Background: an optimization exercise with open tools, aiming at small area, a short achievable clock period and few clock cycles per item. Do not read the settings as production practice.
RTL that was checked went through simulation tests only; none was proved equivalent to the original.
Not every run is shown, and edits may drop behaviour that the tests do not exercise.
The RTL of runs 1 and 5 to 7 was laid out without a check of its function.

File: flow/run.sh
#!/bin/bash
set -euo pipefail
bash standard.sh SETUP_SLACK_MARGIN=8.5 finish > standard.log 2>&1
File: standard.sh
#!/bin/bash
# synth_recipe.tcl (not shown) runs the flow's synth.tcl, then flattens the netlist and writes it again
# the make line also repeats each setting of config.mk as NAME=value (left out here)
make -C /OpenROAD-flow-scripts/flow DESIGN_CONFIG=/design/flow/config.mk WORK_HOME=/design/flow/orfs CLKGATE_MAP_FILE= SYNTH_SCRIPT=/design/flow/synth_recipe.tcl "${@:-finish}"
File: config.mk
export PLATFORM = sky130hd
export DESIGN_NAME = geofence
export DESIGN_NICKNAME = geofence
export VERILOG_FILES = /design/flow/design.v
export SDC_FILE = /design/flow/constraint.sdc
export NUM_CORES = 4
export LEC_CHECK = 0
export CAP_MARGIN = 20
export CORE_MARGIN = 2
export CORE_UTILIZATION = 70
export SLEW_MARGIN = 20
export SYNTH_HIERARCHICAL = 1
export SYNTH_MINIMUM_KEEP_SIZE = 0
File: constraint.sdc
create_clock -name core_clock -period 12.0 [get_ports {clk}]
set_input_delay 2.4000 -clock core_clock [delete_from_list [all_inputs] [get_ports {clk}]]
set_output_delay 2.4000 -clock core_clock [all_outputs]
set_load 0.01 [all_outputs]
File: design.v
module geofence ( clk,reset,X,Y,valid,is_inside);
  input clk;
  input reset;
  input [9:0] X;
  input [9:0] Y;
  output reg valid;
  output reg is_inside;
  reg  [4:0]  cnt;
  reg  [9:0]  px, py;                   
  reg  [9:0]  rx, ry;                   
  reg  [10:0] v0x, v0y;                 
  reg  [10:0] max_, may, mbx, mby, mcx, mcy;   
  reg  [10:0] uax, uay, ubx, uby;       
  reg  [10:0] vqx, vqy;                 
  reg  [10:0] ax, ay, bx, by;           
  reg         has_a, has_b, hit;
  reg         g3, g4, g5, gop;          
  reg         ok_ab;
  wire [10:0] dx1 = {1'b0, rx} - {1'b0, px};
  wire [10:0] dy1 = {1'b0, ry} - {1'b0, py};
  wire [9:0]  dx2 = px - rx;
  wire [9:0]  dy2 = py - ry;
  wire [10:0] vx = {dx1[10], dx1[10] ? dx2 : dx1[9:0]};
  wire [10:0] vy = {dy1[10], dy1[10] ? dy2 : dy1[9:0]};
  wire neg;
  xsm u (.clk(clk), .ax(uax), .ay(uay), .bx(ubx), .by(uby), .neg(neg));
  wire r_init = (cnt == 5'd5);          
  wire r_cmp  = (cnt == 5'd8) | (cnt == 5'd10) | (cnt == 5'd12);
  wire repl = r_cmp & (neg | (gop ? ~has_b : ~has_a));    
  wire set_a = (r_init & ~neg) | (repl & ~gop);
  wire set_b = (r_init & neg) | (repl & gop);
  reg  [10:0] ua_ex, ua_ey, ub_ex, ub_ey, vq_ex, vq_ey;
  reg         ta, tb;                   
  always @(*) begin
    ua_ex = vx; ua_ey = vy; ub_ex = v0x; ub_ey = v0y; vq_ex = vqx; vq_ey = vqy;
    ta = 1'b0; tb = 1'b0;
    case (cnt)
      5'd3:  begin vq_ex = vx; vq_ey = vy; end                           
      5'd6:  begin ua_ex = ax; ua_ey = ay; ub_ex = max_; ub_ey = may;    
                   vq_ex = max_; vq_ey = may; end
      5'd7:  begin ua_ex = mcx; ua_ey = mcy; end                         
      5'd8:  begin vq_ex = mbx; vq_ey = mby;                             
                   if (g3) begin ua_ex = mbx; ua_ey = mby; ub_ex = bx; ub_ey = by; tb = gop; end
                   else    begin ua_ex = ax; ua_ey = ay; ub_ex = mbx; ub_ey = mby; ta = ~gop; end
             end
      5'd9:  begin ua_ex = max_; ua_ey = may; end                        
      5'd10: begin vq_ex = mcx; vq_ey = mcy;                             
                   if (g4) begin ua_ex = mcx; ua_ey = mcy; ub_ex = bx; ub_ey = by; tb = gop; end
                   else    begin ua_ex = ax; ua_ey = ay; ub_ex = mcx; ub_ey = mcy; ta = ~gop; end
             end
      5'd12: begin ua_ex = bx; ua_ey = by; ub_ex = ax; ub_ey = ay;       
                   ta = gop; tb = ~gop; end
      5'd13: begin if (g5) begin ua_ex = max_; ua_ey = may; ub_ex = ax; ub_ey = ay; end
                   else    begin ua_ex = bx; ua_ey = by; ub_ex = max_; ub_ey = may; end
             end
      default: ;
    endcase
  end
  wire r6 = (cnt == 5'd6) & neg;        
  wire take_a = repl & ta;
  wire take_b = repl & tb;
  wire [10:0] uax_n = take_a ? vqx : (r6 ? max_ : ua_ex);
  wire [10:0] uay_n = take_a ? vqy : (r6 ? may : ua_ey);
  wire [10:0] ubx_n = take_b ? vqx : (r6 ? bx : ub_ex);
  wire [10:0] uby_n = take_b ? vqy : (r6 ? by : ub_ey);
  wire gop_n = (cnt == 5'd6) ? neg : (cnt == 5'd8) ? g3 : (cnt == 5'd10) ? g4 : gop;
  wire has_o = g5 ? has_a : has_b;
  wire res = has_o & (hit | ok_ab | ~neg);
  always @(posedge clk or posedge reset) begin
    if (reset) begin
      cnt <= 5'd0;
    end else begin
      cnt <= (cnt == 5'd16) ? 5'd0 : cnt + 5'd1;
    end
  end
  always @(posedge clk) begin
    valid <= (cnt == 5'd15);
    is_inside <= res;
    rx <= X; ry <= Y;
    if (cnt == 5'd0) begin px <= X; py <= Y; end
    if (cnt == 5'd2) begin v0x <= vx; v0y <= vy; end
    if (cnt == 5'd4 || cnt == 5'd7) begin max_ <= vx; may <= vy; end    
    if (cnt == 5'd5) begin mbx <= vx; mby <= vy; end                    
    if (cnt == 5'd6) begin mcx <= vx; mcy <= vy; end                    
    uax <= uax_n; uay <= uay_n; ubx <= ubx_n; uby <= uby_n;
    vqx <= vq_ex; vqy <= vq_ey;
    gop <= gop_n;
    if (set_a) begin ax <= vqx; ay <= vqy; end
    if (set_b) begin bx <= vqx; by <= vqy; end
    if (r_init) begin has_a <= ~neg; has_b <= neg; end
    else if (repl) begin if (gop) has_b <= 1'b1; else has_a <= 1'b1; end
    if (cnt == 5'd7) g3 <= neg;
    if (cnt == 5'd9) g4 <= neg;
    if (cnt == 5'd11) g5 <= neg;
    if (cnt == 5'd14) ok_ab <= has_a & has_b & ~neg;
    if (cnt == 5'd2) hit <= 1'b0;
    else if (cnt >= 5'd3 && cnt <= 5'd7 && rx == px && ry == py) hit <= 1'b1;
  end
endmodule
module xsm (input clk, input [10:0] ax, input [10:0] ay, input [10:0] bx, input [10:0] by, output neg);
  reg q585;
  reg q584;
  reg q583;
  reg q582;
  reg q581;
  reg q580;
  reg q579;
  reg q578;
  reg q577;
  reg q576;
  reg q575;
  reg q574;
  reg q573;
  reg q572;
  reg q571;
  reg q570;
  reg q569;
  reg q568;
  reg q567;
  reg q566;
  reg q565;
  reg q564;
  reg q563;
  reg q562;
  reg q561;
  reg q560;
  reg q559;
  reg q558;
  reg q557;
  reg q556;
  reg q555;
  reg q554;
  reg q553;
  reg q552;
  reg q551;
  reg q550;
  reg q549;
  reg q548;
  reg q547;
  reg q546;
  reg q545;
  reg q544;
  reg q543;
  reg q542;
  reg q541;
  reg q540;
  reg q539;
  reg q538;
  reg q537;
  reg q536;
  reg q535;
  reg q534;
  reg q533;
  reg q532;
  reg q531;
  reg q530;
  reg q529;
  wire p1 = ax[0] & by[0];
  wire p2 = ax[0] & by[1];
  wire p3 = ax[0] & by[2];
  wire p4 = ax[0] & by[3];
  wire p5 = ax[0] & by[4];
  wire p6 = ax[0] & by[5];
  wire p7 = ax[0] & by[6];
  wire p8 = ax[0] & by[7];
  wire p9 = ax[0] & by[8];
  wire p10 = ax[0] & by[9];
  wire p11 = ax[1] & by[0];
  wire p12 = ax[1] & by[1];
  wire p13 = ax[1] & by[2];
  wire p14 = ax[1] & by[3];
  wire p15 = ax[1] & by[4];
  wire p16 = ax[1] & by[5];
  wire p17 = ax[1] & by[6];
  wire p18 = ax[1] & by[7];
  wire p19 = ax[1] & by[8];
  wire p20 = ax[1] & by[9];
  wire p21 = ax[2] & by[0];
  wire p22 = ax[2] & by[1];
  wire p23 = ax[2] & by[2];
  wire p24 = ax[2] & by[3];
  wire p25 = ax[2] & by[4];
  wire p26 = ax[2] & by[5];
  wire p27 = ax[2] & by[6];
  wire p28 = ax[2] & by[7];
  wire p29 = ax[2] & by[8];
  wire p30 = ax[2] & by[9];
  wire p31 = ax[3] & by[0];
  wire p32 = ax[3] & by[1];
  wire p33 = ax[3] & by[2];
  wire p34 = ax[3] & by[3];
  wire p35 = ax[3] & by[4];
  wire p36 = ax[3] & by[5];
  wire p37 = ax[3] & by[6];
  wire p38 = ax[3] & by[7];
  wire p39 = ax[3] & by[8];
  wire p40 = ax[3] & by[9];
  wire p41 = ax[4] & by[0];
  wire p42 = ax[4] & by[1];
  wire p43 = ax[4] & by[2];
  wire p44 = ax[4] & by[3];
  wire p45 = ax[4] & by[4];
  wire p46 = ax[4] & by[5];
  wire p47 = ax[4] & by[6];
  wire p48 = ax[4] & by[7];
  wire p49 = ax[4] & by[8];
  wire p50 = ax[4] & by[9];
  wire p51 = ax[5] & by[0];
  wire p52 = ax[5] & by[1];
  wire p53 = ax[5] & by[2];
  wire p54 = ax[5] & by[3];
  wire p55 = ax[5] & by[4];
  wire p56 = ax[5] & by[5];
  wire p57 = ax[5] & by[6];
  wire p58 = ax[5] & by[7];
  wire p59 = ax[5] & by[8];
  wire p60 = ax[5] & by[9];
  wire p61 = ax[6] & by[0];
  wire p62 = ax[6] & by[1];
  wire p63 = ax[6] & by[2];
  wire p64 = ax[6] & by[3];
  wire p65 = ax[6] & by[4];
  wire p66 = ax[6] & by[5];
  wire p67 = ax[6] & by[6];
  wire p68 = ax[6] & by[7];
  wire p69 = ax[6] & by[8];
  wire p70 = ax[6] & by[9];
  wire p71 = ax[7] & by[0];
  wire p72 = ax[7] & by[1];
  wire p73 = ax[7] & by[2];
  wire p74 = ax[7] & by[3];
  wire p75 = ax[7] & by[4];
  wire p76 = ax[7] & by[5];
  wire p77 = ax[7] & by[6];
  wire p78 = ax[7] & by[7];
  wire p79 = ax[7] & by[8];
  wire p80 = ax[7] & by[9];
  wire p81 = ax[8] & by[0];
  wire p82 = ax[8] & by[1];
  wire p83 = ax[8] & by[2];
  wire p84 = ax[8] & by[3];
  wire p85 = ax[8] & by[4];
  wire p86 = ax[8] & by[5];
  wire p87 = ax[8] & by[6];
  wire p88 = ax[8] & by[7];
  wire p89 = ax[8] & by[8];
  wire p90 = ax[8] & by[9];
  wire p91 = ax[9] & by[0];
  wire p92 = ax[9] & by[1];
  wire p93 = ax[9] & by[2];
  wire p94 = ax[9] & by[3];
  wire p95 = ax[9] & by[4];
  wire p96 = ax[9] & by[5];
  wire p97 = ax[9] & by[6];
  wire p98 = ax[9] & by[7];
  wire p99 = ax[9] & by[8];
  wire p100 = ax[9] & by[9];
  wire p101 = ~(ay[0] & bx[0]);
  wire p102 = ~(ay[0] & bx[1]);
  wire p103 = ~(ay[0] & bx[2]);
  wire p104 = ~(ay[0] & bx[3]);
  wire p105 = ~(ay[0] & bx[4]);
  wire p106 = ~(ay[0] & bx[5]);
  wire p107 = ~(ay[0] & bx[6]);
  wire p108 = ~(ay[0] & bx[7]);
  wire p109 = ~(ay[0] & bx[8]);
  wire p110 = ~(ay[0] & bx[9]);
  wire p111 = ~(ay[1] & bx[0]);
  wire p112 = ~(ay[1] & bx[1]);
  wire p113 = ~(ay[1] & bx[2]);
  wire p114 = ~(ay[1] & bx[3]);
  wire p115 = ~(ay[1] & bx[4]);
  wire p116 = ~(ay[1] & bx[5]);
  wire p117 = ~(ay[1] & bx[6]);
  wire p118 = ~(ay[1] & bx[7]);
  wire p119 = ~(ay[1] & bx[8]);
  wire p120 = ~(ay[1] & bx[9]);
  wire p121 = ~(ay[2] & bx[0]);
  wire p122 = ~(ay[2] & bx[1]);
  wire p123 = ~(ay[2] & bx[2]);
  wire p124 = ~(ay[2] & bx[3]);
  wire p125 = ~(ay[2] & bx[4]);
  wire p126 = ~(ay[2] & bx[5]);
  wire p127 = ~(ay[2] & bx[6]);
  wire p128 = ~(ay[2] & bx[7]);
  wire p129 = ~(ay[2] & bx[8]);
  wire p130 = ~(ay[2] & bx[9]);
  wire p131 = ~(ay[3] & bx[0]);
  wire p132 = ~(ay[3] & bx[1]);
  wire p133 = ~(ay[3] & bx[2]);
  wire p134 = ~(ay[3] & bx[3]);
  wire p135 = ~(ay[3] & bx[4]);
  wire p136 = ~(ay[3] & bx[5]);
  wire p137 = ~(ay[3] & bx[6]);
  wire p138 = ~(ay[3] & bx[7]);
  wire p139 = ~(ay[3] & bx[8]);
  wire p140 = ~(ay[3] & bx[9]);
  wire p141 = ~(ay[4] & bx[0]);
  wire p142 = ~(ay[4] & bx[1]);
  wire p143 = ~(ay[4] & bx[2]);
  wire p144 = ~(ay[4] & bx[3]);
  wire p145 = ~(ay[4] & bx[4]);
  wire p146 = ~(ay[4] & bx[5]);
  wire p147 = ~(ay[4] & bx[6]);
  wire p148 = ~(ay[4] & bx[7]);
  wire p149 = ~(ay[4] & bx[8]);
  wire p150 = ~(ay[4] & bx[9]);
  wire p151 = ~(ay[5] & bx[0]);
  wire p152 = ~(ay[5] & bx[1]);
  wire p153 = ~(ay[5] & bx[2]);
  wire p154 = ~(ay[5] & bx[3]);
  wire p155 = ~(ay[5] & bx[4]);
  wire p156 = ~(ay[5] & bx[5]);
  wire p157 = ~(ay[5] & bx[6]);
  wire p158 = ~(ay[5] & bx[7]);
  wire p159 = ~(ay[5] & bx[8]);
  wire p160 = ~(ay[5] & bx[9]);
  wire p161 = ~(ay[6] & bx[0]);
  wire p162 = ~(ay[6] & bx[1]);
  wire p163 = ~(ay[6] & bx[2]);
  wire p164 = ~(ay[6] & bx[3]);
  wire p165 = ~(ay[6] & bx[4]);
  wire p166 = ~(ay[6] & bx[5]);
  wire p167 = ~(ay[6] & bx[6]);
  wire p168 = ~(ay[6] & bx[7]);
  wire p169 = ~(ay[6] & bx[8]);
  wire p170 = ~(ay[6] & bx[9]);
  wire p171 = ~(ay[7] & bx[0]);
  wire p172 = ~(ay[7] & bx[1]);
  wire p173 = ~(ay[7] & bx[2]);
  wire p174 = ~(ay[7] & bx[3]);
  wire p175 = ~(ay[7] & bx[4]);
  wire p176 = ~(ay[7] & bx[5]);
  wire p177 = ~(ay[7] & bx[6]);
  wire p178 = ~(ay[7] & bx[7]);
  wire p179 = ~(ay[7] & bx[8]);
  wire p180 = ~(ay[7] & bx[9]);
  wire p181 = ~(ay[8] & bx[0]);
  wire p182 = ~(ay[8] & bx[1]);
  wire p183 = ~(ay[8] & bx[2]);
  wire p184 = ~(ay[8] & bx[3]);
  wire p185 = ~(ay[8] & bx[4]);
  wire p186 = ~(ay[8] & bx[5]);
  wire p187 = ~(ay[8] & bx[6]);
  wire p188 = ~(ay[8] & bx[7]);
  wire p189 = ~(ay[8] & bx[8]);
  wire p190 = ~(ay[8] & bx[9]);
  wire p191 = ~(ay[9] & bx[0]);
  wire p192 = ~(ay[9] & bx[1]);
  wire p193 = ~(ay[9] & bx[2]);
  wire p194 = ~(ay[9] & bx[3]);
  wire p195 = ~(ay[9] & bx[4]);
  wire p196 = ~(ay[9] & bx[5]);
  wire p197 = ~(ay[9] & bx[6]);
  wire p198 = ~(ay[9] & bx[7]);
  wire p199 = ~(ay[9] & bx[8]);
  wire p200 = ~(ay[9] & bx[9]);
  wire ks0 = ~(ax[10] ^ by[10]);
  wire s201, c202;
  fa1 us201 (.a(p10), .b(p19), .ci(p28), .s(s201), .co(c202));
  wire s203 = p20 ^ p29;
  wire c204 = p20 & p29;
  wire s205, c206;
  fa1 us205 (.a(p7), .b(p16), .ci(p25), .s(s205), .co(c206));
  wire s207, c208;
  fa1 us207 (.a(p8), .b(p17), .ci(p26), .s(s207), .co(c208));
  wire s209, c210;
  fa1 us209 (.a(p35), .b(p44), .ci(p53), .s(s209), .co(c210));
  wire s211 = p62 ^ p71;
  wire c212 = p62 & p71;
  wire s213, c214;
  fa1 us213 (.a(p9), .b(p18), .ci(p27), .s(s213), .co(c214));
  wire s215, c216;
  fa1 us215 (.a(p36), .b(p45), .ci(p54), .s(s215), .co(c216));
  wire s217, c218;
  fa1 us217 (.a(p63), .b(p72), .ci(p81), .s(s217), .co(c218));
  wire s219, c220;
  fa1 us219 (.a(p109), .b(p118), .ci(p127), .s(s219), .co(c220));
  wire s221 = p136 ^ p145;
  wire c222 = p136 & p145;
  wire s223, c224;
  fa1 us223 (.a(p37), .b(p46), .ci(p55), .s(s223), .co(c224));
  wire s225, c226;
  fa1 us225 (.a(p64), .b(p73), .ci(p82), .s(s225), .co(c226));
  wire s227, c228;
  fa1 us227 (.a(p91), .b(p110), .ci(p119), .s(s227), .co(c228));
  wire s229, c230;
  fa1 us229 (.a(p128), .b(p137), .ci(p146), .s(s229), .co(c230));
  wire s231, c232;
  fa1 us231 (.a(p155), .b(p164), .ci(p173), .s(s231), .co(c232));
  wire s233 = p182 ^ p191;
  wire c234 = p182 & p191;
  wire s235, c236;
  fa1 us235 (.a(p38), .b(p47), .ci(p56), .s(s235), .co(c236));
  wire s237, c238;
  fa1 us237 (.a(p65), .b(p74), .ci(p83), .s(s237), .co(c238));
  wire s239, c240;
  fa1 us239 (.a(p92), .b(p120), .ci(p129), .s(s239), .co(c240));
  wire s241, c242;
  fa1 us241 (.a(p138), .b(p147), .ci(p156), .s(s241), .co(c242));
  wire s243, c244;
  fa1 us243 (.a(p165), .b(p174), .ci(p183), .s(s243), .co(c244));
  wire s245, c246;
  fa1 us245 (.a(p192), .b(1'b1), .ci(c202), .s(s245), .co(c246));
  wire s247, c248;
  fa1 us247 (.a(p30), .b(p39), .ci(p48), .s(s247), .co(c248));
  wire s249, c250;
  fa1 us249 (.a(p57), .b(p66), .ci(p75), .s(s249), .co(c250));
  wire s251, c252;
  fa1 us251 (.a(p84), .b(p93), .ci(p130), .s(s251), .co(c252));
  wire s253, c254;
  fa1 us253 (.a(p139), .b(p148), .ci(p157), .s(s253), .co(c254));
  wire s255, c256;
  fa1 us255 (.a(p166), .b(p175), .ci(p184), .s(s255), .co(c256));
  wire s257, c258;
  fa1 us257 (.a(p40), .b(p49), .ci(p58), .s(s257), .co(c258));
  wire s259, c260;
  fa1 us259 (.a(p67), .b(p76), .ci(p85), .s(s259), .co(c260));
  wire s261, c262;
  fa1 us261 (.a(p94), .b(p140), .ci(p149), .s(s261), .co(c262));
  wire s263, c264;
  fa1 us263 (.a(p50), .b(p59), .ci(p68), .s(s263), .co(c264));
  wire s265, c266;
  fa1 us265 (.a(p5), .b(p14), .ci(p23), .s(s265), .co(c266));
  wire s267, c268;
  fa1 us267 (.a(p6), .b(p15), .ci(p24), .s(s267), .co(c268));
  wire s269, c270;
  fa1 us269 (.a(p33), .b(p42), .ci(p51), .s(s269), .co(c270));
  wire s271 = p106 ^ p115;
  wire c272 = p106 & p115;
  wire s273, c274;
  fa1 us273 (.a(p34), .b(p43), .ci(p52), .s(s273), .co(c274));
  wire s275, c276;
  fa1 us275 (.a(p61), .b(p107), .ci(p116), .s(s275), .co(c276));
  wire s277, c278;
  fa1 us277 (.a(p125), .b(p134), .ci(p143), .s(s277), .co(c278));
  wire s279 = p152 ^ p161;
  wire c280 = p152 & p161;
  wire s281, c282;
  fa1 us281 (.a(p108), .b(p117), .ci(p126), .s(s281), .co(c282));
  wire s283, c284;
  fa1 us283 (.a(p135), .b(p144), .ci(p153), .s(s283), .co(c284));
  wire s285, c286;
  fa1 us285 (.a(p162), .b(p171), .ci(1'b1), .s(s285), .co(c286));
  wire s287, c288;
  fa1 us287 (.a(c206), .b(s207), .ci(s209), .s(s287), .co(c288));
  wire s289, c290;
  fa1 us289 (.a(p154), .b(p163), .ci(p172), .s(s289), .co(c290));
  wire s291, c292;
  fa1 us291 (.a(p181), .b(1'b1), .ci(c208), .s(s291), .co(c292));
  wire s293, c294;
  fa1 us293 (.a(c210), .b(c212), .ci(s213), .s(s293), .co(c294));
  wire s295, c296;
  fa1 us295 (.a(s215), .b(s217), .ci(s219), .s(s295), .co(c296));
  wire s297, c298;
  fa1 us297 (.a(1'b1), .b(c214), .ci(c216), .s(s297), .co(c298));
  wire s299, c300;
  fa1 us299 (.a(c218), .b(c220), .ci(c222), .s(s299), .co(c300));
  wire s301, c302;
  fa1 us301 (.a(s223), .b(s225), .ci(s227), .s(s301), .co(c302));
  wire s303, c304;
  fa1 us303 (.a(s229), .b(s231), .ci(s233), .s(s303), .co(c304));
  wire s305, c306;
  fa1 us305 (.a(c224), .b(c226), .ci(c228), .s(s305), .co(c306));
  wire s307, c308;
  fa1 us307 (.a(c230), .b(c232), .ci(c234), .s(s307), .co(c308));
  wire s309, c310;
  fa1 us309 (.a(s235), .b(s237), .ci(s239), .s(s309), .co(c310));
  wire s311, c312;
  fa1 us311 (.a(s241), .b(s243), .ci(s203), .s(s311), .co(c312));
  wire s313, c314;
  fa1 us313 (.a(p193), .b(c236), .ci(c238), .s(s313), .co(c314));
  wire s315, c316;
  fa1 us315 (.a(c240), .b(c242), .ci(c244), .s(s315), .co(c316));
  wire s317, c318;
  fa1 us317 (.a(s247), .b(s249), .ci(s251), .s(s317), .co(c318));
  wire s319, c320;
  fa1 us319 (.a(s253), .b(s255), .ci(c204), .s(s319), .co(c320));
  wire s321, c322;
  fa1 us321 (.a(p158), .b(p167), .ci(p176), .s(s321), .co(c322));
  wire s323, c324;
  fa1 us323 (.a(p185), .b(p194), .ci(c248), .s(s323), .co(c324));
  wire s325, c326;
  fa1 us325 (.a(c250), .b(c252), .ci(c254), .s(s325), .co(c326));
  wire s327, c328;
  fa1 us327 (.a(c256), .b(s257), .ci(s259), .s(s327), .co(c328));
  wire s329, c330;
  fa1 us329 (.a(p77), .b(p86), .ci(p95), .s(s329), .co(c330));
  wire s331, c332;
  fa1 us331 (.a(p150), .b(p159), .ci(p168), .s(s331), .co(c332));
  wire s333, c334;
  fa1 us333 (.a(p177), .b(p186), .ci(p195), .s(s333), .co(c334));
  wire s335, c336;
  fa1 us335 (.a(c258), .b(c260), .ci(c262), .s(s335), .co(c336));
  wire s337, c338;
  fa1 us337 (.a(p60), .b(p69), .ci(p78), .s(s337), .co(c338));
  wire s339, c340;
  fa1 us339 (.a(p87), .b(p96), .ci(p160), .s(s339), .co(c340));
  wire s341, c342;
  fa1 us341 (.a(p169), .b(p178), .ci(p187), .s(s341), .co(c342));
  wire s343, c344;
  fa1 us343 (.a(p70), .b(p79), .ci(p88), .s(s343), .co(c344));
  wire s345 = p3 ^ p12;
  wire c346 = p3 & p12;
  wire s347, c348;
  fa1 us347 (.a(p4), .b(p13), .ci(p22), .s(s347), .co(c348));
  wire s349, c350;
  fa1 us349 (.a(p31), .b(p104), .ci(p113), .s(s349), .co(c350));
  wire s351, c352;
  fa1 us351 (.a(p32), .b(p41), .ci(p105), .s(s351), .co(c352));
  wire s353, c354;
  fa1 us353 (.a(p114), .b(p123), .ci(p132), .s(s353), .co(c354));
  wire s355 = p141 ^ 1'b1;
  wire c356 = p141 & 1'b1;
  wire s357, c358;
  fa1 us357 (.a(p124), .b(p133), .ci(p142), .s(s357), .co(c358));
  wire s359, c360;
  fa1 us359 (.a(p151), .b(1'b1), .ci(c266), .s(s359), .co(c360));
  wire s361, c362;
  fa1 us361 (.a(s267), .b(s269), .ci(s271), .s(s361), .co(c362));
  wire s363, c364;
  fa1 us363 (.a(1'b1), .b(c268), .ci(c270), .s(s363), .co(c364));
  wire s365, c366;
  fa1 us365 (.a(c272), .b(s273), .ci(s275), .s(s365), .co(c366));
  wire s367, c368;
  fa1 us367 (.a(s277), .b(s279), .ci(s205), .s(s367), .co(c368));
  wire s369, c370;
  fa1 us369 (.a(c274), .b(c276), .ci(c278), .s(s369), .co(c370));
  wire s371, c372;
  fa1 us371 (.a(c280), .b(s281), .ci(s283), .s(s371), .co(c372));
  wire s373, c374;
  fa1 us373 (.a(s285), .b(s211), .ci(s287), .s(s373), .co(c374));
  wire s375, c376;
  fa1 us375 (.a(c282), .b(c284), .ci(c286), .s(s375), .co(c376));
  wire s377, c378;
  fa1 us377 (.a(s289), .b(s221), .ci(c288), .s(s377), .co(c378));
  wire s379, c380;
  fa1 us379 (.a(s291), .b(s293), .ci(s295), .s(s379), .co(c380));
  wire s381, c382;
  fa1 us381 (.a(c290), .b(s201), .ci(c292), .s(s381), .co(c382));
  wire s383, c384;
  fa1 us383 (.a(c294), .b(c296), .ci(s297), .s(s383), .co(c384));
  wire s385, c386;
  fa1 us385 (.a(s299), .b(s301), .ci(s303), .s(s385), .co(c386));
  wire s387, c388;
  fa1 us387 (.a(c298), .b(c300), .ci(c302), .s(s387), .co(c388));
  wire s389, c390;
  fa1 us389 (.a(c304), .b(s305), .ci(s307), .s(s389), .co(c390));
  wire s391, c392;
  fa1 us391 (.a(s309), .b(s311), .ci(s245), .s(s391), .co(c392));
  wire s393, c394;
  fa1 us393 (.a(c306), .b(c308), .ci(c310), .s(s393), .co(c394));
  wire s395, c396;
  fa1 us395 (.a(c312), .b(s313), .ci(s315), .s(s395), .co(c396));
  wire s397, c398;
  fa1 us397 (.a(s317), .b(s319), .ci(c246), .s(s397), .co(c398));
  wire s399, c400;
  fa1 us399 (.a(s321), .b(s261), .ci(c314), .s(s399), .co(c400));
  wire s401, c402;
  fa1 us401 (.a(c316), .b(c318), .ci(c320), .s(s401), .co(c402));
  wire s403, c404;
  fa1 us403 (.a(s323), .b(s325), .ci(s327), .s(s403), .co(c404));
  wire s405, c406;
  fa1 us405 (.a(c322), .b(s329), .ci(s331), .s(s405), .co(c406));
  wire s407, c408;
  fa1 us407 (.a(s333), .b(s263), .ci(c324), .s(s407), .co(c408));
  wire s409, c410;
  fa1 us409 (.a(c326), .b(c328), .ci(s335), .s(s409), .co(c410));
  wire s411, c412;
  fa1 us411 (.a(p196), .b(c330), .ci(c332), .s(s411), .co(c412));
  wire s413, c414;
  fa1 us413 (.a(c334), .b(s337), .ci(s339), .s(s413), .co(c414));
  wire s415, c416;
  fa1 us415 (.a(s341), .b(c264), .ci(c336), .s(s415), .co(c416));
  wire s417, c418;
  fa1 us417 (.a(p97), .b(p170), .ci(p179), .s(s417), .co(c418));
  wire s419, c420;
  fa1 us419 (.a(p188), .b(p197), .ci(c338), .s(s419), .co(c420));
  wire s421, c422;
  fa1 us421 (.a(c340), .b(c342), .ci(s343), .s(s421), .co(c422));
  wire s423, c424;
  fa1 us423 (.a(p80), .b(p89), .ci(p98), .s(s423), .co(c424));
  wire s425, c426;
  fa1 us425 (.a(p180), .b(p189), .ci(p198), .s(s425), .co(c426));
  wire s427 = p2 ^ p11;
  wire c428 = p2 & p11;
  wire s429, c430;
  fa1 us429 (.a(p21), .b(p103), .ci(p112), .s(s429), .co(c430));
  wire s431 = p121 ^ 1'b1;
  wire c432 = p121 & 1'b1;
  wire s433, c434;
  fa1 us433 (.a(p122), .b(p131), .ci(1'b1), .s(s433), .co(c434));
  wire s435, c436;
  fa1 us435 (.a(c346), .b(s347), .ci(s349), .s(s435), .co(c436));
  wire s437, c438;
  fa1 us437 (.a(c348), .b(c350), .ci(s351), .s(s437), .co(c438));
  wire s439, c440;
  fa1 us439 (.a(s353), .b(s355), .ci(s265), .s(s439), .co(c440));
  wire s441, c442;
  fa1 us441 (.a(c352), .b(c354), .ci(c356), .s(s441), .co(c442));
  wire s443, c444;
  fa1 us443 (.a(s357), .b(s359), .ci(s361), .s(s443), .co(c444));
  wire s445, c446;
  fa1 us445 (.a(c358), .b(c360), .ci(c362), .s(s445), .co(c446));
  wire s447, c448;
  fa1 us447 (.a(s363), .b(s365), .ci(s367), .s(s447), .co(c448));
  wire s449, c450;
  fa1 us449 (.a(c364), .b(c366), .ci(c368), .s(s449), .co(c450));
  wire s451, c452;
  fa1 us451 (.a(s369), .b(s371), .ci(s373), .s(s451), .co(c452));
  wire s453, c454;
  fa1 us453 (.a(c370), .b(c372), .ci(s375), .s(s453), .co(c454));
  wire s455, c456;
  fa1 us455 (.a(c374), .b(s377), .ci(s379), .s(s455), .co(c456));
  wire s457, c458;
  fa1 us457 (.a(c376), .b(c378), .ci(c380), .s(s457), .co(c458));
  wire s459, c460;
  fa1 us459 (.a(s381), .b(s383), .ci(s385), .s(s459), .co(c460));
  wire s461, c462;
  fa1 us461 (.a(c382), .b(c384), .ci(c386), .s(s461), .co(c462));
  wire s463, c464;
  fa1 us463 (.a(s387), .b(s389), .ci(s391), .s(s463), .co(c464));
  wire s465, c466;
  fa1 us465 (.a(c388), .b(c390), .ci(c392), .s(s465), .co(c466));
  wire s467, c468;
  fa1 us467 (.a(s393), .b(s395), .ci(s397), .s(s467), .co(c468));
  wire s469, c470;
  fa1 us469 (.a(c394), .b(c396), .ci(c398), .s(s469), .co(c470));
  wire s471, c472;
  fa1 us471 (.a(s399), .b(s401), .ci(s403), .s(s471), .co(c472));
  wire s473, c474;
  fa1 us473 (.a(s405), .b(c400), .ci(c402), .s(s473), .co(c474));
  wire s475, c476;
  fa1 us475 (.a(c404), .b(s407), .ci(s409), .s(s475), .co(c476));
  wire s477, c478;
  fa1 us477 (.a(c406), .b(s411), .ci(s413), .s(s477), .co(c478));
  wire s479, c480;
  fa1 us479 (.a(c408), .b(c410), .ci(s415), .s(s479), .co(c480));
  wire s481, c482;
  fa1 us481 (.a(s417), .b(c412), .ci(c414), .s(s481), .co(c482));
  wire s483, c484;
  fa1 us483 (.a(s419), .b(s421), .ci(c416), .s(s483), .co(c484));
  wire s485, c486;
  fa1 us485 (.a(c418), .b(s423), .ci(s425), .s(s485), .co(c486));
  wire s487, c488;
  fa1 us487 (.a(c344), .b(c420), .ci(c422), .s(s487), .co(c488));
  wire s489, c490;
  fa1 us489 (.a(p90), .b(p99), .ci(p190), .s(s489), .co(c490));
  wire s491, c492;
  fa1 us491 (.a(p199), .b(c424), .ci(c426), .s(s491), .co(c492));
  wire s493 = p102 ^ p111;
  wire c494 = p102 & p111;
  wire s495, c496;
  fa1 us495 (.a(c428), .b(s429), .ci(s431), .s(s495), .co(c496));
  wire s497, c498;
  fa1 us497 (.a(c430), .b(c432), .ci(s433), .s(s497), .co(c498));
  wire s499, c500;
  fa1 us499 (.a(c434), .b(c436), .ci(s437), .s(s499), .co(c500));
  wire s501, c502;
  fa1 us501 (.a(c438), .b(c440), .ci(s441), .s(s501), .co(c502));
  wire s503, c504;
  fa1 us503 (.a(c442), .b(c444), .ci(s445), .s(s503), .co(c504));
  wire s505, c506;
  fa1 us505 (.a(c446), .b(c448), .ci(s449), .s(s505), .co(c506));
  wire s507, c508;
  fa1 us507 (.a(c450), .b(s453), .ci(c452), .s(s507), .co(c508));
  wire s509, c510;
  fa1 us509 (.a(c454), .b(c456), .ci(s457), .s(s509), .co(c510));
  wire s511, c512;
  fa1 us511 (.a(c458), .b(c460), .ci(s461), .s(s511), .co(c512));
  wire s513, c514;
  fa1 us513 (.a(c462), .b(c464), .ci(s465), .s(s513), .co(c514));
  wire s515, c516;
  fa1 us515 (.a(c466), .b(c468), .ci(s469), .s(s515), .co(c516));
  wire s517, c518;
  fa1 us517 (.a(c470), .b(c472), .ci(s473), .s(s517), .co(c518));
  wire s519, c520;
  fa1 us519 (.a(s477), .b(c474), .ci(c476), .s(s519), .co(c520));
  wire s521, c522;
  fa1 us521 (.a(c478), .b(s481), .ci(c480), .s(s521), .co(c522));
  wire s523, c524;
  fa1 us523 (.a(s485), .b(c482), .ci(s487), .s(s523), .co(c524));
  wire s525, c526;
  fa1 us525 (.a(s489), .b(c486), .ci(s491), .s(s525), .co(c526));
  wire s527, c528;
  fa1 us527 (.a(p100), .b(p200), .ci(c490), .s(s527), .co(c528));
  wire s586 = q529 ^ q530;
  wire c587 = q529 & q530;
  wire s588, c589;
  fa1 us588 (.a(q532), .b(1'b1), .ci(q533), .s(s588), .co(c589));
  wire s590, c591;
  fa1 us590 (.a(q534), .b(q535), .ci(q536), .s(s590), .co(c591));
  wire s592, c593;
  fa1 us592 (.a(q537), .b(q538), .ci(q539), .s(s592), .co(c593));
  wire s594, c595;
  fa1 us594 (.a(q540), .b(q541), .ci(q542), .s(s594), .co(c595));
  wire s596, c597;
  fa1 us596 (.a(q543), .b(q544), .ci(q545), .s(s596), .co(c597));
  wire s598, c599;
  fa1 us598 (.a(q546), .b(q547), .ci(q548), .s(s598), .co(c599));
  wire s600, c601;
  fa1 us600 (.a(q549), .b(q550), .ci(q551), .s(s600), .co(c601));
  wire s602, c603;
  fa1 us602 (.a(q552), .b(q553), .ci(q554), .s(s602), .co(c603));
  wire s604, c605;
  fa1 us604 (.a(q555), .b(q556), .ci(q557), .s(s604), .co(c605));
  wire s606, c607;
  fa1 us606 (.a(q558), .b(q559), .ci(q560), .s(s606), .co(c607));
  wire s608, c609;
  fa1 us608 (.a(q561), .b(q562), .ci(q563), .s(s608), .co(c609));
  wire s610, c611;
  fa1 us610 (.a(q564), .b(q565), .ci(q566), .s(s610), .co(c611));
  wire s612, c613;
  fa1 us612 (.a(q567), .b(q568), .ci(q569), .s(s612), .co(c613));
  wire s614, c615;
  fa1 us614 (.a(q570), .b(q571), .ci(q572), .s(s614), .co(c615));
  wire s616, c617;
  fa1 us616 (.a(q573), .b(q574), .ci(q575), .s(s616), .co(c617));
  wire s618, c619;
  fa1 us618 (.a(q576), .b(q577), .ci(q578), .s(s618), .co(c619));
  wire s620, c621;
  fa1 us620 (.a(q579), .b(q580), .ci(q581), .s(s620), .co(c621));
  wire s622, c623;
  fa1 us622 (.a(q582), .b(q583), .ci(q584), .s(s622), .co(c623));
  reg s1r, s2r, z1r, z2r;
  always @(posedge clk) begin
    q529 <= p1;
    q530 <= p101;
    q531 <= ks0;
    q532 <= s493;
    q533 <= s427;
    q534 <= c494;
    q535 <= s495;
    q536 <= s345;
    q537 <= c496;
    q538 <= s497;
    q539 <= s435;
    q540 <= c498;
    q541 <= s499;
    q542 <= s439;
    q543 <= c500;
    q544 <= s501;
    q545 <= s443;
    q546 <= c502;
    q547 <= s503;
    q548 <= s447;
    q549 <= c504;
    q550 <= s505;
    q551 <= s451;
    q552 <= c506;
    q553 <= s507;
    q554 <= s455;
    q555 <= c508;
    q556 <= s509;
    q557 <= s459;
    q558 <= c510;
    q559 <= s511;
    q560 <= s463;
    q561 <= c512;
    q562 <= s513;
    q563 <= s467;
    q564 <= c514;
    q565 <= s515;
    q566 <= s471;
    q567 <= c516;
    q568 <= s517;
    q569 <= s475;
    q570 <= c518;
    q571 <= s519;
    q572 <= s479;
    q573 <= c520;
    q574 <= s521;
    q575 <= s483;
    q576 <= c522;
    q577 <= s523;
    q578 <= c484;
    q579 <= c524;
    q580 <= s525;
    q581 <= c488;
    q582 <= c526;
    q583 <= s527;
    q584 <= c492;
    q585 <= c528;
    s1r <= ax[10] ^ by[10]; s2r <= ~(ay[10] ^ bx[10]);
    z1r <= ~(|ax[9:0]) | ~(|by[9:0]); z2r <= ~(|ay[9:0]) | ~(|bx[9:0]);
  end
  wire [20:0] r0 = {1'b1, c623, c621, c619, c617, c615, c613, c611, c609, c607, c605, c603, c601, c599, c597, c595, c593, c591, c589, c587, s586};
  wire [20:0] r1 = {1'b0, q585, s622, s620, s618, s616, s614, s612, s610, s608, s606, s604, s602, s600, s598, s596, s594, s592, s590, s588, q531};
  wire [20:0] e = r0 + r1;
  wire e_neg = e[20];
  wire s1 = s1r, s2 = s2r, z1 = z1r, z2 = z2r;
  assign neg = (s1 == s2) ? (s1 & ~(z1 & z2)) : (s1 ^ e_neg);
endmodule
module fa1 (input a, input b, input ci, output s, output co);
  assign {co, s} = a + b + ci;
endmodule
==> impl_table.tex, run 1 <==
\begin{tabular}{lr}
\hline
Metric & Value \\
\hline
\multicolumn{2}{l}{\textbf{Status}} \\
Run status & timing/DRC/antenna clean \\
\multicolumn{2}{l}{\textbf{Yosys}} \\
Top cell types by occurrence after synthesis & nand2\_1 (202), edfxtp\_1 (181), fa\_1 (175) \\
Area share of the leading cell type in the synthesized netlist & 0.293 \\
Cell area after technology mapping & 18600 sq um \\
Share of synthesized area occupied by flip-flops and latches & 0.437 \\
Unique masters post-synth & 83 \\
Number of standard cells after synthesis & 1625 \\
Seq cells post-synth & 314 \\
Most frequently used flop master after synthesis & edfxtp\_1 \\
Post-Synthesis Mean Instance Area & 11.4 sq um \\
Number of synthesized flops with an enable pin & around 180 \\
Most common cell in the netlist & nand2\_1 \\
Synth warn & 8 \\
Most area-consuming cells after synthesis & edfxtp\_1 (29\%), fa\_1 (19\%), dfxtp\_1 (14\%) \\
\multicolumn{2}{l}{\textbf{Finish}} \\
Number of standard cells in the layout, taps in and fillers out & 1989 \\
Antenna diode count & 0 \\
End-of-flow core utilization & 0.805 \\
Finished layout cell area & $\sim$21000 sq um \\
Most used cells in the layout excluding fill and tap cells & nand2\_1 (190), edfxtp\_1 (181), fa\_1 (175) \\
Number of nets in the layout & 1897 \\
Most common cell after layout, fill and taps aside & nand2\_1 \\
\multicolumn{2}{l}{\textbf{Timing}} \\
Max Clock Freq & 281 MHz \\
RSZ-0062 raised after global routing & true \\
Worst hold slack across all endpoints & $\sim$0.51 ns \\
Final Hold Violating Endpoints & 0 \\
Transition at the pin with the smallest max-transition slack & about 1.1 ns \\
Max-slew violation total from the final report & 0 \\
Final setup fails & 0 \\
Min cycle time layout & 3.56 ns \\
Final period utilization & 0.297 \\
Tightest slew margin relative to the limit & 0.267 \\
Sum Neg Setup Slack & 0 ns \\
Post-route clock skew & 0.0266 ns \\
\multicolumn{2}{l}{\textbf{Worst setup path}} \\
Largest stage delay on the critical path & about 0.6 ns \\
CP Launch Type & flop \\
Required time reported for the critical path endpoint & 12.45 ns \\
Worst path buffer plus inverter count & 3 \\
Kind of critical path & flop to flop \\
Critical Path End Type & flop \\
Maximum fanout along the worst path & 6 \\
Cells along the critical path & fa\_1, ha\_4, a21oi\_2, o21ai\_2, a221oi\_2, buf\_4, a31o\_1, o211a\_4, o21ai\_4, or3\_4, o32ai\_4, buf\_6, clkbuf\_16, nand2\_1, o21ai\_1 \\
Arrival time of the worst setup path & 4.00 ns \\
\multicolumn{2}{l}{\textbf{Drt}} \\
Via density per instance & approximately 7.0 \\
Vias & 14000 \\
First-pass iteration count of the detailed router & 14 \\
Count of routing violations after the opening detailed-route iteration & about 2400 \\
Antenna viol nets, final & 0 \\
Length of routed wiring on met1 & around 18000 um \\
Final wirelength & 51300 um \\
\multicolumn{2}{l}{\textbf{Placement}} \\
Cell area after placement & 19000 sq um \\
Buffers on Ports & 23 \\
Global placement routability congestion & 0.907 \\
Setup slack at placement & 7.45 ns \\
HPWL after DPL & 32200 um \\
\multicolumn{2}{l}{\textbf{Floorplan}} \\
Number of top-level pins & 24 \\
Initial Util & 0.713 \\
Area enclosed by the die boundary & around 28000 sq um \\
Die width & 167 um \\
Std cell rows & 59 \\
\multicolumn{2}{l}{\textbf{GRT}} \\
Remaining Overflow, GRT & 0 \\
Largest net degree at the start of global routing & 53 \\
Vias in the first global route & about 14000 \\
\multicolumn{2}{l}{\textbf{Clock network}} \\
Number of clock sinks & about 310 \\
Clk buf depth & 3 \\
Number of buffers created by CTS & 35 \\
Clk slew on worst S/H paths & 0.06 ns \\
Total of hold buffers inserted after clock tree synthesis & 0 \\
\multicolumn{2}{l}{\textbf{Run}} \\
MaxCap Viol Count & 0 \\
\hline
\end{tabular}
[run 1: final timing paths]
path                          from  endpoint  slack, ns  cells after the start
setup reg to reg            u.q563    uby[3]       8.44                     15
hold reg to reg            ubx[10]     u.s2r       0.51                      1
min in group asynchronous    reset    cnt[4]       2.08                      2
setup / recovery            u.q563    uby[3]       8.44                     15
max in group asynchronous    reset    cnt[3]       9.71                      2
hold / removal             ubx[10]     u.s2r       0.51                      1
[run 1: logic make-up (layout without fill, tap and decap cells)]
| family | count (synthesis) | after routing | synth area share |
|---|---|---|---|
| fa+ha+maj | 247 | 247 | 0.237 |
| flops | 314 | 314 | 0.437 |
| buf+inv | 189 | 210 | 0.0424 |
| other cells | 1 | 8 | 0.000202 |
| simple gates | 451 | 451 | 0.121 |
| compound gates | 392 | 393 | 0.146 |
| xor+xnor | 19 | 19 | 0.00896 |
| mux | 12 | 12 | 0.00700 |
[run 1: sequential cells by signal, indices dropped and copies added (netlist names), 5 cells and up]
signal and flops:
mcy 11, v0y 11, mbx 11, vqy 11, px 10, ay 11
uby 11, by 11, mby 11, rx 10, mcx 11, py 10
uax 11, max_ 11, cnt 5, ry 10, bx 11, v0x 11
ubx 11, uay 11, ax 11, vqx 11, may 11
[run 1: modules after synthesis (local to each module, per instance)]
module / flops+latches / cells inside
geofence: 253 / 1071
xsm: 61 / 383
fa1: 0 / 1
[run 1: worst reg2reg max path, delay by kind of cell (launching register included)]
family / cells / cell delay, ns
buffers and inverters: 3 / 0.51
adder cells (fa/ha/maj): 2 / 0.81
AO/OA/AOI/OAI: 8 / 1.35
AND/OR/NAND/NOR: 2 / 0.51
flip-flops: 1 / 0.32
[run 1: timing repair]
| action | 4_1_cts | 5_1_grt |
|---|---|---|
| resized for setup | 44 | 87 |
| buffers inserted | 14 | 5 |
| cloned | 3 | 4 |
| setup endpoints to repair | 92 | 80 |
| pin swaps | 12 | 30 |
[run 1: final cells by class]
class                      instances  area [sq um]
clock buffer                      47          1000
clock inverter                    16           208
fill                            1516          5070
inverter                          78           303
multi-input combinational       1130         10200
sequential                       314          8140
tap                              335           419
timing repair buffer              69           718
[run 1: per-layer routing]
metal / track usage / vias to the layer above
met1: 0.460 / 6754
met5: 0 / -
met3: 0.0720 / 269
li1: - / 5817
met4: 0.153 / 2
met2: 0.597 / 1119
run_1/drive_strength.png
Bar = 50 um.
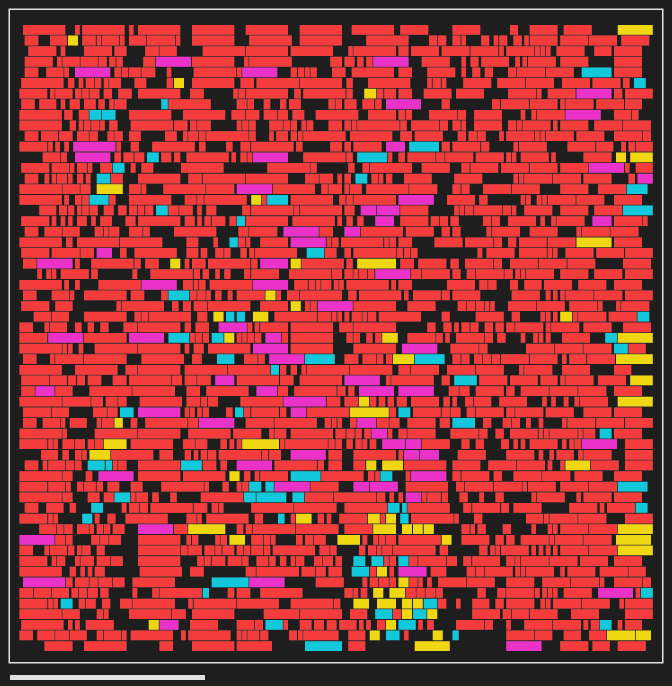
red -> drive 1 or less  # cells 1447, share 87%
magenta -> drive 6 and up  # cells 69, share 4.2%
cyan -> drive 2  # cells 73, share 4.4%
yellow -> drive 3 to 4  # cells 65, share 3.9%

run_1/final_routing.png
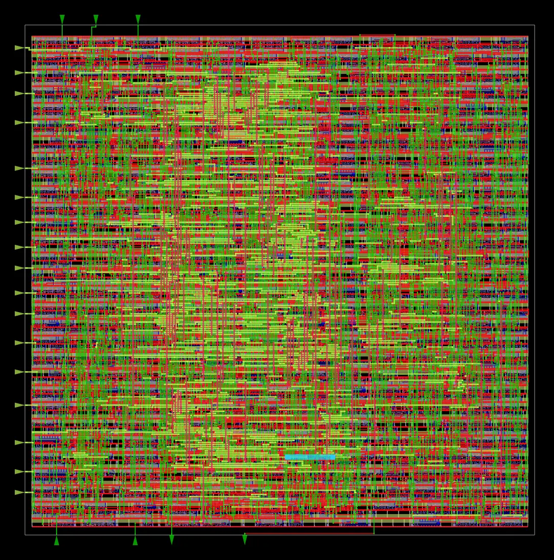
Top Metal Used: met5
DR WL met2: 24800 um

run_1/met3.png
Bar = 50 um. Cells faint in the background.
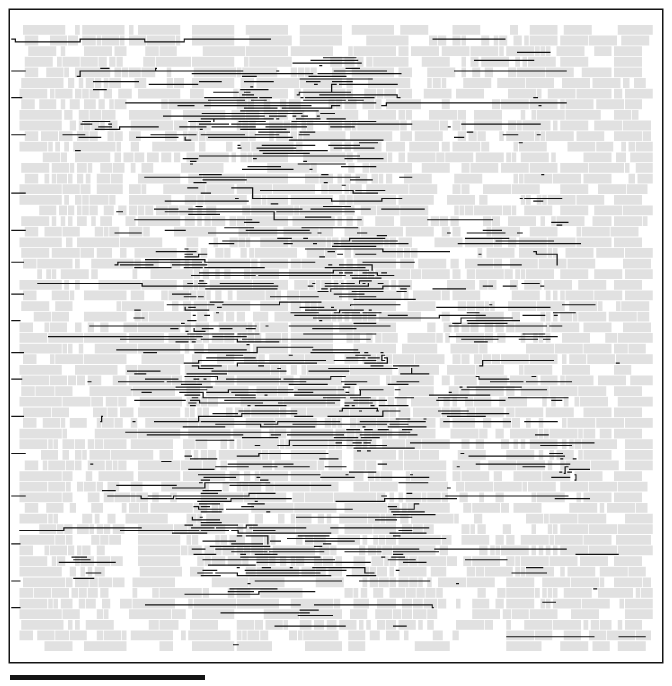
main direction = horizontal
wire length on this layer = 6200 um
longest straight run = 72.7 um

--- run 2 (diff from run 1) ---
--- a/design.v
+++ b/design.v
@@ -15,7 +15,7 @@
   reg  [10:0] ax, ay, bx, by;           
   reg         has_a, has_b, hit;
   reg         g3, g4, g5, gop;          
-  reg         ok_ab;
+  reg         ok_ab, ok_5, fast;       
   wire [10:0] dx1 = {1'b0, rx} - {1'b0, px};
   wire [10:0] dy1 = {1'b0, ry} - {1'b0, py};
   wire [9:0]  dx2 = px - rx;
@@ -48,6 +48,7 @@
                    if (g4) begin ua_ex = mcx; ua_ey = mcy; ub_ex = bx; ub_ey = by; tb = gop; end
                    else    begin ua_ex = ax; ua_ey = ay; ub_ex = mcx; ub_ey = mcy; ta = ~gop; end
              end
+      5'd11: begin ua_ex = bx; ua_ey = by; ub_ex = max_; ub_ey = may; end   
       5'd12: begin ua_ex = bx; ua_ey = by; ub_ex = ax; ub_ey = ay;       
                    ta = gop; tb = ~gop; end
       5'd13: begin if (g5) begin ua_ex = max_; ua_ey = may; ub_ex = ax; ub_ey = ay; end
@@ -57,24 +58,26 @@
     endcase
   end
   wire r6 = (cnt == 5'd6) & neg;        
+  wire r11 = (cnt == 5'd11) & neg;      
   wire take_a = repl & ta;
   wire take_b = repl & tb;
-  wire [10:0] uax_n = take_a ? vqx : (r6 ? max_ : ua_ex);
-  wire [10:0] uay_n = take_a ? vqy : (r6 ? may : ua_ey);
-  wire [10:0] ubx_n = take_b ? vqx : (r6 ? bx : ub_ex);
-  wire [10:0] uby_n = take_b ? vqy : (r6 ? by : ub_ey);
+  wire [10:0] uax_n = take_a ? vqx : ((r6 | r11) ? max_ : ua_ex);
+  wire [10:0] uay_n = take_a ? vqy : ((r6 | r11) ? may : ua_ey);
+  wire [10:0] ubx_n = take_b ? vqx : (r6 ? bx : r11 ? ax : ub_ex);
+  wire [10:0] uby_n = take_b ? vqy : (r6 ? by : r11 ? ay : ub_ey);
   wire gop_n = (cnt == 5'd6) ? neg : (cnt == 5'd8) ? g3 : (cnt == 5'd10) ? g4 : gop;
   wire has_o = g5 ? has_a : has_b;
-  wire res = has_o & (hit | ok_ab | ~neg);
+  wire res = has_o & (hit | (fast ? (ok_5 | (has_a & has_b & ~neg)) : (ok_ab | ~neg)));
+  wire fin = fast ? (cnt == 5'd14) : (cnt == 5'd15);
   always @(posedge clk or posedge reset) begin
     if (reset) begin
       cnt <= 5'd0;
     end else begin
-      cnt <= (cnt == 5'd16) ? 5'd0 : cnt + 5'd1;
+      cnt <= (cnt == 5'd16 || (fast && cnt == 5'd15)) ? 5'd0 : cnt + 5'd1;
     end
   end
   always @(posedge clk) begin
-    valid <= (cnt == 5'd15);
+    valid <= fin;
     is_inside <= res;
     rx <= X; ry <= Y;
     if (cnt == 5'd0) begin px <= X; py <= Y; end
@@ -91,7 +94,8 @@
     else if (repl) begin if (gop) has_b <= 1'b1; else has_a <= 1'b1; end
     if (cnt == 5'd7) g3 <= neg;
     if (cnt == 5'd9) g4 <= neg;
-    if (cnt == 5'd11) g5 <= neg;
+    if (cnt == 5'd11) begin g5 <= neg; fast <= (neg == g4); end
+    if (cnt == 5'd13) ok_5 <= ~neg;
     if (cnt == 5'd14) ok_ab <= has_a & has_b & ~neg;
     if (cnt == 5'd2) hit <= 1'b0;
     else if (cnt >= 5'd3 && cnt <= 5'd7 && rx == px && ry == py) hit <= 1'b1;
--- a/config.mk
+++ b/config.mk
@@ -7,7 +7,7 @@
 export LEC_CHECK = 0
 export CAP_MARGIN = 20
 export CORE_MARGIN = 2
-export CORE_UTILIZATION = 70
+export CORE_UTILIZATION = 55
 export SLEW_MARGIN = 20
 export SYNTH_HIERARCHICAL = 1
 export SYNTH_MINIMUM_KEEP_SIZE = 0
run_2/drive_strength.png
Bar = 50 um.
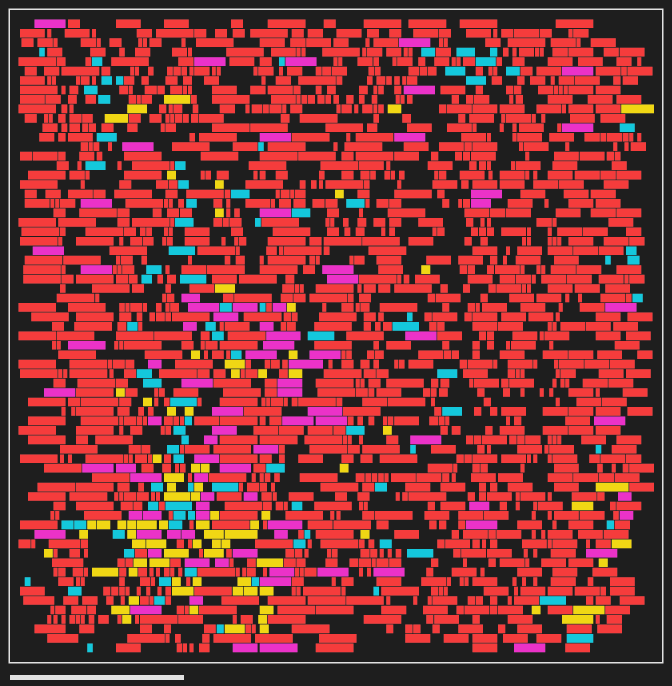
red -> drive 1 or less  # cells 1425, share 85%
yellow -> drive 3 to 4  # cells 82, share 4.9%
magenta -> drive 6 and up  # cells 84, share 5.0%
cyan -> drive 2  # cells 87, share 5.2%
finished layout cell area: 21600 sq um
setup ws final: 8.28 ns
relative area change from synthesis to final layout: 16.7%
Non-Clock Buffer Count: 106

run_2/cell_classes.png
Fill, decap, tap and diode cells in gray.
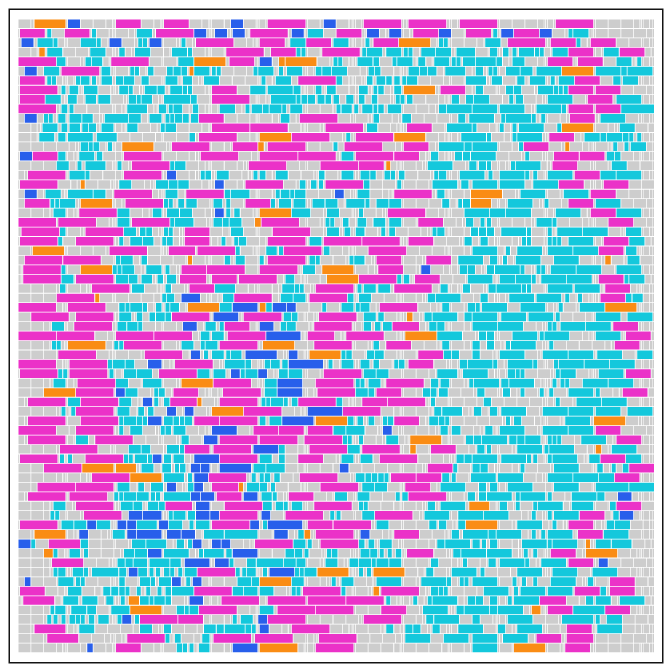
magenta -> flip-flops  # cells 316
blue -> other buffers and delay cells  # cells 106
cyan -> all other logic  # cells 1190
orange -> clock drivers and dummy loads  # cells 66
sequential share of cell area: 0.379
std cell rows: 67
end-of-flow core utilization: 0.648
Floorplan Core Area: 33400 sq um

run_2/density.png
19 x 19 tiles, from dark blue (low) to red (high), 0 to 100% covered.
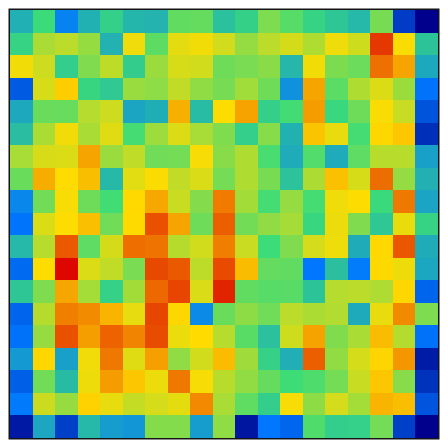
mean over tiles = 60%
nearly empty tiles = 0.60%
fullest tile = 99%
Initial Util: 0.555

==> run 2 against run 1 <==
Against the previous run: still clean on timing, DRC and antenna; design area is 3.1% higher; critical path depth is 2 higher; non-clock buffer count is 37 higher; fmax is 4.4% lower; critical path type unchanged.
==> impl_table.tex, run 2 <==
\begin{tabular}{lr}
\hline
Metric & Value \\
\hline
\multicolumn{2}{l}{\textbf{Worst setup path}} \\
FF-to-FF Start & u.q579 \\
CP Launch Type & flop \\
Cell family with the largest share of critical-path delay & compound AO/OA/AOI/OAI gates \\
Maximum fanout along the worst path & 5 (-1) \\
Worst setup path end & ubx[5] \\
Critical-path cell with the highest stage delay & fa\_1 \\
Worst reg2reg path depth & 17 (+2) \\
Worst path buffer plus inverter count & 7 (+4) \\
Arrival time of the worst setup path & 4.15 ns (+0.15 ns) \\
Critical Path End Type & flop \\
Start point of the critical path & u.q579 \\
Number of cells on the critical path & 17 (+2) \\
Kind of critical path & flop to flop \\
Largest stage delay on the critical path & 0.47 ns (-0.12 ns) \\
Required time reported for the critical path endpoint & 12.43 ns (-0.02 ns) \\
Flop-to-flop setup slack & 8.28 ns (-0.16 ns) \\
Cells along the critical path & fa\_1, ha\_1, nand4\_1, nor3\_4, buf\_6, buf\_6, a221oi\_4, a31o\_1, o211a\_4, buf\_6, buf\_6, buf\_6, nand3\_4, buf\_12, buf\_16, a222oi\_1, a21oi\_1 \\
Most Frequent Cell on Critical Path & buf\_6 \\
FF-to-FF End & ubx[5] \\
\multicolumn{2}{l}{\textbf{Clock network}} \\
Number of buffers created by CTS & 36 (+2.9\%) \\
H-Tree Depth & 2 \\
Number of clock sinks & 316 (+0.64\%) \\
Clk slew on worst S/H paths & 0.06 ns (about the same) \\
Clock tree from TritonCTS & done \\
Buffer type at the clock tree root & clkbuf\_16 \\
Latest clock arrival within the worst-skew pair & roughly 0.56 ns \\
Clk buf depth & 3 (unchanged) \\
Total of hold buffers inserted after clock tree synthesis & 0 (unchanged) \\
\multicolumn{2}{l}{\textbf{Run}} \\
MaxCap Viol Count & 0 (unchanged) \\
\multicolumn{2}{l}{\textbf{Finish}} \\
Area occupied by multi-input gates & 10200 sq um (+0.13\%) \\
Count of fill cells added during filler insertion & 2653 (+75\%) \\
Most used cells in the layout excluding fill and tap cells & nand2\_1 (209), edfxtp\_1 (183), fa\_1 (175) \\
Antenna diode count & 0 (unchanged) \\
Storage cell area & 8200 sq um (+0.72\%) \\
Number of nets in the layout & 1919 (+1.2\%) \\
Number of standard cells in the layout, taps in and fillers out & 2126 (+6.9\%) \\
Share of cells above drive strength 1 & 0.151 \\
Most common cell after layout, fill and taps aside & nand2\_1 \\
\multicolumn{2}{l}{\textbf{Placement}} \\
Buffers on Ports & 23 (unchanged) \\
Global placement routability congestion & 0.857 (-5.5\%) \\
Setup slack at placement & 6.84 ns (-0.611 ns) \\
HPWL after DPL & 34900 um (+8.4\%) \\
Cell area after placement & 19200 sq um (+1.2\%) \\
Dpl cells & between 1500 and 2000 \\
\multicolumn{2}{l}{\textbf{Drt}} \\
Final wirelength & 56000 um (+9.3\%) \\
First-pass iteration count of the detailed router & 14 (unchanged) \\
Final routed wire length divided by cell count & 26.4 um \\
Via density per instance & 6.42 (-8.5\%) \\
Vias & 13700 (-2.2\%) \\
Antenna viol nets, final & 0 (unchanged) \\
Count of routing violations after the opening detailed-route iteration & 1949 (-20\%) \\
Number of DRC violations after detailed routing & 0 \\
\multicolumn{2}{l}{\textbf{Floorplan}} \\
Area enclosed by the die boundary & 35200 sq um (+26\%) \\
Vertical extent of the die & approximately 190 um \\
Number of top-level pins & 24 (unchanged) \\
Die width & 188 um (+12\%) \\
\multicolumn{2}{l}{\textbf{Yosys}} \\
Area share of the leading cell type in the synthesized netlist & 0.297 (+0.00399) \\
Most frequently used flop master after synthesis & edfxtp\_1 \\
Post-synth top area cell & edfxtp\_1 \\
Most area-consuming cells after synthesis & edfxtp\_1 (30\%), fa\_1 (19\%), dfxtp\_1 (14\%) \\
Synth warn & 8 (unchanged) \\
Seq cells post-synth & 316 (+0.64\%) \\
Async set-reset flop share out of synthesis & 0.0158 \\
Number of standard cells after synthesis & 1600 (-1.5\%) \\
Post-Synthesis Mean Instance Area & 11.6 sq um (+1.3\%) \\
Number of synthesized flops with an enable pin & 183 (+1.1\%) \\
Most common cell in the netlist & nand2\_1 \\
Unique masters post-synth & 76 (-8.4\%) \\
Cell area after technology mapping & 18500 sq um (-0.26\%) \\
Share of synthesized area occupied by flip-flops and latches & 0.442 (+0.00436) \\
Top cell types by occurrence after synthesis & nand2\_1 (215), edfxtp\_1 (183), fa\_1 (175) \\
\multicolumn{2}{l}{\textbf{Timing}} \\
Min cycle time layout & 3.72 ns (+0.162 ns) \\
Max-slew violation total from the final report & 0 (unchanged) \\
RSZ-0062 raised after global routing & true \\
Post-route clock skew & 0.0172 ns (-0.00942 ns) \\
Final setup fails & 0 (unchanged) \\
Max Clock Freq & 269 MHz (-4.4\%) \\
Final Hold Violating Endpoints & 0 (unchanged) \\
Tightest slew margin relative to the limit & 0.265 (-0.00196) \\
Sum Neg Setup Slack & 0 ns (unchanged) \\
Transition at the pin with the smallest max-transition slack & 1.09 ns (-0.00366 ns) \\
Worst hold slack across all endpoints & 0.483 ns (-0.0269 ns) \\
Final period utilization & 0.310 (+0.0135) \\
\multicolumn{2}{l}{\textbf{GRT}} \\
Vias in the first global route & 13800 (-1.3\%) \\
First-pass GRT wire length & roughly 80000 um \\
Overall global routing resource usage & 0.313 \\
Largest net degree at the start of global routing & 47 (-11\%) \\
Remaining Overflow, GRT & 0 (unchanged) \\
Antenna violations before repair & 0 \\
\multicolumn{2}{l}{\textbf{Min path}} \\
Worst min-delay path category & flop to flop \\
\multicolumn{2}{l}{\textbf{Status}} \\
Run status & timing/DRC/antenna clean \\
\hline
\end{tabular}
Testbench counts for the RTL of run 2, summed over its fixed seeds: cycles 15,753, items 960.
run 2: cell types whose count changed in the layout (fill, tap and decap cells not counted), sizes merged, moves of 8 or more:
cell | before | now
a22o | 12 | 1
a221o | 9 | 24
o21ai | 101 | 52
nor2 | 24 | 76
nand3 | 40 | 29
inv | 78 | 69
buf | 43 | 81
a222oi | 48 | 74
nand2 | 202 | 215
clkinv | 11 | 19
a22oi | 33 | 24
a21oi | 94 | 69
nor3 | 6 | 26
run 2: final cells by class:
| type | count | share of cell area |
|---|---|---|
| clock buffer | 44 | 0.0450 |
| sequential | 316 | 0.379 |
| tap | 448 | 0.0259 |
| timing repair buffer | 106 | 0.0562 |
| inverter | 71 | 0.0126 |
| multi-input combinational | 1119 | 0.472 |
| clock inverter | 22 | 0.00920 |
run 2: Yosys stat by module, one instance, submodules excluded:
module,cells inside,flops+latches,copies in the design,cell area (sq um)
fa1,1,0,171,20.0
geofence,1046,255,1,12000
xsm,383,61,1,3070
run 2: how the worst min path moves through the flow:
| stage | startpoint | endpoint | slack (ns) | cells past startpoint |
|---|---|---|---|---|
| floorplan | uay[10] | u.s2r | 0.40 | 1 |
| global placement | hit | hit | 0.46 | 2 |
| detailed placement | hit | hit | 0.47 | 2 |
| CTS | hit | hit | 0.49 | 2 |
| global route | vqy[6] | by[6] | 0.53 | 0 |
| finish | hit | hit | 0.48 | 2 |
run 2: logic make-up after synthesis:
| group | count (synthesis) | share of synthesized area |
|---|---|---|
| mux | 21 | 0.0116 |
| fa+ha+maj | 247 | 0.238 |
| buf+inv | 175 | 0.0383 |
| simple gates | 500 | 0.128 |
| other cells | 1 | 0.000202 |
| flops | 316 | 0.442 |
| compound gates | 320 | 0.133 |
| xor+xnor | 20 | 0.00945 |
run 2: per-layer routing:
metal | vias up | GRT usage | part of all wire
met2 | 847 | 0.498 | 0.46
met5 | - | 0 | 0
met3 | 203 | 0.0625 | 0.099
met1 | 6736 | 0.404 | 0.38
met4 | 0 | 0.177 | 0.056
li1 | 5869 | - | -
run 2: repair_timing:
| action | 4_1_cts | 5_1_grt |
|---|---|---|
| pin swaps | 29 | 54 |
| endpoints found under the setup margin | 135 | 139 |
| setup buffers | 28 | 18 |
| cloned | 8 | 7 |
| resized for setup | 68 | 85 |
--- run 3 (diff from run 2) ---
--- a/config.mk
+++ b/config.mk
@@ -7,7 +7,7 @@
 export LEC_CHECK = 0
 export CAP_MARGIN = 20
 export CORE_MARGIN = 2
-export CORE_UTILIZATION = 55
+export CORE_UTILIZATION = 75
 export SLEW_MARGIN = 20
 export SYNTH_HIERARCHICAL = 1
 export SYNTH_MINIMUM_KEEP_SIZE = 0
run_3/density.png
16 x 16 tiles, from dark blue (low) to red (high), 0 to 100% covered.
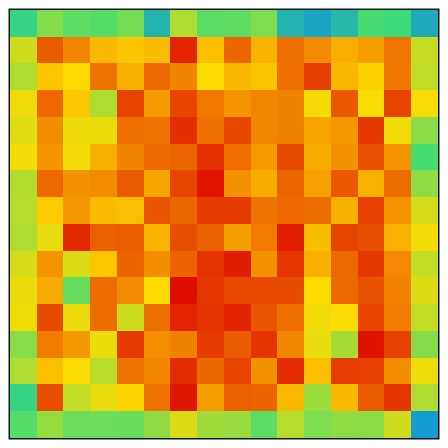
mean over tiles = 79%
fullest tile = 99%
tiles over 75% full = 67%
end-of-flow core utilization: 0.860
Floorplan Core Area: 24300 sq um

run_3/cell_classes.png
Fill, decap, tap and diode cells in gray.
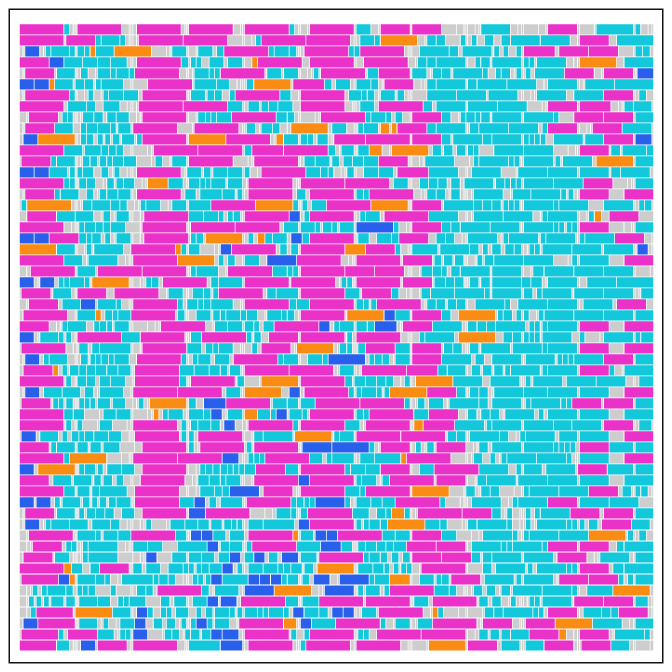
blue -> other buffers and delay cells  # cells 81
cyan -> all other logic  # cells 1188
magenta -> flip-flops  # cells 316
orange -> clock drivers and dummy loads  # cells 63

run_3/drive_strength.png
Bar = 50 um.
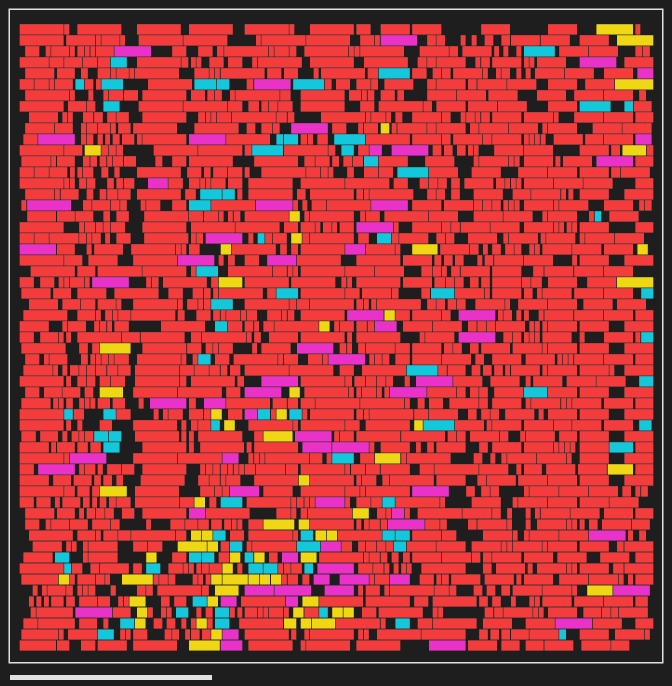
yellow -> drive 3 to 4  # cells 65, share 3.9%
magenta -> drive 6 and up  # cells 66, share 4.0%
cyan -> drive 2  # cells 74, share 4.5%
red -> drive 1 or less  # cells 1443, share 88%

==> run 3 against run 2 <==
Against the previous run: utilization increased by 21 points; first-iteration DRC count rose by 37%; area after synthesis is the same.
==> impl_table.tex, run 3 <==
\begin{tabular}{lr}
\hline
Metric & Value \\
\hline
\multicolumn{2}{l}{\textbf{Yosys}} \\
Main combinational cell family by area after synthesis & adder cells \\
Share of synthesized area spent on multiplexers & 0.0116 (unchanged) \\
Cell area after technology mapping & 18500 sq um (unchanged) \\
Share of the synthesized area in compound gates (AO/OA/AOI/OAI) & 0.133 (unchanged) \\
Post-Synthesis Mean Instance Area & 11.6 sq um (unchanged) \\
Post-synthesis share of cell area spent on and, or, nand and nor gates & 0.128 (unchanged) \\
Most area-consuming cells after synthesis & edfxtp\_1 (30\%), fa\_1 (19\%), dfxtp\_1 (14\%) \\
Async set-reset flop share out of synthesis & 0.0158 (unchanged) \\
Synth warn & 8 (unchanged) \\
Top cell types by occurrence after synthesis & nand2\_1 (215), edfxtp\_1 (183), fa\_1 (175) \\
Share of synthesized area occupied by flip-flops and latches & 0.442 (unchanged) \\
Post-synth top area cell & edfxtp\_1 \\
Unique masters post-synth & 76 (unchanged) \\
Number of standard cells after synthesis & 1600 (unchanged) \\
Adder and majority gate portion of the synthesized area & 0.238 (unchanged) \\
Most common cell in the netlist & nand2\_1 \\
Synthesized-area fraction occupied by xor and xnor cells & 0.00945 (unchanged) \\
Number of synthesized flops with an enable pin & 183 (unchanged) \\
Most frequently used flop master after synthesis & edfxtp\_1 \\
Area share of the leading cell type in the synthesized netlist & 0.297 (unchanged) \\
Seq cells post-synth & 316 (unchanged) \\
\multicolumn{2}{l}{\textbf{Finish}} \\
Number of standard cells in the layout, taps in and fillers out & 1972 (-7.2\%) \\
Relative area change from synthesis to final layout & 12.9\% \\
Most common cell after layout, fill and taps aside & nand2\_1 \\
Count of fill cells added during filler insertion & 1192 (-55\%) \\
Storage cell area & 8190 sq um (about the same) \\
Most used cells in the layout excluding fill and tap cells & nand2\_1 (212), edfxtp\_1 (183), fa\_1 (175) \\
Number of nets in the layout & 1891 (-1.5\%) \\
Share of cells above drive strength 1 & 0.124 (-0.0264) \\
Finished layout cell area & 20900 sq um (-3.3\%) \\
Antenna diode count & 0 (unchanged) \\
Area occupied by multi-input gates & 10100 sq um (-1.2\%) \\
\multicolumn{2}{l}{\textbf{Floorplan}} \\
Area enclosed by the die boundary & 26000 sq um (-26\%) \\
Std cell rows & 57 (-15\%) \\
Vertical extent of the die & 161 um (-14\%) \\
Die width & 161 um (-14\%) \\
Number of top-level pins & 24 (unchanged) \\
Initial Util & 0.762 (+0.207) \\
\multicolumn{2}{l}{\textbf{Worst setup path}} \\
Worst path buffer plus inverter count & 2 (-5) \\
Required time reported for the critical path endpoint & 12.36 ns (-0.07 ns) \\
FF-to-FF End & ubx[8] \\
Flop-to-flop setup slack & 8.28 ns (about the same) \\
Maximum fanout along the worst path & 10 (+5) \\
Critical Path End Type & flop \\
Cell family with the largest share of critical-path delay & compound AO/OA/AOI/OAI gates \\
Most Frequent Cell on Critical Path & a21oi\_1 \\
Cells along the critical path & fa\_1, ha\_1, a21oi\_1, o21ai\_1, o311ai\_2, a31o\_1, o211a\_4, buf\_4, nand3\_4, clkbuf\_16, a222oi\_1, a21oi\_1 \\
Worst reg2reg path depth & 12 (-5) \\
Critical-path cell with the highest stage delay & fa\_1 \\
Arrival time of the worst setup path & 4.08 ns (-0.07 ns) \\
Kind of critical path & flop to flop \\
CP Launch Type & flop \\
Largest stage delay on the critical path & 0.49 ns (+0.02 ns) \\
FF-to-FF Start & u.q543 \\
\multicolumn{2}{l}{\textbf{Clock network}} \\
Total of hold buffers inserted after clock tree synthesis & 0 (unchanged) \\
Buffer type at the clock tree root & clkbuf\_16 \\
Number of buffers created by CTS & 35 (-2.8\%) \\
Clk buf depth & 3 (unchanged) \\
Clk slew on worst S/H paths & 0.06 ns (about the same) \\
Clock tree from TritonCTS & done \\
Number of clock sinks & 316 (unchanged) \\
Latest clock arrival within the worst-skew pair & 0.53 ns (-0.03 ns) \\
H-Tree Depth & 2 (unchanged) \\
\multicolumn{2}{l}{\textbf{Drt}} \\
Via density per instance & 7.22 (+12\%) \\
Final routed wire length divided by cell count & 27.5 um (+4.5\%) \\
Antenna viol nets, final & 0 (unchanged) \\
Number of DRC violations after detailed routing & 0 (unchanged) \\
Vias & 14200 (+4.3\%) \\
Count of routing violations after the opening detailed-route iteration & 2677 (+37\%) \\
Final wirelength & 54300 um (-3.1\%) \\
First-pass iteration count of the detailed router & 12 (-2) \\
\multicolumn{2}{l}{\textbf{Timing}} \\
Post-route clock skew & 0.0286 ns (+0.0115 ns) \\
Worst hold slack across all endpoints & 0.500 ns (+0.0176 ns) \\
Sum Neg Setup Slack & 0 ns (unchanged) \\
Max-slew violation total from the final report & 0 (unchanged) \\
Transition at the pin with the smallest max-transition slack & 1.06 ns (-0.0307 ns) \\
Final Hold Violating Endpoints & 0 (unchanged) \\
Final setup fails & 0 (unchanged) \\
RSZ-0062 raised after global routing & true \\
Min cycle time layout & 3.72 ns (-0.00171 ns) \\
Max Clock Freq & 269 MHz (about the same) \\
Final period utilization & 0.310 (about the same) \\
Tightest slew margin relative to the limit & 0.292 (+0.0272) \\
\multicolumn{2}{l}{\textbf{Min path}} \\
Worst min-delay path category & flop to flop \\
Critical hold path startpoint & vqx[9] \\
Min-Delay Endpoint & bx[9] \\
Number of instances on the worst hold path & 0 (-2) \\
\multicolumn{2}{l}{\textbf{GRT}} \\
Largest net degree at the start of global routing & 48 (+2.1\%) \\
Remaining Overflow, GRT & 0 (unchanged) \\
First-pass GRT wire length & 80400 um (-2.2\%) \\
Vias in the first global route & 14900 (+7.5\%) \\
Antenna violations before repair & 0 (unchanged) \\
Overall global routing resource usage & 0.408 (+0.0948) \\
\multicolumn{2}{l}{\textbf{Placement}} \\
Global placement routability congestion & 0.906 (+5.7\%) \\
HPWL after DPL & 32000 um (-8.2\%) \\
Dpl cells & 1874 (-6.3\%) \\
Cell area after placement & 19000 sq um (-1.1\%) \\
Buffers on Ports & 23 (unchanged) \\
\multicolumn{2}{l}{\textbf{Run}} \\
MaxCap Viol Count & 0 (unchanged) \\
\multicolumn{2}{l}{\textbf{Status}} \\
Run status & timing/DRC/antenna clean \\
\hline
\end{tabular}
## run 3: final cells by class
type,count,share of cell area
Clock buffer,47,0.0465
Clock inverter,16,0.00562
Inverter,71,0.0130
Multi-Input combinational cell,1117,0.482
Sequential cell,316,0.392
Tap cell,324,0.0194
Timing Repair Buffer,81,0.0413
## run 3: what timing repair did
action,4_1_cts,5_1_grt
endpoints found under the hold margin,0,0
resized for setup,51,64
cloned,2,5
pin swaps,15,36
endpoints found under the setup margin,95,103
setup buffers,21,7
## run 3: worst max path at each step
stage | start | endpoint | slack, ns | cells past startpoint
final | u.q543 | ubx[8] | 8.28 | 12
after global routing | u.q582 | ubx[8] | 8.20 | 14
after CTS | u.q584 | uax[3] | 8.45 | 18
after detailed placement | u.q558 | uax[3] | 6.97 | 14
after global placement | u.q561 | uax[5] | 7.23 | 14
after floorplan | u.q561 | ubx[9] | 8.52 | 14
## run 3: modules after synthesis, one instance, submodules excluded
module	cells	flip-flops and latches	area, sq um
fa1	1	0	20.0
geofence	1046	255	12000
xsm	383	61	3070
## run 3: per-stage QoR
| step | worst slack, ns | utilization |
|---|---|---|
| 6_report | 8.28 | 0.860 |
| 5_1_grt | 8.20 | 0.860 |
| 4_1_cts | 8.45 | 0.845 |
| 3_5_place_dp | 6.97 | 0.782 |
| 3_3_place_gp | 7.23 | 0.782 |
| 2_1_floorplan | 8.52 | - |
## run 3: metal layers
layer  GRT usage  vias up  share of wire
li1            -     5786              -
met1       0.479     6717           0.31
met2       0.683     1327           0.47
met3      0.0945      411           0.13
met4       0.257        0          0.083
met5           0        -              0
--- run 4 (diff from run 3) ---
--- a/config.mk
+++ b/config.mk
@@ -7,7 +7,7 @@
 export LEC_CHECK = 0
 export CAP_MARGIN = 20
 export CORE_MARGIN = 2
-export CORE_UTILIZATION = 75
+export CORE_UTILIZATION = 70
 export SLEW_MARGIN = 20
 export SYNTH_HIERARCHICAL = 1
 export SYNTH_MINIMUM_KEEP_SIZE = 0
run_4/density.png
17 x 17 tiles, from dark blue (low) to red (high), 0 to 100% covered.
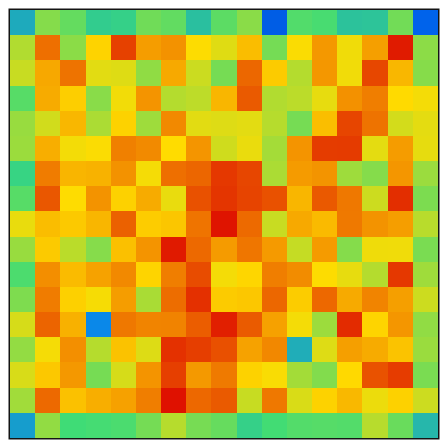
tiles over 75% full = 53%
mean over tiles = 74%
fullest tile = 98%
Floorplan Core Area: 26100 sq um
Initial Util: 0.711
end-of-flow core utilization: 0.803

run_4/final_routing.png
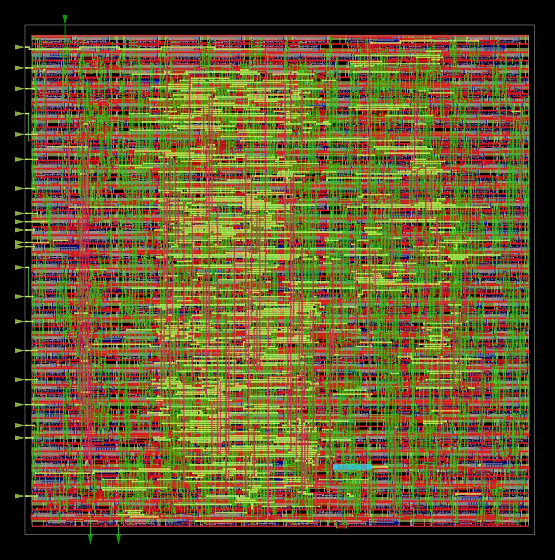
routed wire length on met3: 5670 um
vias: 13700

run_4/cell_classes.png
Fill, decap, tap and diode cells in gray.
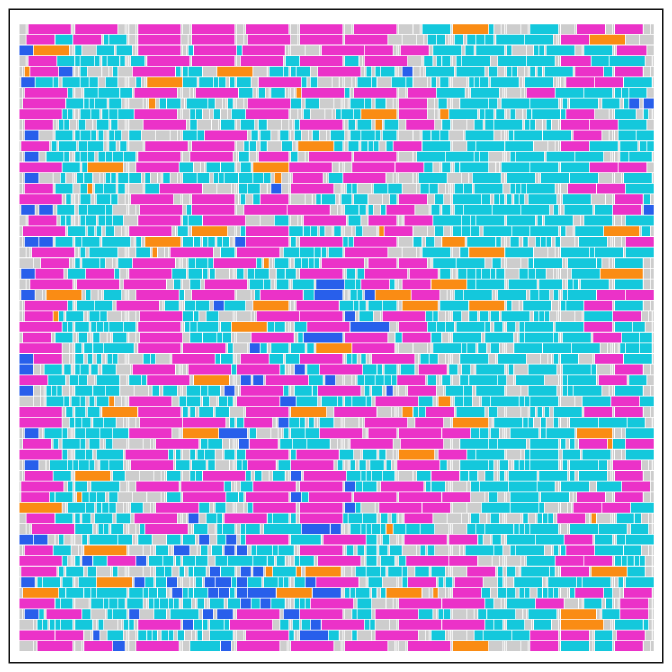
cyan -> all other logic  # cells 1190
blue -> other buffers and delay cells  # cells 86
magenta -> flip-flops  # cells 316
orange -> clock drivers and dummy loads  # cells 63

==> run 4 against run 3 <==
Against the previous run: wire length is 7.5% lower; still clean; synthesized cell count did not move; clock-buffer cell count fell by 5; sequential share of layout area barely moved; final cell count grew 0.96%; via count shrank 4.1%; area after synthesis unchanged; largest cell class unchanged.
==> impl_table.tex, run 4 <==
\begin{tabular}{lr}
\hline
Metric & Value \\
\hline
\multicolumn{2}{l}{\textbf{Drt}} \\
Number of DRC violations after detailed routing & 0 (unchanged) \\
Via density per instance & 6.86 (-5.0\%) \\
Final wirelength & 50200 um (-7.5\%) \\
First-pass iteration count of the detailed router & 11 (-1) \\
Antenna viol nets, final & 0 (unchanged) \\
Length of routed wiring on met1 & 17400 um (+2.1\%) \\
DR WL met2 & 24100 um (-5.2\%) \\
Count of routing violations after the opening detailed-route iteration & 2211 (-17\%) \\
Final routed wire length divided by cell count & 25.2 um (-8.4\%) \\
Top Metal Used & met5 \\
\multicolumn{2}{l}{\textbf{Worst setup path}} \\
FF-to-FF End & ubx[6] \\
Critical Path End Type & flop \\
Critical-path cell with the highest stage delay & fa\_1 \\
Kind of critical path & flop to flop \\
Required time reported for the critical path endpoint & 12.41 ns (+0.05 ns) \\
Arrival time of the worst setup path & 4.00 ns (-0.08 ns) \\
Most Frequent Cell on Critical Path & buf\_4 \\
Worst path buffer plus inverter count & 5 (+3) \\
FF-to-FF Start & u.q583 \\
Maximum fanout along the worst path & 22 (+12) \\
Cell family with the largest share of critical-path delay & compound AO/OA/AOI/OAI gates \\
Worst reg2reg path depth & 15 (+3) \\
Cells along the critical path & fa\_1, ha\_4, nand4\_1, nor3\_4, buf\_4, a221oi\_2, buf\_4, a31o\_1, o211a\_4, inv\_6, buf\_4, nor3\_2, buf\_6, a222oi\_1, a21oi\_1 \\
Flop-to-flop setup slack & 8.41 ns (+0.13 ns) \\
CP Launch Type & flop \\
Largest stage delay on the critical path & 0.57 ns (+0.08 ns) \\
\multicolumn{2}{l}{\textbf{Yosys}} \\
Post-synth top area cell & edfxtp\_1 \\
Share of synthesized area occupied by flip-flops and latches & 0.442 (unchanged) \\
Most area-consuming cells after synthesis & edfxtp\_1 (30\%), fa\_1 (19\%), dfxtp\_1 (14\%) \\
Area share of the leading cell type in the synthesized netlist & 0.297 (unchanged) \\
Top cell types by occurrence after synthesis & nand2\_1 (215), edfxtp\_1 (183), fa\_1 (175) \\
Cell area after technology mapping & 18500 sq um (unchanged) \\
Number of standard cells after synthesis & 1600 (unchanged) \\
Post-Synthesis Mean Instance Area & 11.6 sq um (unchanged) \\
Most common cell in the netlist & nand2\_1 \\
Number of synthesized flops with an enable pin & 183 (unchanged) \\
Unique masters post-synth & 76 (unchanged) \\
Seq cells post-synth & 316 (unchanged) \\
Most frequently used flop master after synthesis & edfxtp\_1 \\
Synth warn & 8 (unchanged) \\
Async set-reset flop share out of synthesis & 0.0158 (unchanged) \\
\multicolumn{2}{l}{\textbf{Floorplan}} \\
Area enclosed by the die boundary & 27800 sq um (+7.0\%) \\
Number of top-level pins & 24 (unchanged) \\
Vertical extent of the die & 167 um (+3.4\%) \\
Std cell rows & 59 (+3.5\%) \\
Die width & 167 um (+3.4\%) \\
\multicolumn{2}{l}{\textbf{Min path}} \\
Critical hold path startpoint & uay[10] \\
Min-Delay Endpoint & u.s2r \\
Number of instances on the worst hold path & 1 (+1) \\
Worst min-delay path category & flop to flop \\
\multicolumn{2}{l}{\textbf{GRT}} \\
Remaining Overflow, GRT & 0 (unchanged) \\
Antenna violations before repair & 1 (+1) \\
Global-route layer with the greatest usage & met2 \\
Global Route met3 Usage & 0.0711 (-0.0234) \\
Largest net degree at the start of global routing & 48 (unchanged) \\
Overall global routing resource usage & 0.362 (-0.0461) \\
Met1 Usage GRT & 0.444 (-0.0352) \\
Grt met2 use & 0.606 (-0.0772) \\
Vias in the first global route & 14200 (-4.4\%) \\
First-pass GRT wire length & 77700 um (-3.4\%) \\
\multicolumn{2}{l}{\textbf{Clock network}} \\
Buffer type at the clock tree root & clkbuf\_16 \\
Number of buffers created by CTS & 35 (unchanged) \\
Latest clock arrival within the worst-skew pair & 0.53 ns (about the same) \\
Clk buf depth & 3 (unchanged) \\
Number of clock sinks & 316 (unchanged) \\
H-Tree Depth & 2 (unchanged) \\
Clk slew on worst S/H paths & 0.06 ns (about the same) \\
Clock tree from TritonCTS & done \\
\multicolumn{2}{l}{\textbf{Timing}} \\
Post-route clock skew & 0.0168 ns (-0.0118 ns) \\
Final setup fails & 0 (unchanged) \\
Worst hold slack across all endpoints & 0.503 ns (+0.00293 ns) \\
Max Clock Freq & 278 MHz (+3.5\%) \\
RSZ-0062 raised after global routing & true \\
Tightest slew margin relative to the limit & 0.312 (+0.0197) \\
Final period utilization & 0.299 (-0.0105) \\
Min cycle time layout & 3.59 ns (-0.126 ns) \\
Final Hold Violating Endpoints & 0 (unchanged) \\
Setup ws final & 8.41 ns (+0.126 ns) \\
Sum Neg Setup Slack & 0 ns (unchanged) \\
Max-slew violation total from the final report & 0 (unchanged) \\
Transition at the pin with the smallest max-transition slack & 1.03 ns (-0.0296 ns) \\
\multicolumn{2}{l}{\textbf{Placement}} \\
Dpl cells & 1886 (+0.64\%) \\
Cell area after placement & 19000 sq um (+0.16\%) \\
Global placement routability congestion & 0.923 (+1.9\%) \\
HPWL after DPL & 31900 um (-0.51\%) \\
Setup slack at placement & 7.05 ns (+0.0773 ns) \\
Buffers on Ports & 23 (unchanged) \\
\multicolumn{2}{l}{\textbf{Finish}} \\
Count of fill cells added during filler insertion & 1600 (+34\%) \\
Number of standard cells in the layout, taps in and fillers out & 1991 (+0.96\%) \\
Relative area change from synthesis to final layout & 12.9\% (about the same) \\
Most common cell after layout, fill and taps aside & nand2\_1 \\
Most used cells in the layout excluding fill and tap cells & nand2\_1 (212), edfxtp\_1 (183), fa\_1 (175) \\
Share of cells above drive strength 1 & 0.123 (-0.00113) \\
Finished layout cell area & 20900 sq um (about the same) \\
Number of nets in the layout & 1898 (+0.37\%) \\
\multicolumn{2}{l}{\textbf{Run}} \\
MaxCap Viol Count & 0 (unchanged) \\
\multicolumn{2}{l}{\textbf{Status}} \\
Run status & timing/DRC/antenna clean \\
\hline
\end{tabular}
run 4: changes by cell type in the layout (fill, tap and decap cells not counted), sizes merged, moves of 2 or more:
cell,change
buf,+9
clkbuf,-8
clkinv,+4
bufinv,+3
inv,-3
clkdlybuf4s15,-2
run 4: layout make-up:
class                   count  area (sq um)  share of cell area
diodes                      1          2.50            0.000120
clock buffers              42           945              0.0451
clock inverters            21           214              0.0102
inverters                  71           273              0.0130
multi-input cells        1119         10000               0.480
flip-flops and latches    316          8190               0.391
well taps                 335           419              0.0200
repair buffers             86           841              0.0402
run 4: worst reg2reg max path, cell delays in order (launching register included):
cell and delay [ns]:
dfxtp_2 0.32, fa_1 0.57, ha_4 0.21, nand4_1 0.17
nor3_4 0.06, buf_4 0.13, a221oi_2 0.22, buf_4 0.18
a31o_1 0.17, o211a_4 0.27, inv_6 0.07, buf_4 0.14
nor3_2 0.18, buf_6 0.30, a222oi_1 0.17, a21oi_1 0.30
run 4: kinds of logic (layout without fill, tap and decap cells):
family / count (synthesis) / in the layout / synth area share
xor+xnor: 20 / 20 / 0.00945
fa+ha+maj: 247 / 247 / 0.238
mux: 21 / 21 / 0.0116
simple gates: 500 / 501 / 0.128
buf+inv: 175 / 220 / 0.0383
compound gates: 320 / 322 / 0.133
flops: 316 / 316 / 0.442
other cells: 1 / 9 / 0.000202
run 4: Yosys stat by module (local to each module, per instance):
| module | times used | flip-flops and latches |
|---|---|---|
| xsm | 1 | 61 |
| fa1 | 171 | 0 |
| geofence | 1 | 255 |
run 4: worst max path at each step:
stage	from	to	slack (ns)	cells past startpoint
2_1_floorplan	u.q561	ubx[9]	8.52	14
3_3_place_gp	u.q561	uax[2]	7.25	14
3_5_place_dp	u.q561	uax[4]	7.05	14
4_1_cts	u.q581	uay[5]	8.46	15
5_1_grt	u.q549	uay[8]	8.37	15
6_report	u.q583	ubx[6]	8.41	15
run 4: what timing repair did:
action | 4_1_cts | 5_1_grt
gates cloned | 5 | 1
buffers inserted | 20 | 15
endpoints found under the setup margin | 107 | 92
gates resized for setup | 49 | 42
pin swaps | 13 | 19
hold buffers | 0 | 0
--- run 5 (diff from run 4) ---
--- a/design.v
+++ b/design.v
@@ -27,8 +27,10 @@
   wire r_init = (cnt == 5'd5);          
   wire r_cmp  = (cnt == 5'd8) | (cnt == 5'd10) | (cnt == 5'd12);
   wire repl = r_cmp & (neg | (gop ? ~has_b : ~has_a));    
-  wire set_a = (r_init & ~neg) | (repl & ~gop);
-  wire set_b = (r_init & neg) | (repl & gop);
+  wire sa1 = r_cmp & ~gop, sa0 = r_init | (r_cmp & ~gop & ~has_a);
+  wire sb1 = r_init | (r_cmp & gop), sb0 = r_cmp & gop & ~has_b;
+  wire set_a = neg ? sa1 : sa0;
+  wire set_b = neg ? sb1 : sb0;
   reg  [10:0] ua_ex, ua_ey, ub_ex, ub_ey, vq_ex, vq_ey;
   reg         ta, tb;                   
   always @(*) begin
@@ -57,14 +59,24 @@
       default: ;
     endcase
   end
-  wire r6 = (cnt == 5'd6) & neg;        
-  wire r11 = (cnt == 5'd11) & neg;      
-  wire take_a = repl & ta;
-  wire take_b = repl & tb;
-  wire [10:0] uax_n = take_a ? vqx : ((r6 | r11) ? max_ : ua_ex);
-  wire [10:0] uay_n = take_a ? vqy : ((r6 | r11) ? may : ua_ey);
-  wire [10:0] ubx_n = take_b ? vqx : (r6 ? bx : r11 ? ax : ub_ex);
-  wire [10:0] uby_n = take_b ? vqy : (r6 ? by : r11 ? ay : ub_ey);
+  wire c6 = (cnt == 5'd6);              
+  wire c11 = (cnt == 5'd11);            
+  wire nh = gop ? ~has_b : ~has_a;      
+  wire ta1 = r_cmp & ta, ta0 = r_cmp & ta & nh;
+  wire tb1 = r_cmp & tb, tb0 = r_cmp & tb & nh;
+  wire [10:0] ua1x = ta1 ? vqx : ((c6 | c11) ? max_ : ua_ex);
+  wire [10:0] ua1y = ta1 ? vqy : ((c6 | c11) ? may : ua_ey);
+  wire [10:0] ua0x = ta0 ? vqx : ua_ex;
+  wire [10:0] ua0y = ta0 ? vqy : ua_ey;
+  wire [10:0] ub1x = tb1 ? vqx : (c6 ? bx : c11 ? ax : ub_ex);
+  wire [10:0] ub1y = tb1 ? vqy : (c6 ? by : c11 ? ay : ub_ey);
+  wire [10:0] ub0x = tb0 ? vqx : ub_ex;
+  wire [10:0] ub0y = tb0 ? vqy : ub_ey;
+  wire [10:0] uax_n, uay_n, ubx_n, uby_n;
+  mux11 u_max (.s(neg), .a(ua1x), .b(ua0x), .y(uax_n));
+  mux11 u_may (.s(neg), .a(ua1y), .b(ua0y), .y(uay_n));
+  mux11 u_mbx (.s(neg), .a(ub1x), .b(ub0x), .y(ubx_n));
+  mux11 u_mby (.s(neg), .a(ub1y), .b(ub0y), .y(uby_n));
   wire gop_n = (cnt == 5'd6) ? neg : (cnt == 5'd8) ? g3 : (cnt == 5'd10) ? g4 : gop;
   wire has_o = g5 ? has_a : has_b;
   wire res = has_o & (hit | (fast ? (ok_5 | (has_a & has_b & ~neg)) : (ok_ab | ~neg)));
@@ -101,6 +113,9 @@
     else if (cnt >= 5'd3 && cnt <= 5'd7 && rx == px && ry == py) hit <= 1'b1;
   end
 endmodule
+module mux11 (input s, input [10:0] a, input [10:0] b, output [10:0] y);
+  assign y = s ? a : b;
+endmodule
 module xsm (input clk, input [10:0] ax, input [10:0] ay, input [10:0] bx, input [10:0] by, output neg);
   reg q585;
   reg q584;
run_5/density.png
17 x 17 tiles, from dark blue (low) to red (high), 0 to 100% covered.
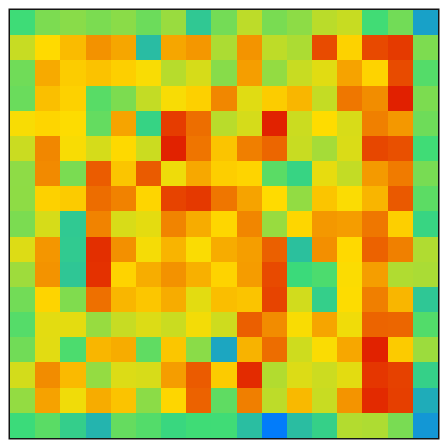
tiles over 75% full = 48%
mean over tiles = 72%
fullest tile = 96%
Initial Util: 0.706
end-of-flow core utilization: 0.773
Floorplan Core Area: 28500 sq um

run_5/drive_strength.png
Bar = 50 um.
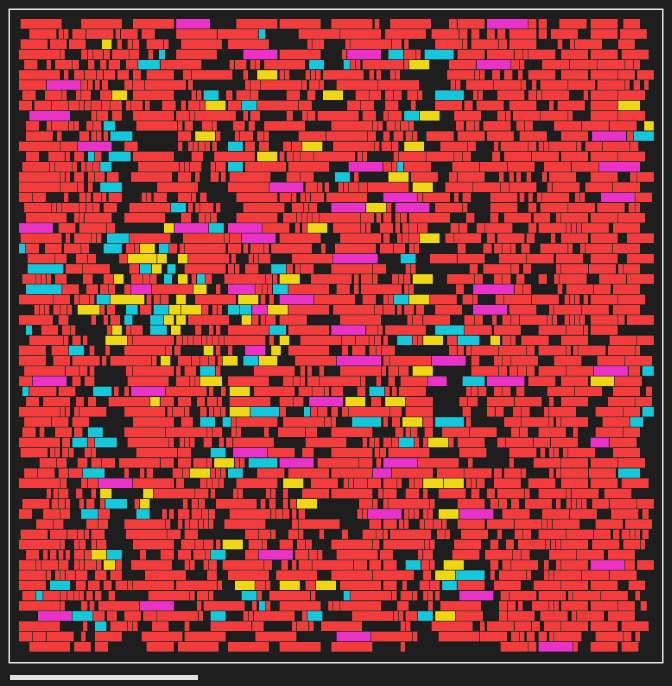
magenta -> drive 6 and up  # cells 52, share 2.8%
yellow -> drive 3 to 4  # cells 80, share 4.4%
cyan -> drive 2  # cells 94, share 5.1%
red -> drive 1 or less  # cells 1610, share 88%
setup ws final: 8.44 ns
relative area change from synthesis to final layout: 9.43%

run_5/cell_classes.png
Fill, decap, tap and diode cells in gray.
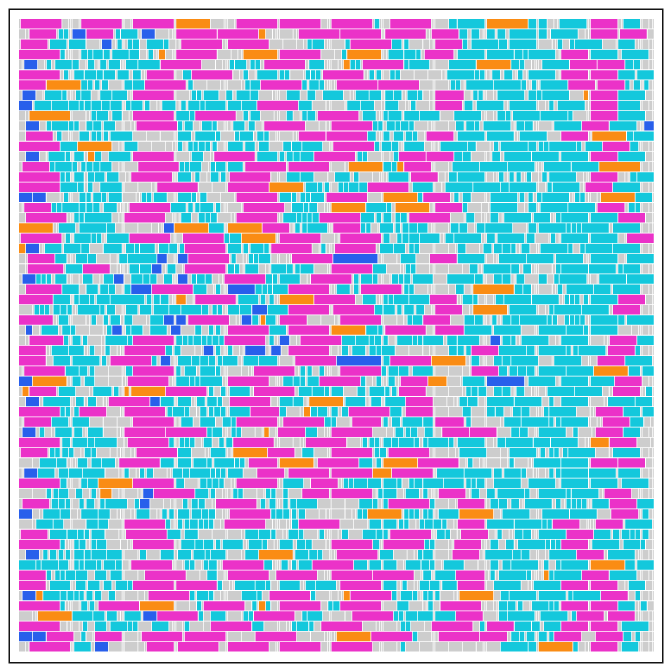
cyan -> all other logic  # cells 1406
blue -> other buffers and delay cells  # cells 51
magenta -> flip-flops  # cells 316
orange -> clock drivers and dummy loads  # cells 63
finished layout cell area: 22100 sq um
std cell rows: 62
sequential share of cell area: 0.372

==> run 5 against run 4 <==
Against the previous run: final cell count is 12% higher; setup slack better by 0.033 ns; design area is 5.4% higher; largest cell class unchanged; critical path depth is 3 lower; still clean on timing, DRC and antenna.
==> impl_table.tex, run 5 <==
\begin{tabular}{lr}
\hline
Metric & Value \\
\hline
\multicolumn{2}{l}{\textbf{Yosys}} \\
Async set-reset flop share out of synthesis & 0.0158 (unchanged) \\
Post-synthesis share of cell area spent on and, or, nand and nor gates & 0.143 (+0.0146) \\
Seq cells post-synth & 316 (unchanged) \\
Main combinational cell family by area after synthesis & adder cells \\
Synthesized-area fraction occupied by xor and xnor cells & 0.00913 (-0.000325) \\
Top cell types by occurrence after synthesis & nand2\_1 (318), edfxtp\_1 (183), fa\_1 (175) \\
Most area-consuming cells after synthesis & edfxtp\_1 (27\%), fa\_1 (17\%), dfxtp\_1 (13\%) \\
Area share of the leading cell type in the synthesized netlist & 0.273 (-0.0238) \\
Most frequently used flop master after synthesis & edfxtp\_1 \\
Post-synth top area cell & edfxtp\_1 \\
Cell area after technology mapping & 20200 sq um (+8.7\%) \\
Unique masters post-synth & 81 (+6.6\%) \\
Share of synthesized area spent on multiplexers & 0.0547 (+0.0431) \\
Synth warn & 8 (unchanged) \\
Share of synthesized area occupied by flip-flops and latches & 0.406 (-0.0355) \\
Number of standard cells after synthesis & 1842 (+15\%) \\
Most common cell in the netlist & nand2\_1 \\
\multicolumn{2}{l}{\textbf{Finish}} \\
Area occupied by multi-input gates & 11300 sq um (+13\%) \\
Count of fill cells added during filler insertion & 1876 (+17\%) \\
Antenna diode count & 0 (-1) \\
Most common cell after layout, fill and taps aside & nand2\_1 \\
Most used cells in the layout excluding fill and tap cells & nand2\_1 (316), edfxtp\_1 (183), fa\_1 (175) \\
Number of nets in the layout & 2079 (+9.5\%) \\
\multicolumn{2}{l}{\textbf{Worst setup path}} \\
Flop-to-flop setup slack & 8.44 ns (+0.03 ns) \\
Maximum fanout along the worst path & 25 (+14\%) \\
CP Launch Type & flop \\
Arrival time of the worst setup path & 4.02 ns (+0.02 ns) \\
Worst reg2reg path depth & 12 (-3) \\
Required time reported for the critical path endpoint & 12.46 ns (+0.05 ns) \\
FF-to-FF Start & cnt[0] \\
FF-to-FF End & uay[8] \\
Kind of critical path & flop to flop \\
Critical Path End Type & flop \\
\multicolumn{2}{l}{\textbf{Timing}} \\
Post-route clock skew & 0.0261 ns (+0.00926 ns) \\
Min cycle time layout & 3.56 ns (-0.0328 ns) \\
RSZ-0062 raised after global routing & true \\
Transition at the pin with the smallest max-transition slack & 1.24 ns (+0.204 ns) \\
Worst hold slack across all endpoints & 0.472 ns (-0.0315 ns) \\
Final period utilization & 0.297 (-0.00274) \\
Max Clock Freq & 281 MHz (+0.92\%) \\
Sum Neg Setup Slack & 0 ns (unchanged) \\
Final setup fails & 0 (unchanged) \\
Final Hold Violating Endpoints & 0 (unchanged) \\
Tightest slew margin relative to the limit & 0.173 (-0.139) \\
Max-slew violation total from the final report & 0 (unchanged) \\
\multicolumn{2}{l}{\textbf{GRT}} \\
Antenna violations before repair & 0 (-1) \\
Remaining Overflow, GRT & 0 (unchanged) \\
Largest net degree at the start of global routing & 47 (-2.1\%) \\
First-pass GRT wire length & 86900 um (+12\%) \\
Vias in the first global route & 15700 (+11\%) \\
Overall global routing resource usage & 0.376 (+0.0147) \\
\multicolumn{2}{l}{\textbf{Drt}} \\
Count of routing violations after the opening detailed-route iteration & 2499 (+13\%) \\
Antenna viol nets, final & 0 (unchanged) \\
Final routed wire length divided by cell count & 25.2 um (-0.16\%) \\
Final wirelength & 55900 um (+11\%) \\
First-pass iteration count of the detailed router & 11 (unchanged) \\
Via density per instance & 6.82 (-0.52\%) \\
\multicolumn{2}{l}{\textbf{Floorplan}} \\
Number of top-level pins & 24 (unchanged) \\
Die width & 174 um (+4.2\%) \\
Area enclosed by the die boundary & 30200 sq um (+8.5\%) \\
\multicolumn{2}{l}{\textbf{Placement}} \\
Buffers on Ports & 23 (unchanged) \\
Global placement routability congestion & 0.885 (-4.1\%) \\
Dpl cells & 2147 (+14\%) \\
Setup slack at placement & 7.24 ns (+0.194 ns) \\
\multicolumn{2}{l}{\textbf{Min path}} \\
Critical hold path startpoint & uay[10] \\
Number of instances on the worst hold path & 1 (unchanged) \\
Worst min-delay path category & flop to flop \\
Min-Delay Endpoint & u.s2r \\
\multicolumn{2}{l}{\textbf{Clock network}} \\
Clk buf depth & 3 (unchanged) \\
Buffer type at the clock tree root & clkbuf\_16 \\
Clock tree from TritonCTS & done \\
Number of buffers created by CTS & 35 (unchanged) \\
H-Tree Depth & 2 (unchanged) \\
Number of clock sinks & 316 (unchanged) \\
\multicolumn{2}{l}{\textbf{Run}} \\
MaxCap Viol Count & 0 (unchanged) \\
\multicolumn{2}{l}{\textbf{Status}} \\
Run status & timing/DRC/antenna clean \\
\hline
\end{tabular}
[run 5: cell types whose count changed in the layout (fill, tap and decap cells not counted), sizes merged, moves of 15 or more]
cell   before  now
a221o      24    3
a22oi      24    5
a41oi       1   26
buf        62   26
mux2        4   73
nand2     215  318
nand3      29   14
nor2       75  108
o22ai       1   21
o31ai       2   27
[run 5: repair_timing]
item / in CTS / in global routing
buffers inserted: 4 / 2
cloned: 4 / 0
gates resized for setup: 24 / 33
pin swaps: 3 / 3
endpoints found under the setup margin: 102 / 69
hold buffers: 0 / 0
[run 5: how the worst max path moves through the flow]
stage / start / end
6_report: cnt[0] / uay[8]
5_1_grt: cnt[0] / uay[8]
3_3_place_gp: u.q561 / ay[4]
2_1_floorplan: u.q561 / bx[0]
3_5_place_dp: u.q561 / ay[6]
4_1_cts: uay[3] / u.q565
[run 5: cell type report]
class,count,area share
well taps,384,0.0218
flip-flops and latches,316,0.372
repair buffers,51,0.0243
clock inverters,18,0.00879
multi-input cells,1330,0.515
clock buffers,45,0.0457
inverters,76,0.0132
[run 5: stage by stage]
stage / util
final: 0.773
after global routing: 0.773
after CTS: 0.768
after detailed placement: 0.719
after global placement: 0.719
after floorplan: -
[run 5: per-layer routing]
metal  global-route usage  vias to the layer above  wire length, um
met4                0.174                        0             3140
met2                0.628                     1149            26500
met1                0.466                     7239            19600
met3               0.0925                      297             6740
li1                     -                     6461                -
met5                    0                        -                0
[run 5: worst max-delay path, stage by stage, from the launching register on]
cell and delay, ns:
dfrtp_1 0.43, inv_1 0.11, ha_1 0.40, and4bb_4 0.34
nor2b_1 0.14, buf_4 0.38, or2_2 0.60, a222oi_1 0.22
and3_1 0.21, a21oi_1 0.17, mux2i_1 0.11, o21ai_0 0.21
mux2_2 0.17
[run 5: modules after synthesis (local to each module, per instance)]
module / flops+latches / times used
fa1: 0 / 171
mux11: 0 / 4
xsm: 61 / 1
geofence: 255 / 1
--- run 6 (diff from run 5) ---
--- a/design.v
+++ b/design.v
@@ -7,7 +7,6 @@
   output reg is_inside;
   reg  [4:0]  cnt;
   reg  [9:0]  px, py;                   
-  reg  [9:0]  rx, ry;                   
   reg  [10:0] v0x, v0y;                 
   reg  [10:0] max_, may, mbx, mby, mcx, mcy;   
   reg  [10:0] uax, uay, ubx, uby;       
@@ -16,28 +15,23 @@
   reg         has_a, has_b, hit;
   reg         g3, g4, g5, gop;          
   reg         ok_ab, ok_5, fast;       
-  wire [10:0] dx1 = {1'b0, rx} - {1'b0, px};
-  wire [10:0] dy1 = {1'b0, ry} - {1'b0, py};
-  wire [9:0]  dx2 = px - rx;
-  wire [9:0]  dy2 = py - ry;
-  wire [10:0] vx = {dx1[10], dx1[10] ? dx2 : dx1[9:0]};
-  wire [10:0] vy = {dy1[10], dy1[10] ? dy2 : dy1[9:0]};
+  wire [4:0] c = cnt + 5'd1;
+  wire [10:0] vx, vy;
+  smdiff u_dx (.a(X), .b(px), .v(vx));
+  smdiff u_dy (.a(Y), .b(py), .v(vy));
   wire neg;
   xsm u (.clk(clk), .ax(uax), .ay(uay), .bx(ubx), .by(uby), .neg(neg));
-  wire r_init = (cnt == 5'd5);          
-  wire r_cmp  = (cnt == 5'd8) | (cnt == 5'd10) | (cnt == 5'd12);
+  wire r_init = (c == 5'd5);          
+  wire r_cmp  = (c == 5'd8) | (c == 5'd10) | (c == 5'd12);
   wire repl = r_cmp & (neg | (gop ? ~has_b : ~has_a));    
-  wire sa1 = r_cmp & ~gop, sa0 = r_init | (r_cmp & ~gop & ~has_a);
-  wire sb1 = r_init | (r_cmp & gop), sb0 = r_cmp & gop & ~has_b;
-  wire set_a = neg ? sa1 : sa0;
-  wire set_b = neg ? sb1 : sb0;
+  wire set_a = (r_init & ~neg) | (repl & ~gop);
+  wire set_b = (r_init & neg) | (repl & gop);
   reg  [10:0] ua_ex, ua_ey, ub_ex, ub_ey, vq_ex, vq_ey;
   reg         ta, tb;                   
   always @(*) begin
-    ua_ex = vx; ua_ey = vy; ub_ex = v0x; ub_ey = v0y; vq_ex = vqx; vq_ey = vqy;
+    ua_ex = max_; ua_ey = may; ub_ex = v0x; ub_ey = v0y; vq_ex = vqx; vq_ey = vqy;
     ta = 1'b0; tb = 1'b0;
-    case (cnt)
-      5'd3:  begin vq_ex = vx; vq_ey = vy; end                           
+    case (c)
       5'd6:  begin ua_ex = ax; ua_ey = ay; ub_ex = max_; ub_ey = may;    
                    vq_ex = max_; vq_ey = may; end
       5'd7:  begin ua_ex = mcx; ua_ey = mcy; end                         
@@ -59,60 +53,60 @@
       default: ;
     endcase
   end
-  wire c6 = (cnt == 5'd6);              
-  wire c11 = (cnt == 5'd11);            
-  wire nh = gop ? ~has_b : ~has_a;      
-  wire ta1 = r_cmp & ta, ta0 = r_cmp & ta & nh;
-  wire tb1 = r_cmp & tb, tb0 = r_cmp & tb & nh;
-  wire [10:0] ua1x = ta1 ? vqx : ((c6 | c11) ? max_ : ua_ex);
-  wire [10:0] ua1y = ta1 ? vqy : ((c6 | c11) ? may : ua_ey);
-  wire [10:0] ua0x = ta0 ? vqx : ua_ex;
-  wire [10:0] ua0y = ta0 ? vqy : ua_ey;
-  wire [10:0] ub1x = tb1 ? vqx : (c6 ? bx : c11 ? ax : ub_ex);
-  wire [10:0] ub1y = tb1 ? vqy : (c6 ? by : c11 ? ay : ub_ey);
-  wire [10:0] ub0x = tb0 ? vqx : ub_ex;
-  wire [10:0] ub0y = tb0 ? vqy : ub_ey;
-  wire [10:0] uax_n, uay_n, ubx_n, uby_n;
-  mux11 u_max (.s(neg), .a(ua1x), .b(ua0x), .y(uax_n));
-  mux11 u_may (.s(neg), .a(ua1y), .b(ua0y), .y(uay_n));
-  mux11 u_mbx (.s(neg), .a(ub1x), .b(ub0x), .y(ubx_n));
-  mux11 u_mby (.s(neg), .a(ub1y), .b(ub0y), .y(uby_n));
-  wire gop_n = (cnt == 5'd6) ? neg : (cnt == 5'd8) ? g3 : (cnt == 5'd10) ? g4 : gop;
+  wire r6 = (c == 5'd6) & neg;          
+  wire r11 = (c == 5'd11) & neg;        
+  wire take_a = repl & ta;
+  wire take_b = repl & tb;
+  wire [10:0] uax_r = take_a ? vqx : ((r6 | r11) ? max_ : ua_ex);
+  wire [10:0] uay_r = take_a ? vqy : ((r6 | r11) ? may : ua_ey);
+  wire use_v = (c == 5'd3) | (c == 5'd4) | (c == 5'd5);
+  wire [10:0] uax_n, uay_n, vqx_n, vqy_n;
+  mux11 u_mux_ax (.s(use_v), .a(vx), .b(uax_r), .y(uax_n));
+  mux11 u_mux_ay (.s(use_v), .a(vy), .b(uay_r), .y(uay_n));
+  mux11 u_mux_qx (.s(c == 5'd3), .a(vx), .b(vq_ex), .y(vqx_n));    
+  mux11 u_mux_qy (.s(c == 5'd3), .a(vy), .b(vq_ey), .y(vqy_n));
+  wire [10:0] ubx_n = take_b ? vqx : (r6 ? bx : r11 ? ax : ub_ex);
+  wire [10:0] uby_n = take_b ? vqy : (r6 ? by : r11 ? ay : ub_ey);
+  wire gop_n = (c == 5'd6) ? neg : (c == 5'd8) ? g3 : (c == 5'd10) ? g4 : gop;
   wire has_o = g5 ? has_a : has_b;
   wire res = has_o & (hit | (fast ? (ok_5 | (has_a & has_b & ~neg)) : (ok_ab | ~neg)));
-  wire fin = fast ? (cnt == 5'd14) : (cnt == 5'd15);
+  wire fin = fast ? (c == 5'd14) : (c == 5'd15);
   always @(posedge clk or posedge reset) begin
     if (reset) begin
       cnt <= 5'd0;
     end else begin
-      cnt <= (cnt == 5'd16 || (fast && cnt == 5'd15)) ? 5'd0 : cnt + 5'd1;
+      cnt <= valid ? 5'd0 : cnt + 5'd1;
     end
   end
   always @(posedge clk) begin
     valid <= fin;
     is_inside <= res;
-    rx <= X; ry <= Y;
     if (cnt == 5'd0) begin px <= X; py <= Y; end
-    if (cnt == 5'd2) begin v0x <= vx; v0y <= vy; end
-    if (cnt == 5'd4 || cnt == 5'd7) begin max_ <= vx; may <= vy; end    
-    if (cnt == 5'd5) begin mbx <= vx; mby <= vy; end                    
-    if (cnt == 5'd6) begin mcx <= vx; mcy <= vy; end                    
+    if (c == 5'd2) begin v0x <= vx; v0y <= vy; end
+    if (c == 5'd4 || c == 5'd7) begin max_ <= vx; may <= vy; end        
+    if (c == 5'd5) begin mbx <= vx; mby <= vy; end                      
+    if (c == 5'd6) begin mcx <= vx; mcy <= vy; end                      
     uax <= uax_n; uay <= uay_n; ubx <= ubx_n; uby <= uby_n;
-    vqx <= vq_ex; vqy <= vq_ey;
+    vqx <= vqx_n; vqy <= vqy_n;
     gop <= gop_n;
     if (set_a) begin ax <= vqx; ay <= vqy; end
     if (set_b) begin bx <= vqx; by <= vqy; end
     if (r_init) begin has_a <= ~neg; has_b <= neg; end
     else if (repl) begin if (gop) has_b <= 1'b1; else has_a <= 1'b1; end
-    if (cnt == 5'd7) g3 <= neg;
-    if (cnt == 5'd9) g4 <= neg;
-    if (cnt == 5'd11) begin g5 <= neg; fast <= (neg == g4); end
-    if (cnt == 5'd13) ok_5 <= ~neg;
-    if (cnt == 5'd14) ok_ab <= has_a & has_b & ~neg;
-    if (cnt == 5'd2) hit <= 1'b0;
-    else if (cnt >= 5'd3 && cnt <= 5'd7 && rx == px && ry == py) hit <= 1'b1;
+    if (c == 5'd7) g3 <= neg;
+    if (c == 5'd9) g4 <= neg;
+    if (c == 5'd11) begin g5 <= neg; fast <= (neg == g4); end
+    if (c == 5'd13) ok_5 <= ~neg;
+    if (c == 5'd14) ok_ab <= has_a & has_b & ~neg;
+    if (c == 5'd2) hit <= 1'b0;
+    else if (c >= 5'd3 && c <= 5'd7 && X == px && Y == py) hit <= 1'b1;
   end
 endmodule
+module smdiff (input [9:0] a, input [9:0] b, output [10:0] v);
+  wire [10:0] d1 = {1'b0, a} - {1'b0, b};
+  wire [9:0]  d2 = b - a;
+  assign v = {d1[10], d1[10] ? d2 : d1[9:0]};
+endmodule
 module mux11 (input s, input [10:0] a, input [10:0] b, output [10:0] y);
   assign y = s ? a : b;
 endmodule
run_6/final_routing.png
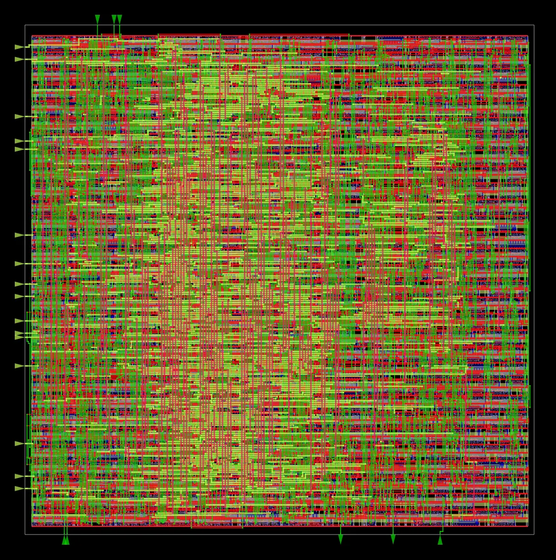
DR WL met2: 30000 um
final wirelength: 67100 um
vias: 15800
final routed wire length divided by cell count: 32.1 um

run_6/cell_classes.png
Fill, decap, tap and diode cells in gray.
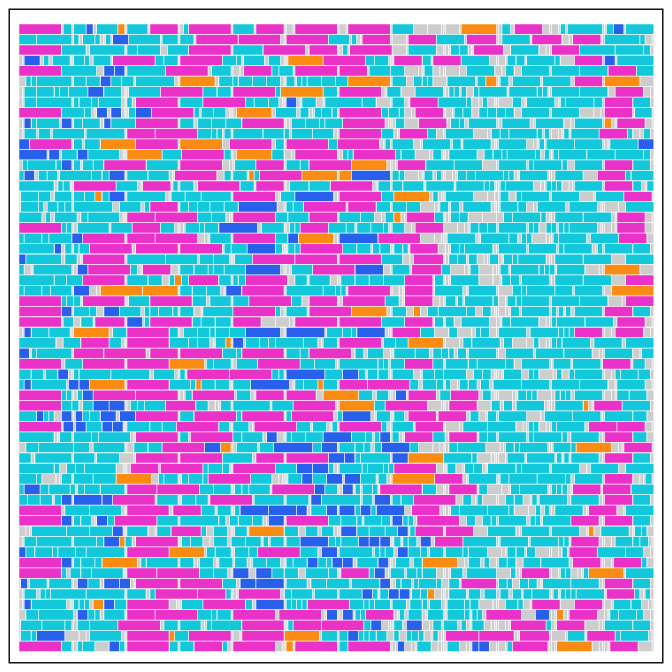
cyan -> all other logic  # cells 1247
orange -> clock drivers and dummy loads  # cells 58
blue -> other buffers and delay cells  # cells 149
magenta -> flip-flops  # cells 296
finished layout cell area: 23600 sq um
sequential share of cell area: 0.321
end-of-flow core utilization: 0.877
Floorplan Core Area: 27000 sq um
std cell rows: 60

run_6/drive_strength.png
Bar = 50 um.
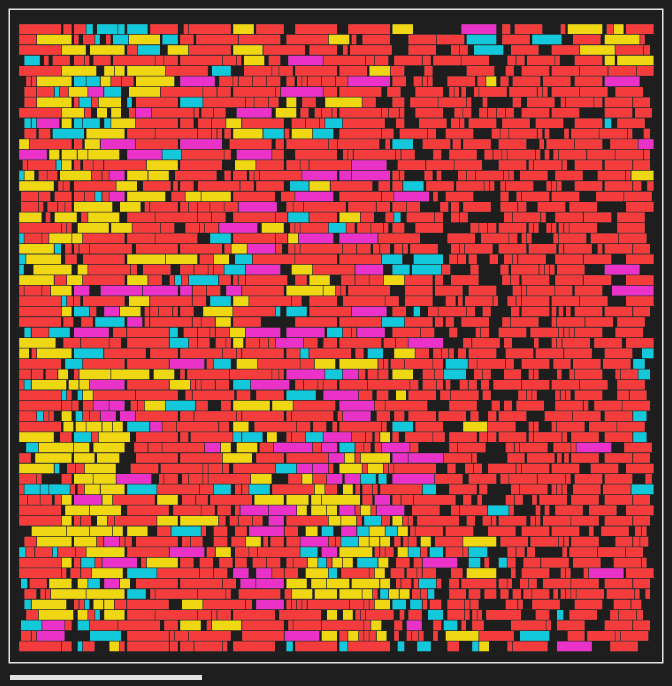
cyan -> drive 2  # cells 151, share 8.6%
magenta -> drive 6 and up  # cells 102, share 5.8%
red -> drive 1 or less  # cells 1258, share 72%
yellow -> drive 3 to 4  # cells 239, share 14%

==> run 6 against run 5 <==
Against the previous run: hold slack got worse by 0.036 ns; wire length increased by 20%; utilization increased by 10 points; setup slack got worse by 0.63 ns; critical path depth increased by 6; register-to-register slack got worse by 0.63 ns; clock skew increased by 0.0095 ns; non-clock buffer count increased by 98; design area increased by 7.1%; fmax decreased by 15%; critical endpoint is now uay[7].
==> impl_table.tex, run 6 <==
\begin{tabular}{lr}
\hline
Metric & Value \\
\hline
\multicolumn{2}{l}{\textbf{Finish}} \\
Most common cell after layout, fill and taps aside & fa\_1 \\
Count of fill cells added during filler insertion & 1152 (-39\%) \\
Share of cells above drive strength 1 & 0.281 \\
Storage cell area & 7580 sq um \\
Number of standard cells in the layout, taps in and fillers out & around 2100 \\
Relative area change from synthesis to final layout & 23.2\% \\
Most used cells in the layout excluding fill and tap cells & fa\_1 (173), edfxtp\_1 (161), nand2\_1 (159) \\
Antenna diode count & 0 (unchanged) \\
Number of nets in the layout & 1994 (-4.1\%) \\
Area occupied by multi-input gates & 12600 sq um (+11\%) \\
\multicolumn{2}{l}{\textbf{GRT}} \\
Largest net degree at the start of global routing & 52 (+11\%) \\
Antenna violations before repair & 1 (+1) \\
Overall global routing resource usage & 0.432 (+0.0553) \\
Vias in the first global route & 16000 (+1.5\%) \\
Remaining Overflow, GRT & 0 (unchanged) \\
First-pass GRT wire length & 92700 um (+6.7\%) \\
\multicolumn{2}{l}{\textbf{Timing}} \\
Transition at the pin with the smallest max-transition slack & 1.37 ns (+0.134 ns) \\
Tightest slew margin relative to the limit & 0.0839 (-0.0890) \\
Max-slew violation total from the final report & 0 (unchanged) \\
Final period utilization & 0.349 (+0.0523) \\
Post-route clock skew & 0.0356 ns (+0.00951 ns) \\
Final Hold Violating Endpoints & 0 (unchanged) \\
RSZ-0062 raised after global routing & true \\
Max Clock Freq & 239 MHz (-15\%) \\
Min cycle time layout & 4.19 ns (+0.628 ns) \\
Final setup fails & 0 (unchanged) \\
Worst hold slack across all endpoints & 0.436 ns (-0.0356 ns) \\
Sum Neg Setup Slack & 0 ns (unchanged) \\
\multicolumn{2}{l}{\textbf{Min path}} \\
Worst min-delay path category & flop to flop \\
\multicolumn{2}{l}{\textbf{Status}} \\
Run status & timing/DRC/antenna clean \\
\multicolumn{2}{l}{\textbf{Floorplan}} \\
Number of top-level pins & 24 (unchanged) \\
Initial Util & 0.712 (+0.00565) \\
Area enclosed by the die boundary & 28700 sq um (-4.7\%) \\
Vertical extent of the die & between 150 and 200 um \\
Die width & 170 um (-2.4\%) \\
\multicolumn{2}{l}{\textbf{Clock network}} \\
Buffer type at the clock tree root & clkbuf\_16 \\
H-Tree Depth & 1 (-1) \\
Clk slew on worst S/H paths & 0.06 ns \\
Clk buf depth & 3 (unchanged) \\
Number of buffers created by CTS & 31 (-11\%) \\
Clock tree from TritonCTS & done \\
Number of clock sinks & 296 (-6.3\%) \\
Total of hold buffers inserted after clock tree synthesis & 0 (unchanged) \\
Latest clock arrival within the worst-skew pair & 0.61 ns \\
\multicolumn{2}{l}{\textbf{Worst setup path}} \\
Most Frequent Cell on Critical Path & buf\_6 \\
Critical Path End Type & flop \\
Arrival time of the worst setup path & 4.72 ns (+0.70 ns) \\
Cells along the critical path & fa\_1, ha\_4, nand4\_1, nor3\_4, buf\_6, a221oi\_4, a31o\_1, o211a\_4, o21ai\_4, or2\_4, nor2\_4, a21oi\_4, buf\_6, buf\_6, o211ai\_4, buf\_12, mux2i\_1, mux2\_4 \\
Critical-path cell with the highest stage delay & fa\_1 \\
Required time reported for the critical path endpoint & 12.53 ns (+0.07 ns) \\
Kind of critical path & flop to flop \\
Largest stage delay on the critical path & 0.58 ns (-0.02 ns) \\
Maximum fanout along the worst path & 7 (-72\%) \\
CP Launch Type & flop \\
\multicolumn{2}{l}{\textbf{Yosys}} \\
Unique masters post-synth & 76 (-6.2\%) \\
Post-Synthesis Mean Instance Area & 11.7 sq um \\
Post-synth top area cell & edfxtp\_1 \\
Most area-consuming cells after synthesis & edfxtp\_1 (25\%), fa\_1 (18\%), dfxtp\_1 (14\%) \\
Most common cell in the netlist & fa\_1 \\
Async set-reset flop share out of synthesis & 0.0169 (+0.00107) \\
Seq cells post-synth & 296 (-6.3\%) \\
Top cell types by occurrence after synthesis & fa\_1 (175), nand2\_1 (168), edfxtp\_1 (161) \\
Share of synthesized area occupied by flip-flops and latches & 0.394 (-0.0117) \\
Most frequently used flop master after synthesis & edfxtp\_1 \\
Area share of the leading cell type in the synthesized netlist & 0.252 (-0.0206) \\
Cell area after technology mapping & 19200 sq um (-4.8\%) \\
Synth warn & 8 (unchanged) \\
Number of standard cells after synthesis & 1645 (-11\%) \\
Number of synthesized flops with an enable pin & 161 \\
\multicolumn{2}{l}{\textbf{Placement}} \\
Buffers on Ports & 23 (unchanged) \\
Global placement routability congestion & 0.934 (+5.5\%) \\
Dpl cells & 1924 (-10\%) \\
HPWL after DPL & between 30000 and 40000 um \\
\multicolumn{2}{l}{\textbf{Drt}} \\
Via density per instance & 7.55 (+11\%) \\
Number of DRC violations after detailed routing & 0 \\
Count of routing violations after the opening detailed-route iteration & 3318 (+33\%) \\
Antenna viol nets, final & 0 (unchanged) \\
First-pass iteration count of the detailed router & 14 (+3) \\
\multicolumn{2}{l}{\textbf{Run}} \\
MaxCap Viol Count & 0 (unchanged) \\
\hline
\end{tabular}
==> run 6: final cells by class <==
| type | count | area share |
|---|---|---|
| inverters | 68 | 0.0124 |
| clock inverters | 26 | 0.0120 |
| well taps | 341 | 0.0181 |
| repair buffers | 149 | 0.0687 |
| clock buffers | 32 | 0.0330 |
| flip-flops and latches | 296 | 0.321 |
| multi-input cells | 1179 | 0.535 |
==> run 6: stage by stage <==
| step | setup slack, ns | util | area, sq um |
|---|---|---|---|
| final | 7.81 | 0.877 | 23600 |
| after global routing | 7.73 | 0.877 | 23600 |
| after CTS | 7.99 | 0.851 | 22900 |
| after detailed placement | 6.41 | 0.734 | 19800 |
| after global placement | 6.57 | 0.734 | 19800 |
| after floorplan | 7.77 | - | 19500 |
==> run 6: worst max-delay path, delay by kind of cell (launching register included) <==
kind            cells  cell delay [ns]
compound gates      6             1.22
fa+ha+maj           2             0.80
simple gates        4             0.63
buf+inv             4             0.58
mux                 2             0.56
flops               1             0.32
==> run 6: layer usage <==
metal / part of all wire / GRT usage / vias to the layer above
met2: 0.45 / 0.696 / 1550
met3: 0.15 / 0.114 / 550
met1: 0.31 / 0.521 / 7547
li1: - / - / 6143
met4: 0.095 / 0.271 / 0
met5: 0 / 0 / -
==> run 6: cell families after synthesis <==
kind of cell / count (synthesis) / share of synthesized area
AND/OR/NAND/NOR: 446 / 0.116
XOR/XNOR: 44 / 0.0201
other: 1 / 0.000196
buffers and inverters: 184 / 0.0416
multiplexers: 114 / 0.0707
AO/OA/AOI/OAI: 313 / 0.128
adder cells (fa/ha/maj): 247 / 0.230
flip-flops: 296 / 0.394
==> run 6: final timing paths <==
kind                       startpoint  endpoint  slack, ns  depth (start not counted)
setup / recovery               u.q583    uay[7]       7.81                         18
hold / removal                uay[10]     u.s2r       0.44                          1
setup reg to reg               u.q583    uay[7]       7.81                         18
hold reg to reg               uay[10]     u.s2r       0.44                          1
max in group asynchronous       reset    cnt[0]       9.83                          2
min in group asynchronous       reset    cnt[2]       1.99                          2
==> run 6: repair_timing <==
action | CTS | global route
setup endpoints to repair | 197 | 197
pin swaps | 77 | 54
gates resized for setup | 321 | 108
setup buffers | 64 | 27
cloned | 18 | 0
## Run 7: large edit since run 6, in outline
design.v: 809 -> 808 lines; modules unchanged: 4
  geofence: edited, 104 -> 103 lines
run_7/density.png
18 x 18 tiles, from dark blue (low) to red (high), 0 to 100% covered.
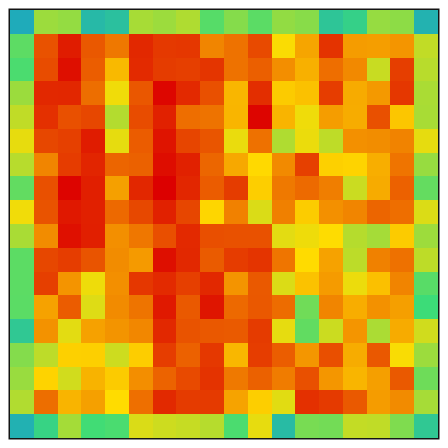
fullest tile = 100%
mean over tiles = 80%
tiles over 75% full = 69%

run_7/drive_strength.png
Bar = 50 um.
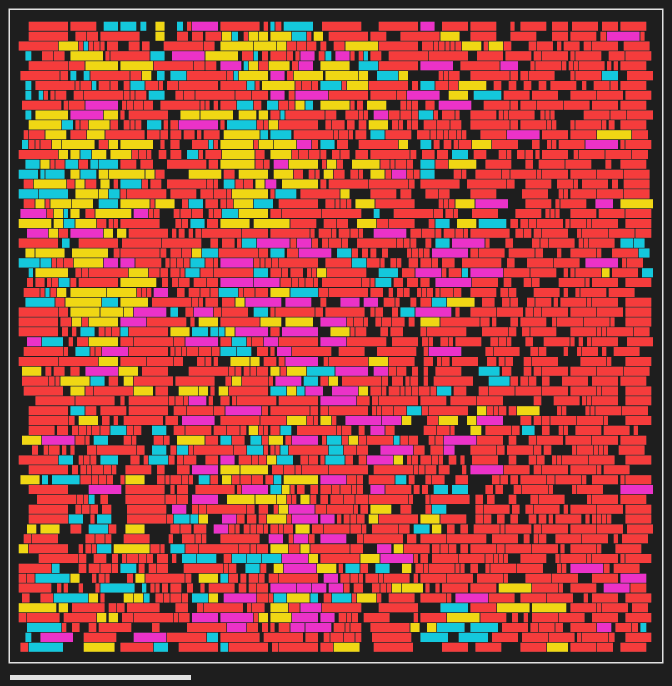
red -> drive 1 or less  # cells 1584, share 74%
magenta -> drive 6 and up  # cells 129, share 6.0%
yellow -> drive 3 to 4  # cells 236, share 11%
cyan -> drive 2  # cells 197, share 9.2%

run_7/cell_classes.png
Fill, decap, tap and diode cells in gray.
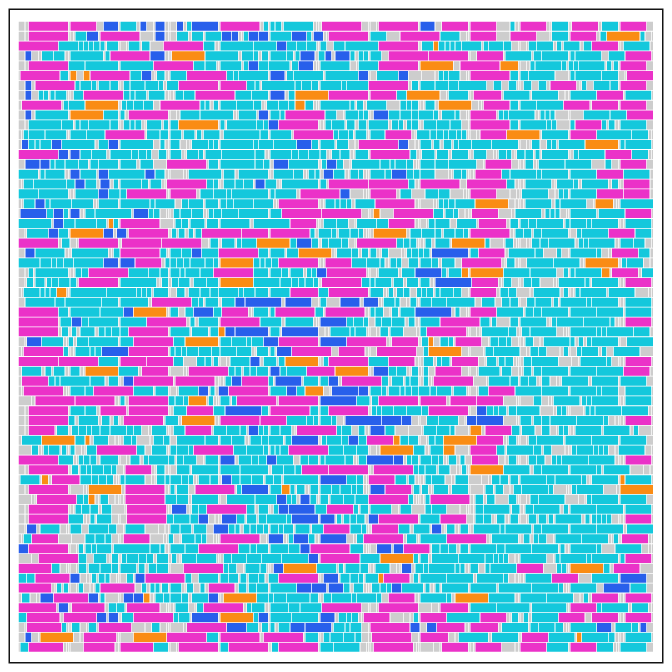
blue -> other buffers and delay cells  # cells 173
orange -> clock drivers and dummy loads  # cells 68
magenta -> flip-flops  # cells 306
cyan -> all other logic  # cells 1599
std cell rows: 64
finished layout cell area: 26300 sq um
Floorplan Core Area: 30500 sq um

==> run 7 against run 6 <==
Against the previous run: hold slack better by 0.051 ns; utilization is 1.4 points lower; fmax is 1.9% higher; via count is 23% higher; global-route usage is 2.9 points higher; setup slack better by 0.078 ns; highest routed layer is now met5.
==> impl_table.tex, run 7 <==
\begin{tabular}{lr}
\hline
Metric & Value \\
\hline
\multicolumn{2}{l}{\textbf{Timing}} \\
Worst hold slack across all endpoints & 0.487 ns (+0.0512 ns) \\
Post-route clock skew & 0.0356 ns (-0.0000157 ns) \\
Setup ws final & 7.89 ns (+0.0781 ns) \\
\multicolumn{2}{l}{\textbf{Clock network}} \\
H-Tree Depth & 2 (+1) \\
Number of clock sinks & 306 (+3.4\%) \\
\multicolumn{2}{l}{\textbf{GRT}} \\
Largest net degree at the start of global routing & 67 (+29\%) \\
\multicolumn{2}{l}{\textbf{Finish}} \\
Relative area change from synthesis to final layout & 21.5\% \\
Largest area class, layout & multi-input combinational cells \\
Most used cells in the layout excluding fill and tap cells & nand2\_1 (180), fa\_1 (170), edfxtp\_1 (161) \\
Number of nets in the layout & 2381 (+19\%) \\
Count of multi-input gates & 1520 (+29\%) \\
Clock buffer and inverter area fraction after layout & 0.0466 (+0.00165) \\
\multicolumn{2}{l}{\textbf{Run}} \\
MaxCap Viol Count & 0 (unchanged) \\
\multicolumn{2}{l}{\textbf{Yosys}} \\
Main combinational cell family by area after synthesis & adder cells \\
Share of synthesized area occupied by flip-flops and latches & 0.361 (-0.0337) \\
Top cell types by occurrence after synthesis & nand2\_1 (188), fa\_1 (175), edfxtp\_1 (161) \\
\multicolumn{2}{l}{\textbf{Floorplan}} \\
Area enclosed by the die boundary & 32400 sq um (+13\%) \\
\multicolumn{2}{l}{\textbf{Worst setup path}} \\
CP Launch Type & flop \\
\multicolumn{2}{l}{\textbf{Drt}} \\
Final wirelength & 79500 um (+18\%) \\
\multicolumn{2}{l}{\textbf{Status}} \\
Run status & timing/DRC/antenna clean \\
\hline
\end{tabular}
## run 7: cell types whose count changed after synthesis, moves of 15 or more
cell	previous run	this run
o21ai_0	24	96
a21oi_1	53	109
nor2_1	74	109
o2111ai_1	0	15
a31oi_1	15	61
nand2_1	168	188
a21o_1	18	34
mux2_2	9	52
a222oi_1	50	10
a221o_1	31	9
buf_2	19	43
nor2b_1	2	29
a22oi_1	5	24
## run 7: worst paths after layout
path / startpoint / endpoint / slack (ns) / depth (start not counted)
setup / recovery: u.q579 / uay[7] / 7.89 / 17
hold / removal: st[14] / valid / 0.49 / 1
setup reg to reg: u.q579 / uay[7] / 7.89 / 17
hold reg to reg: st[14] / valid / 0.49 / 1
max in group asynchronous: reset / st[5] / 9.39 / 2
min in group asynchronous: reset / st[12] / 2.21 / 2
## run 7: repair_timing
item / 4_1_cts / 5_1_grt
gates resized for setup: 330 / 125
pin swaps: 88 / 80
setup buffers: 72 / 40
endpoints found under the hold margin: 0 / 0
setup endpoints to repair: 201 / 200
cloned: 13 / 2
## run 7: critical path, stage by stage, from the launching register on
cell and delay (ns):
dfxtp_2 0.32, fa_1 0.52, ha_4 0.30, nand4_1 0.14, nor3_4 0.28, buf_12 0.14, buf_12 0.11, o311ai_4 0.13
a31o_1 0.25, o211a_4 0.15, buf_12 0.14, a21oi_4 0.20, buf_12 0.16, o21ai_0 0.14, a211oi_1 0.36, o221ai_1 0.20
a31oi_1 0.31, mux2_4 0.20
## run 7: metal layers
layer  wire length [um]  part of all wire  vias to the layer above
met5                 31           0.00039                        -
met4               7170             0.090                        4
met3              12000              0.15                      698
met2              34900              0.44                     1890
met1              25400              0.32                     9208
li1                   -                 -                     7560
## run 7: kinds of logic (layout without fill, tap and decap cells)
logic type / after synthesis / in the layout
AOI/OAI and AO/OA: 524 / 527
xor gates and xnor gates: 39 / 39
adders and majority gates: 242 / 242
buffers and inverters: 239 / 320
DFF: 306 / 306
muxes: 165 / 165
other: 1 / 9
and+or+nand+nor: 536 / 539

==> re-timing with driven ports <==
The flow's constraints put no driver on any port. The routed layouts listed below were extracted and timed again, unchanged, in two steps. Step 1 (the two cells are an assumption about what drives the block):
set clk [get_ports {clk}]
set_driving_cell -lib_cell sky130_fd_sc_hd__clkbuf_16 $clk
set_driving_cell -lib_cell sky130_fd_sc_hd__buf_2 [delete_from_list [all_inputs] $clk]
Step 2, shift: input delay + t, output delay - t, t = (earliest + latest rising clock arrival at the registers) / 2. This alone moves slack from input paths to output paths. a / b / c = ideal ports / drivers / drivers and shift; a / b = the first two.
run | t, ns | setup slack, ns | worst hold slack (ns) | slew at the worst register clock pin (ns)
run 1 | 0.565 | 8.441 / 8.441 / 8.441 | 0.509 / 0.509 / 0.509 | 0.07 / 0.07
run 2 | 0.609 | 8.279 / 8.279 / 8.279 | 0.483 / 0.483 / 0.483 | 0.07 / 0.07
run 3 | 0.568 | 8.281 / 8.281 / 8.281 | 0.500 / 0.500 / 0.500 | 0.06 / 0.06
run 4 | 0.570 | 8.407 / 8.407 / 8.407 | 0.503 / 0.503 / 0.503 | 0.06 / 0.06
run 5 | 0.570 | 8.440 / 8.440 / 8.440 | 0.472 / 0.472 / 0.472 | 0.06 / 0.06
run 6 | 0.643 | 7.812 / 7.812 / 7.335 | 0.436 / 0.436 / 0.436 | 0.07 / 0.07
run 7 | 0.593 | 7.890 / 7.890 / 7.324 | 0.487 / 0.487 / 0.487 | 0.06 / 0.06
After both steps setup and hold are still met in every run listed. The setup slack of run 7, which loses most, moves by 0.000 ns with the drivers and by -0.566 ns with both steps.
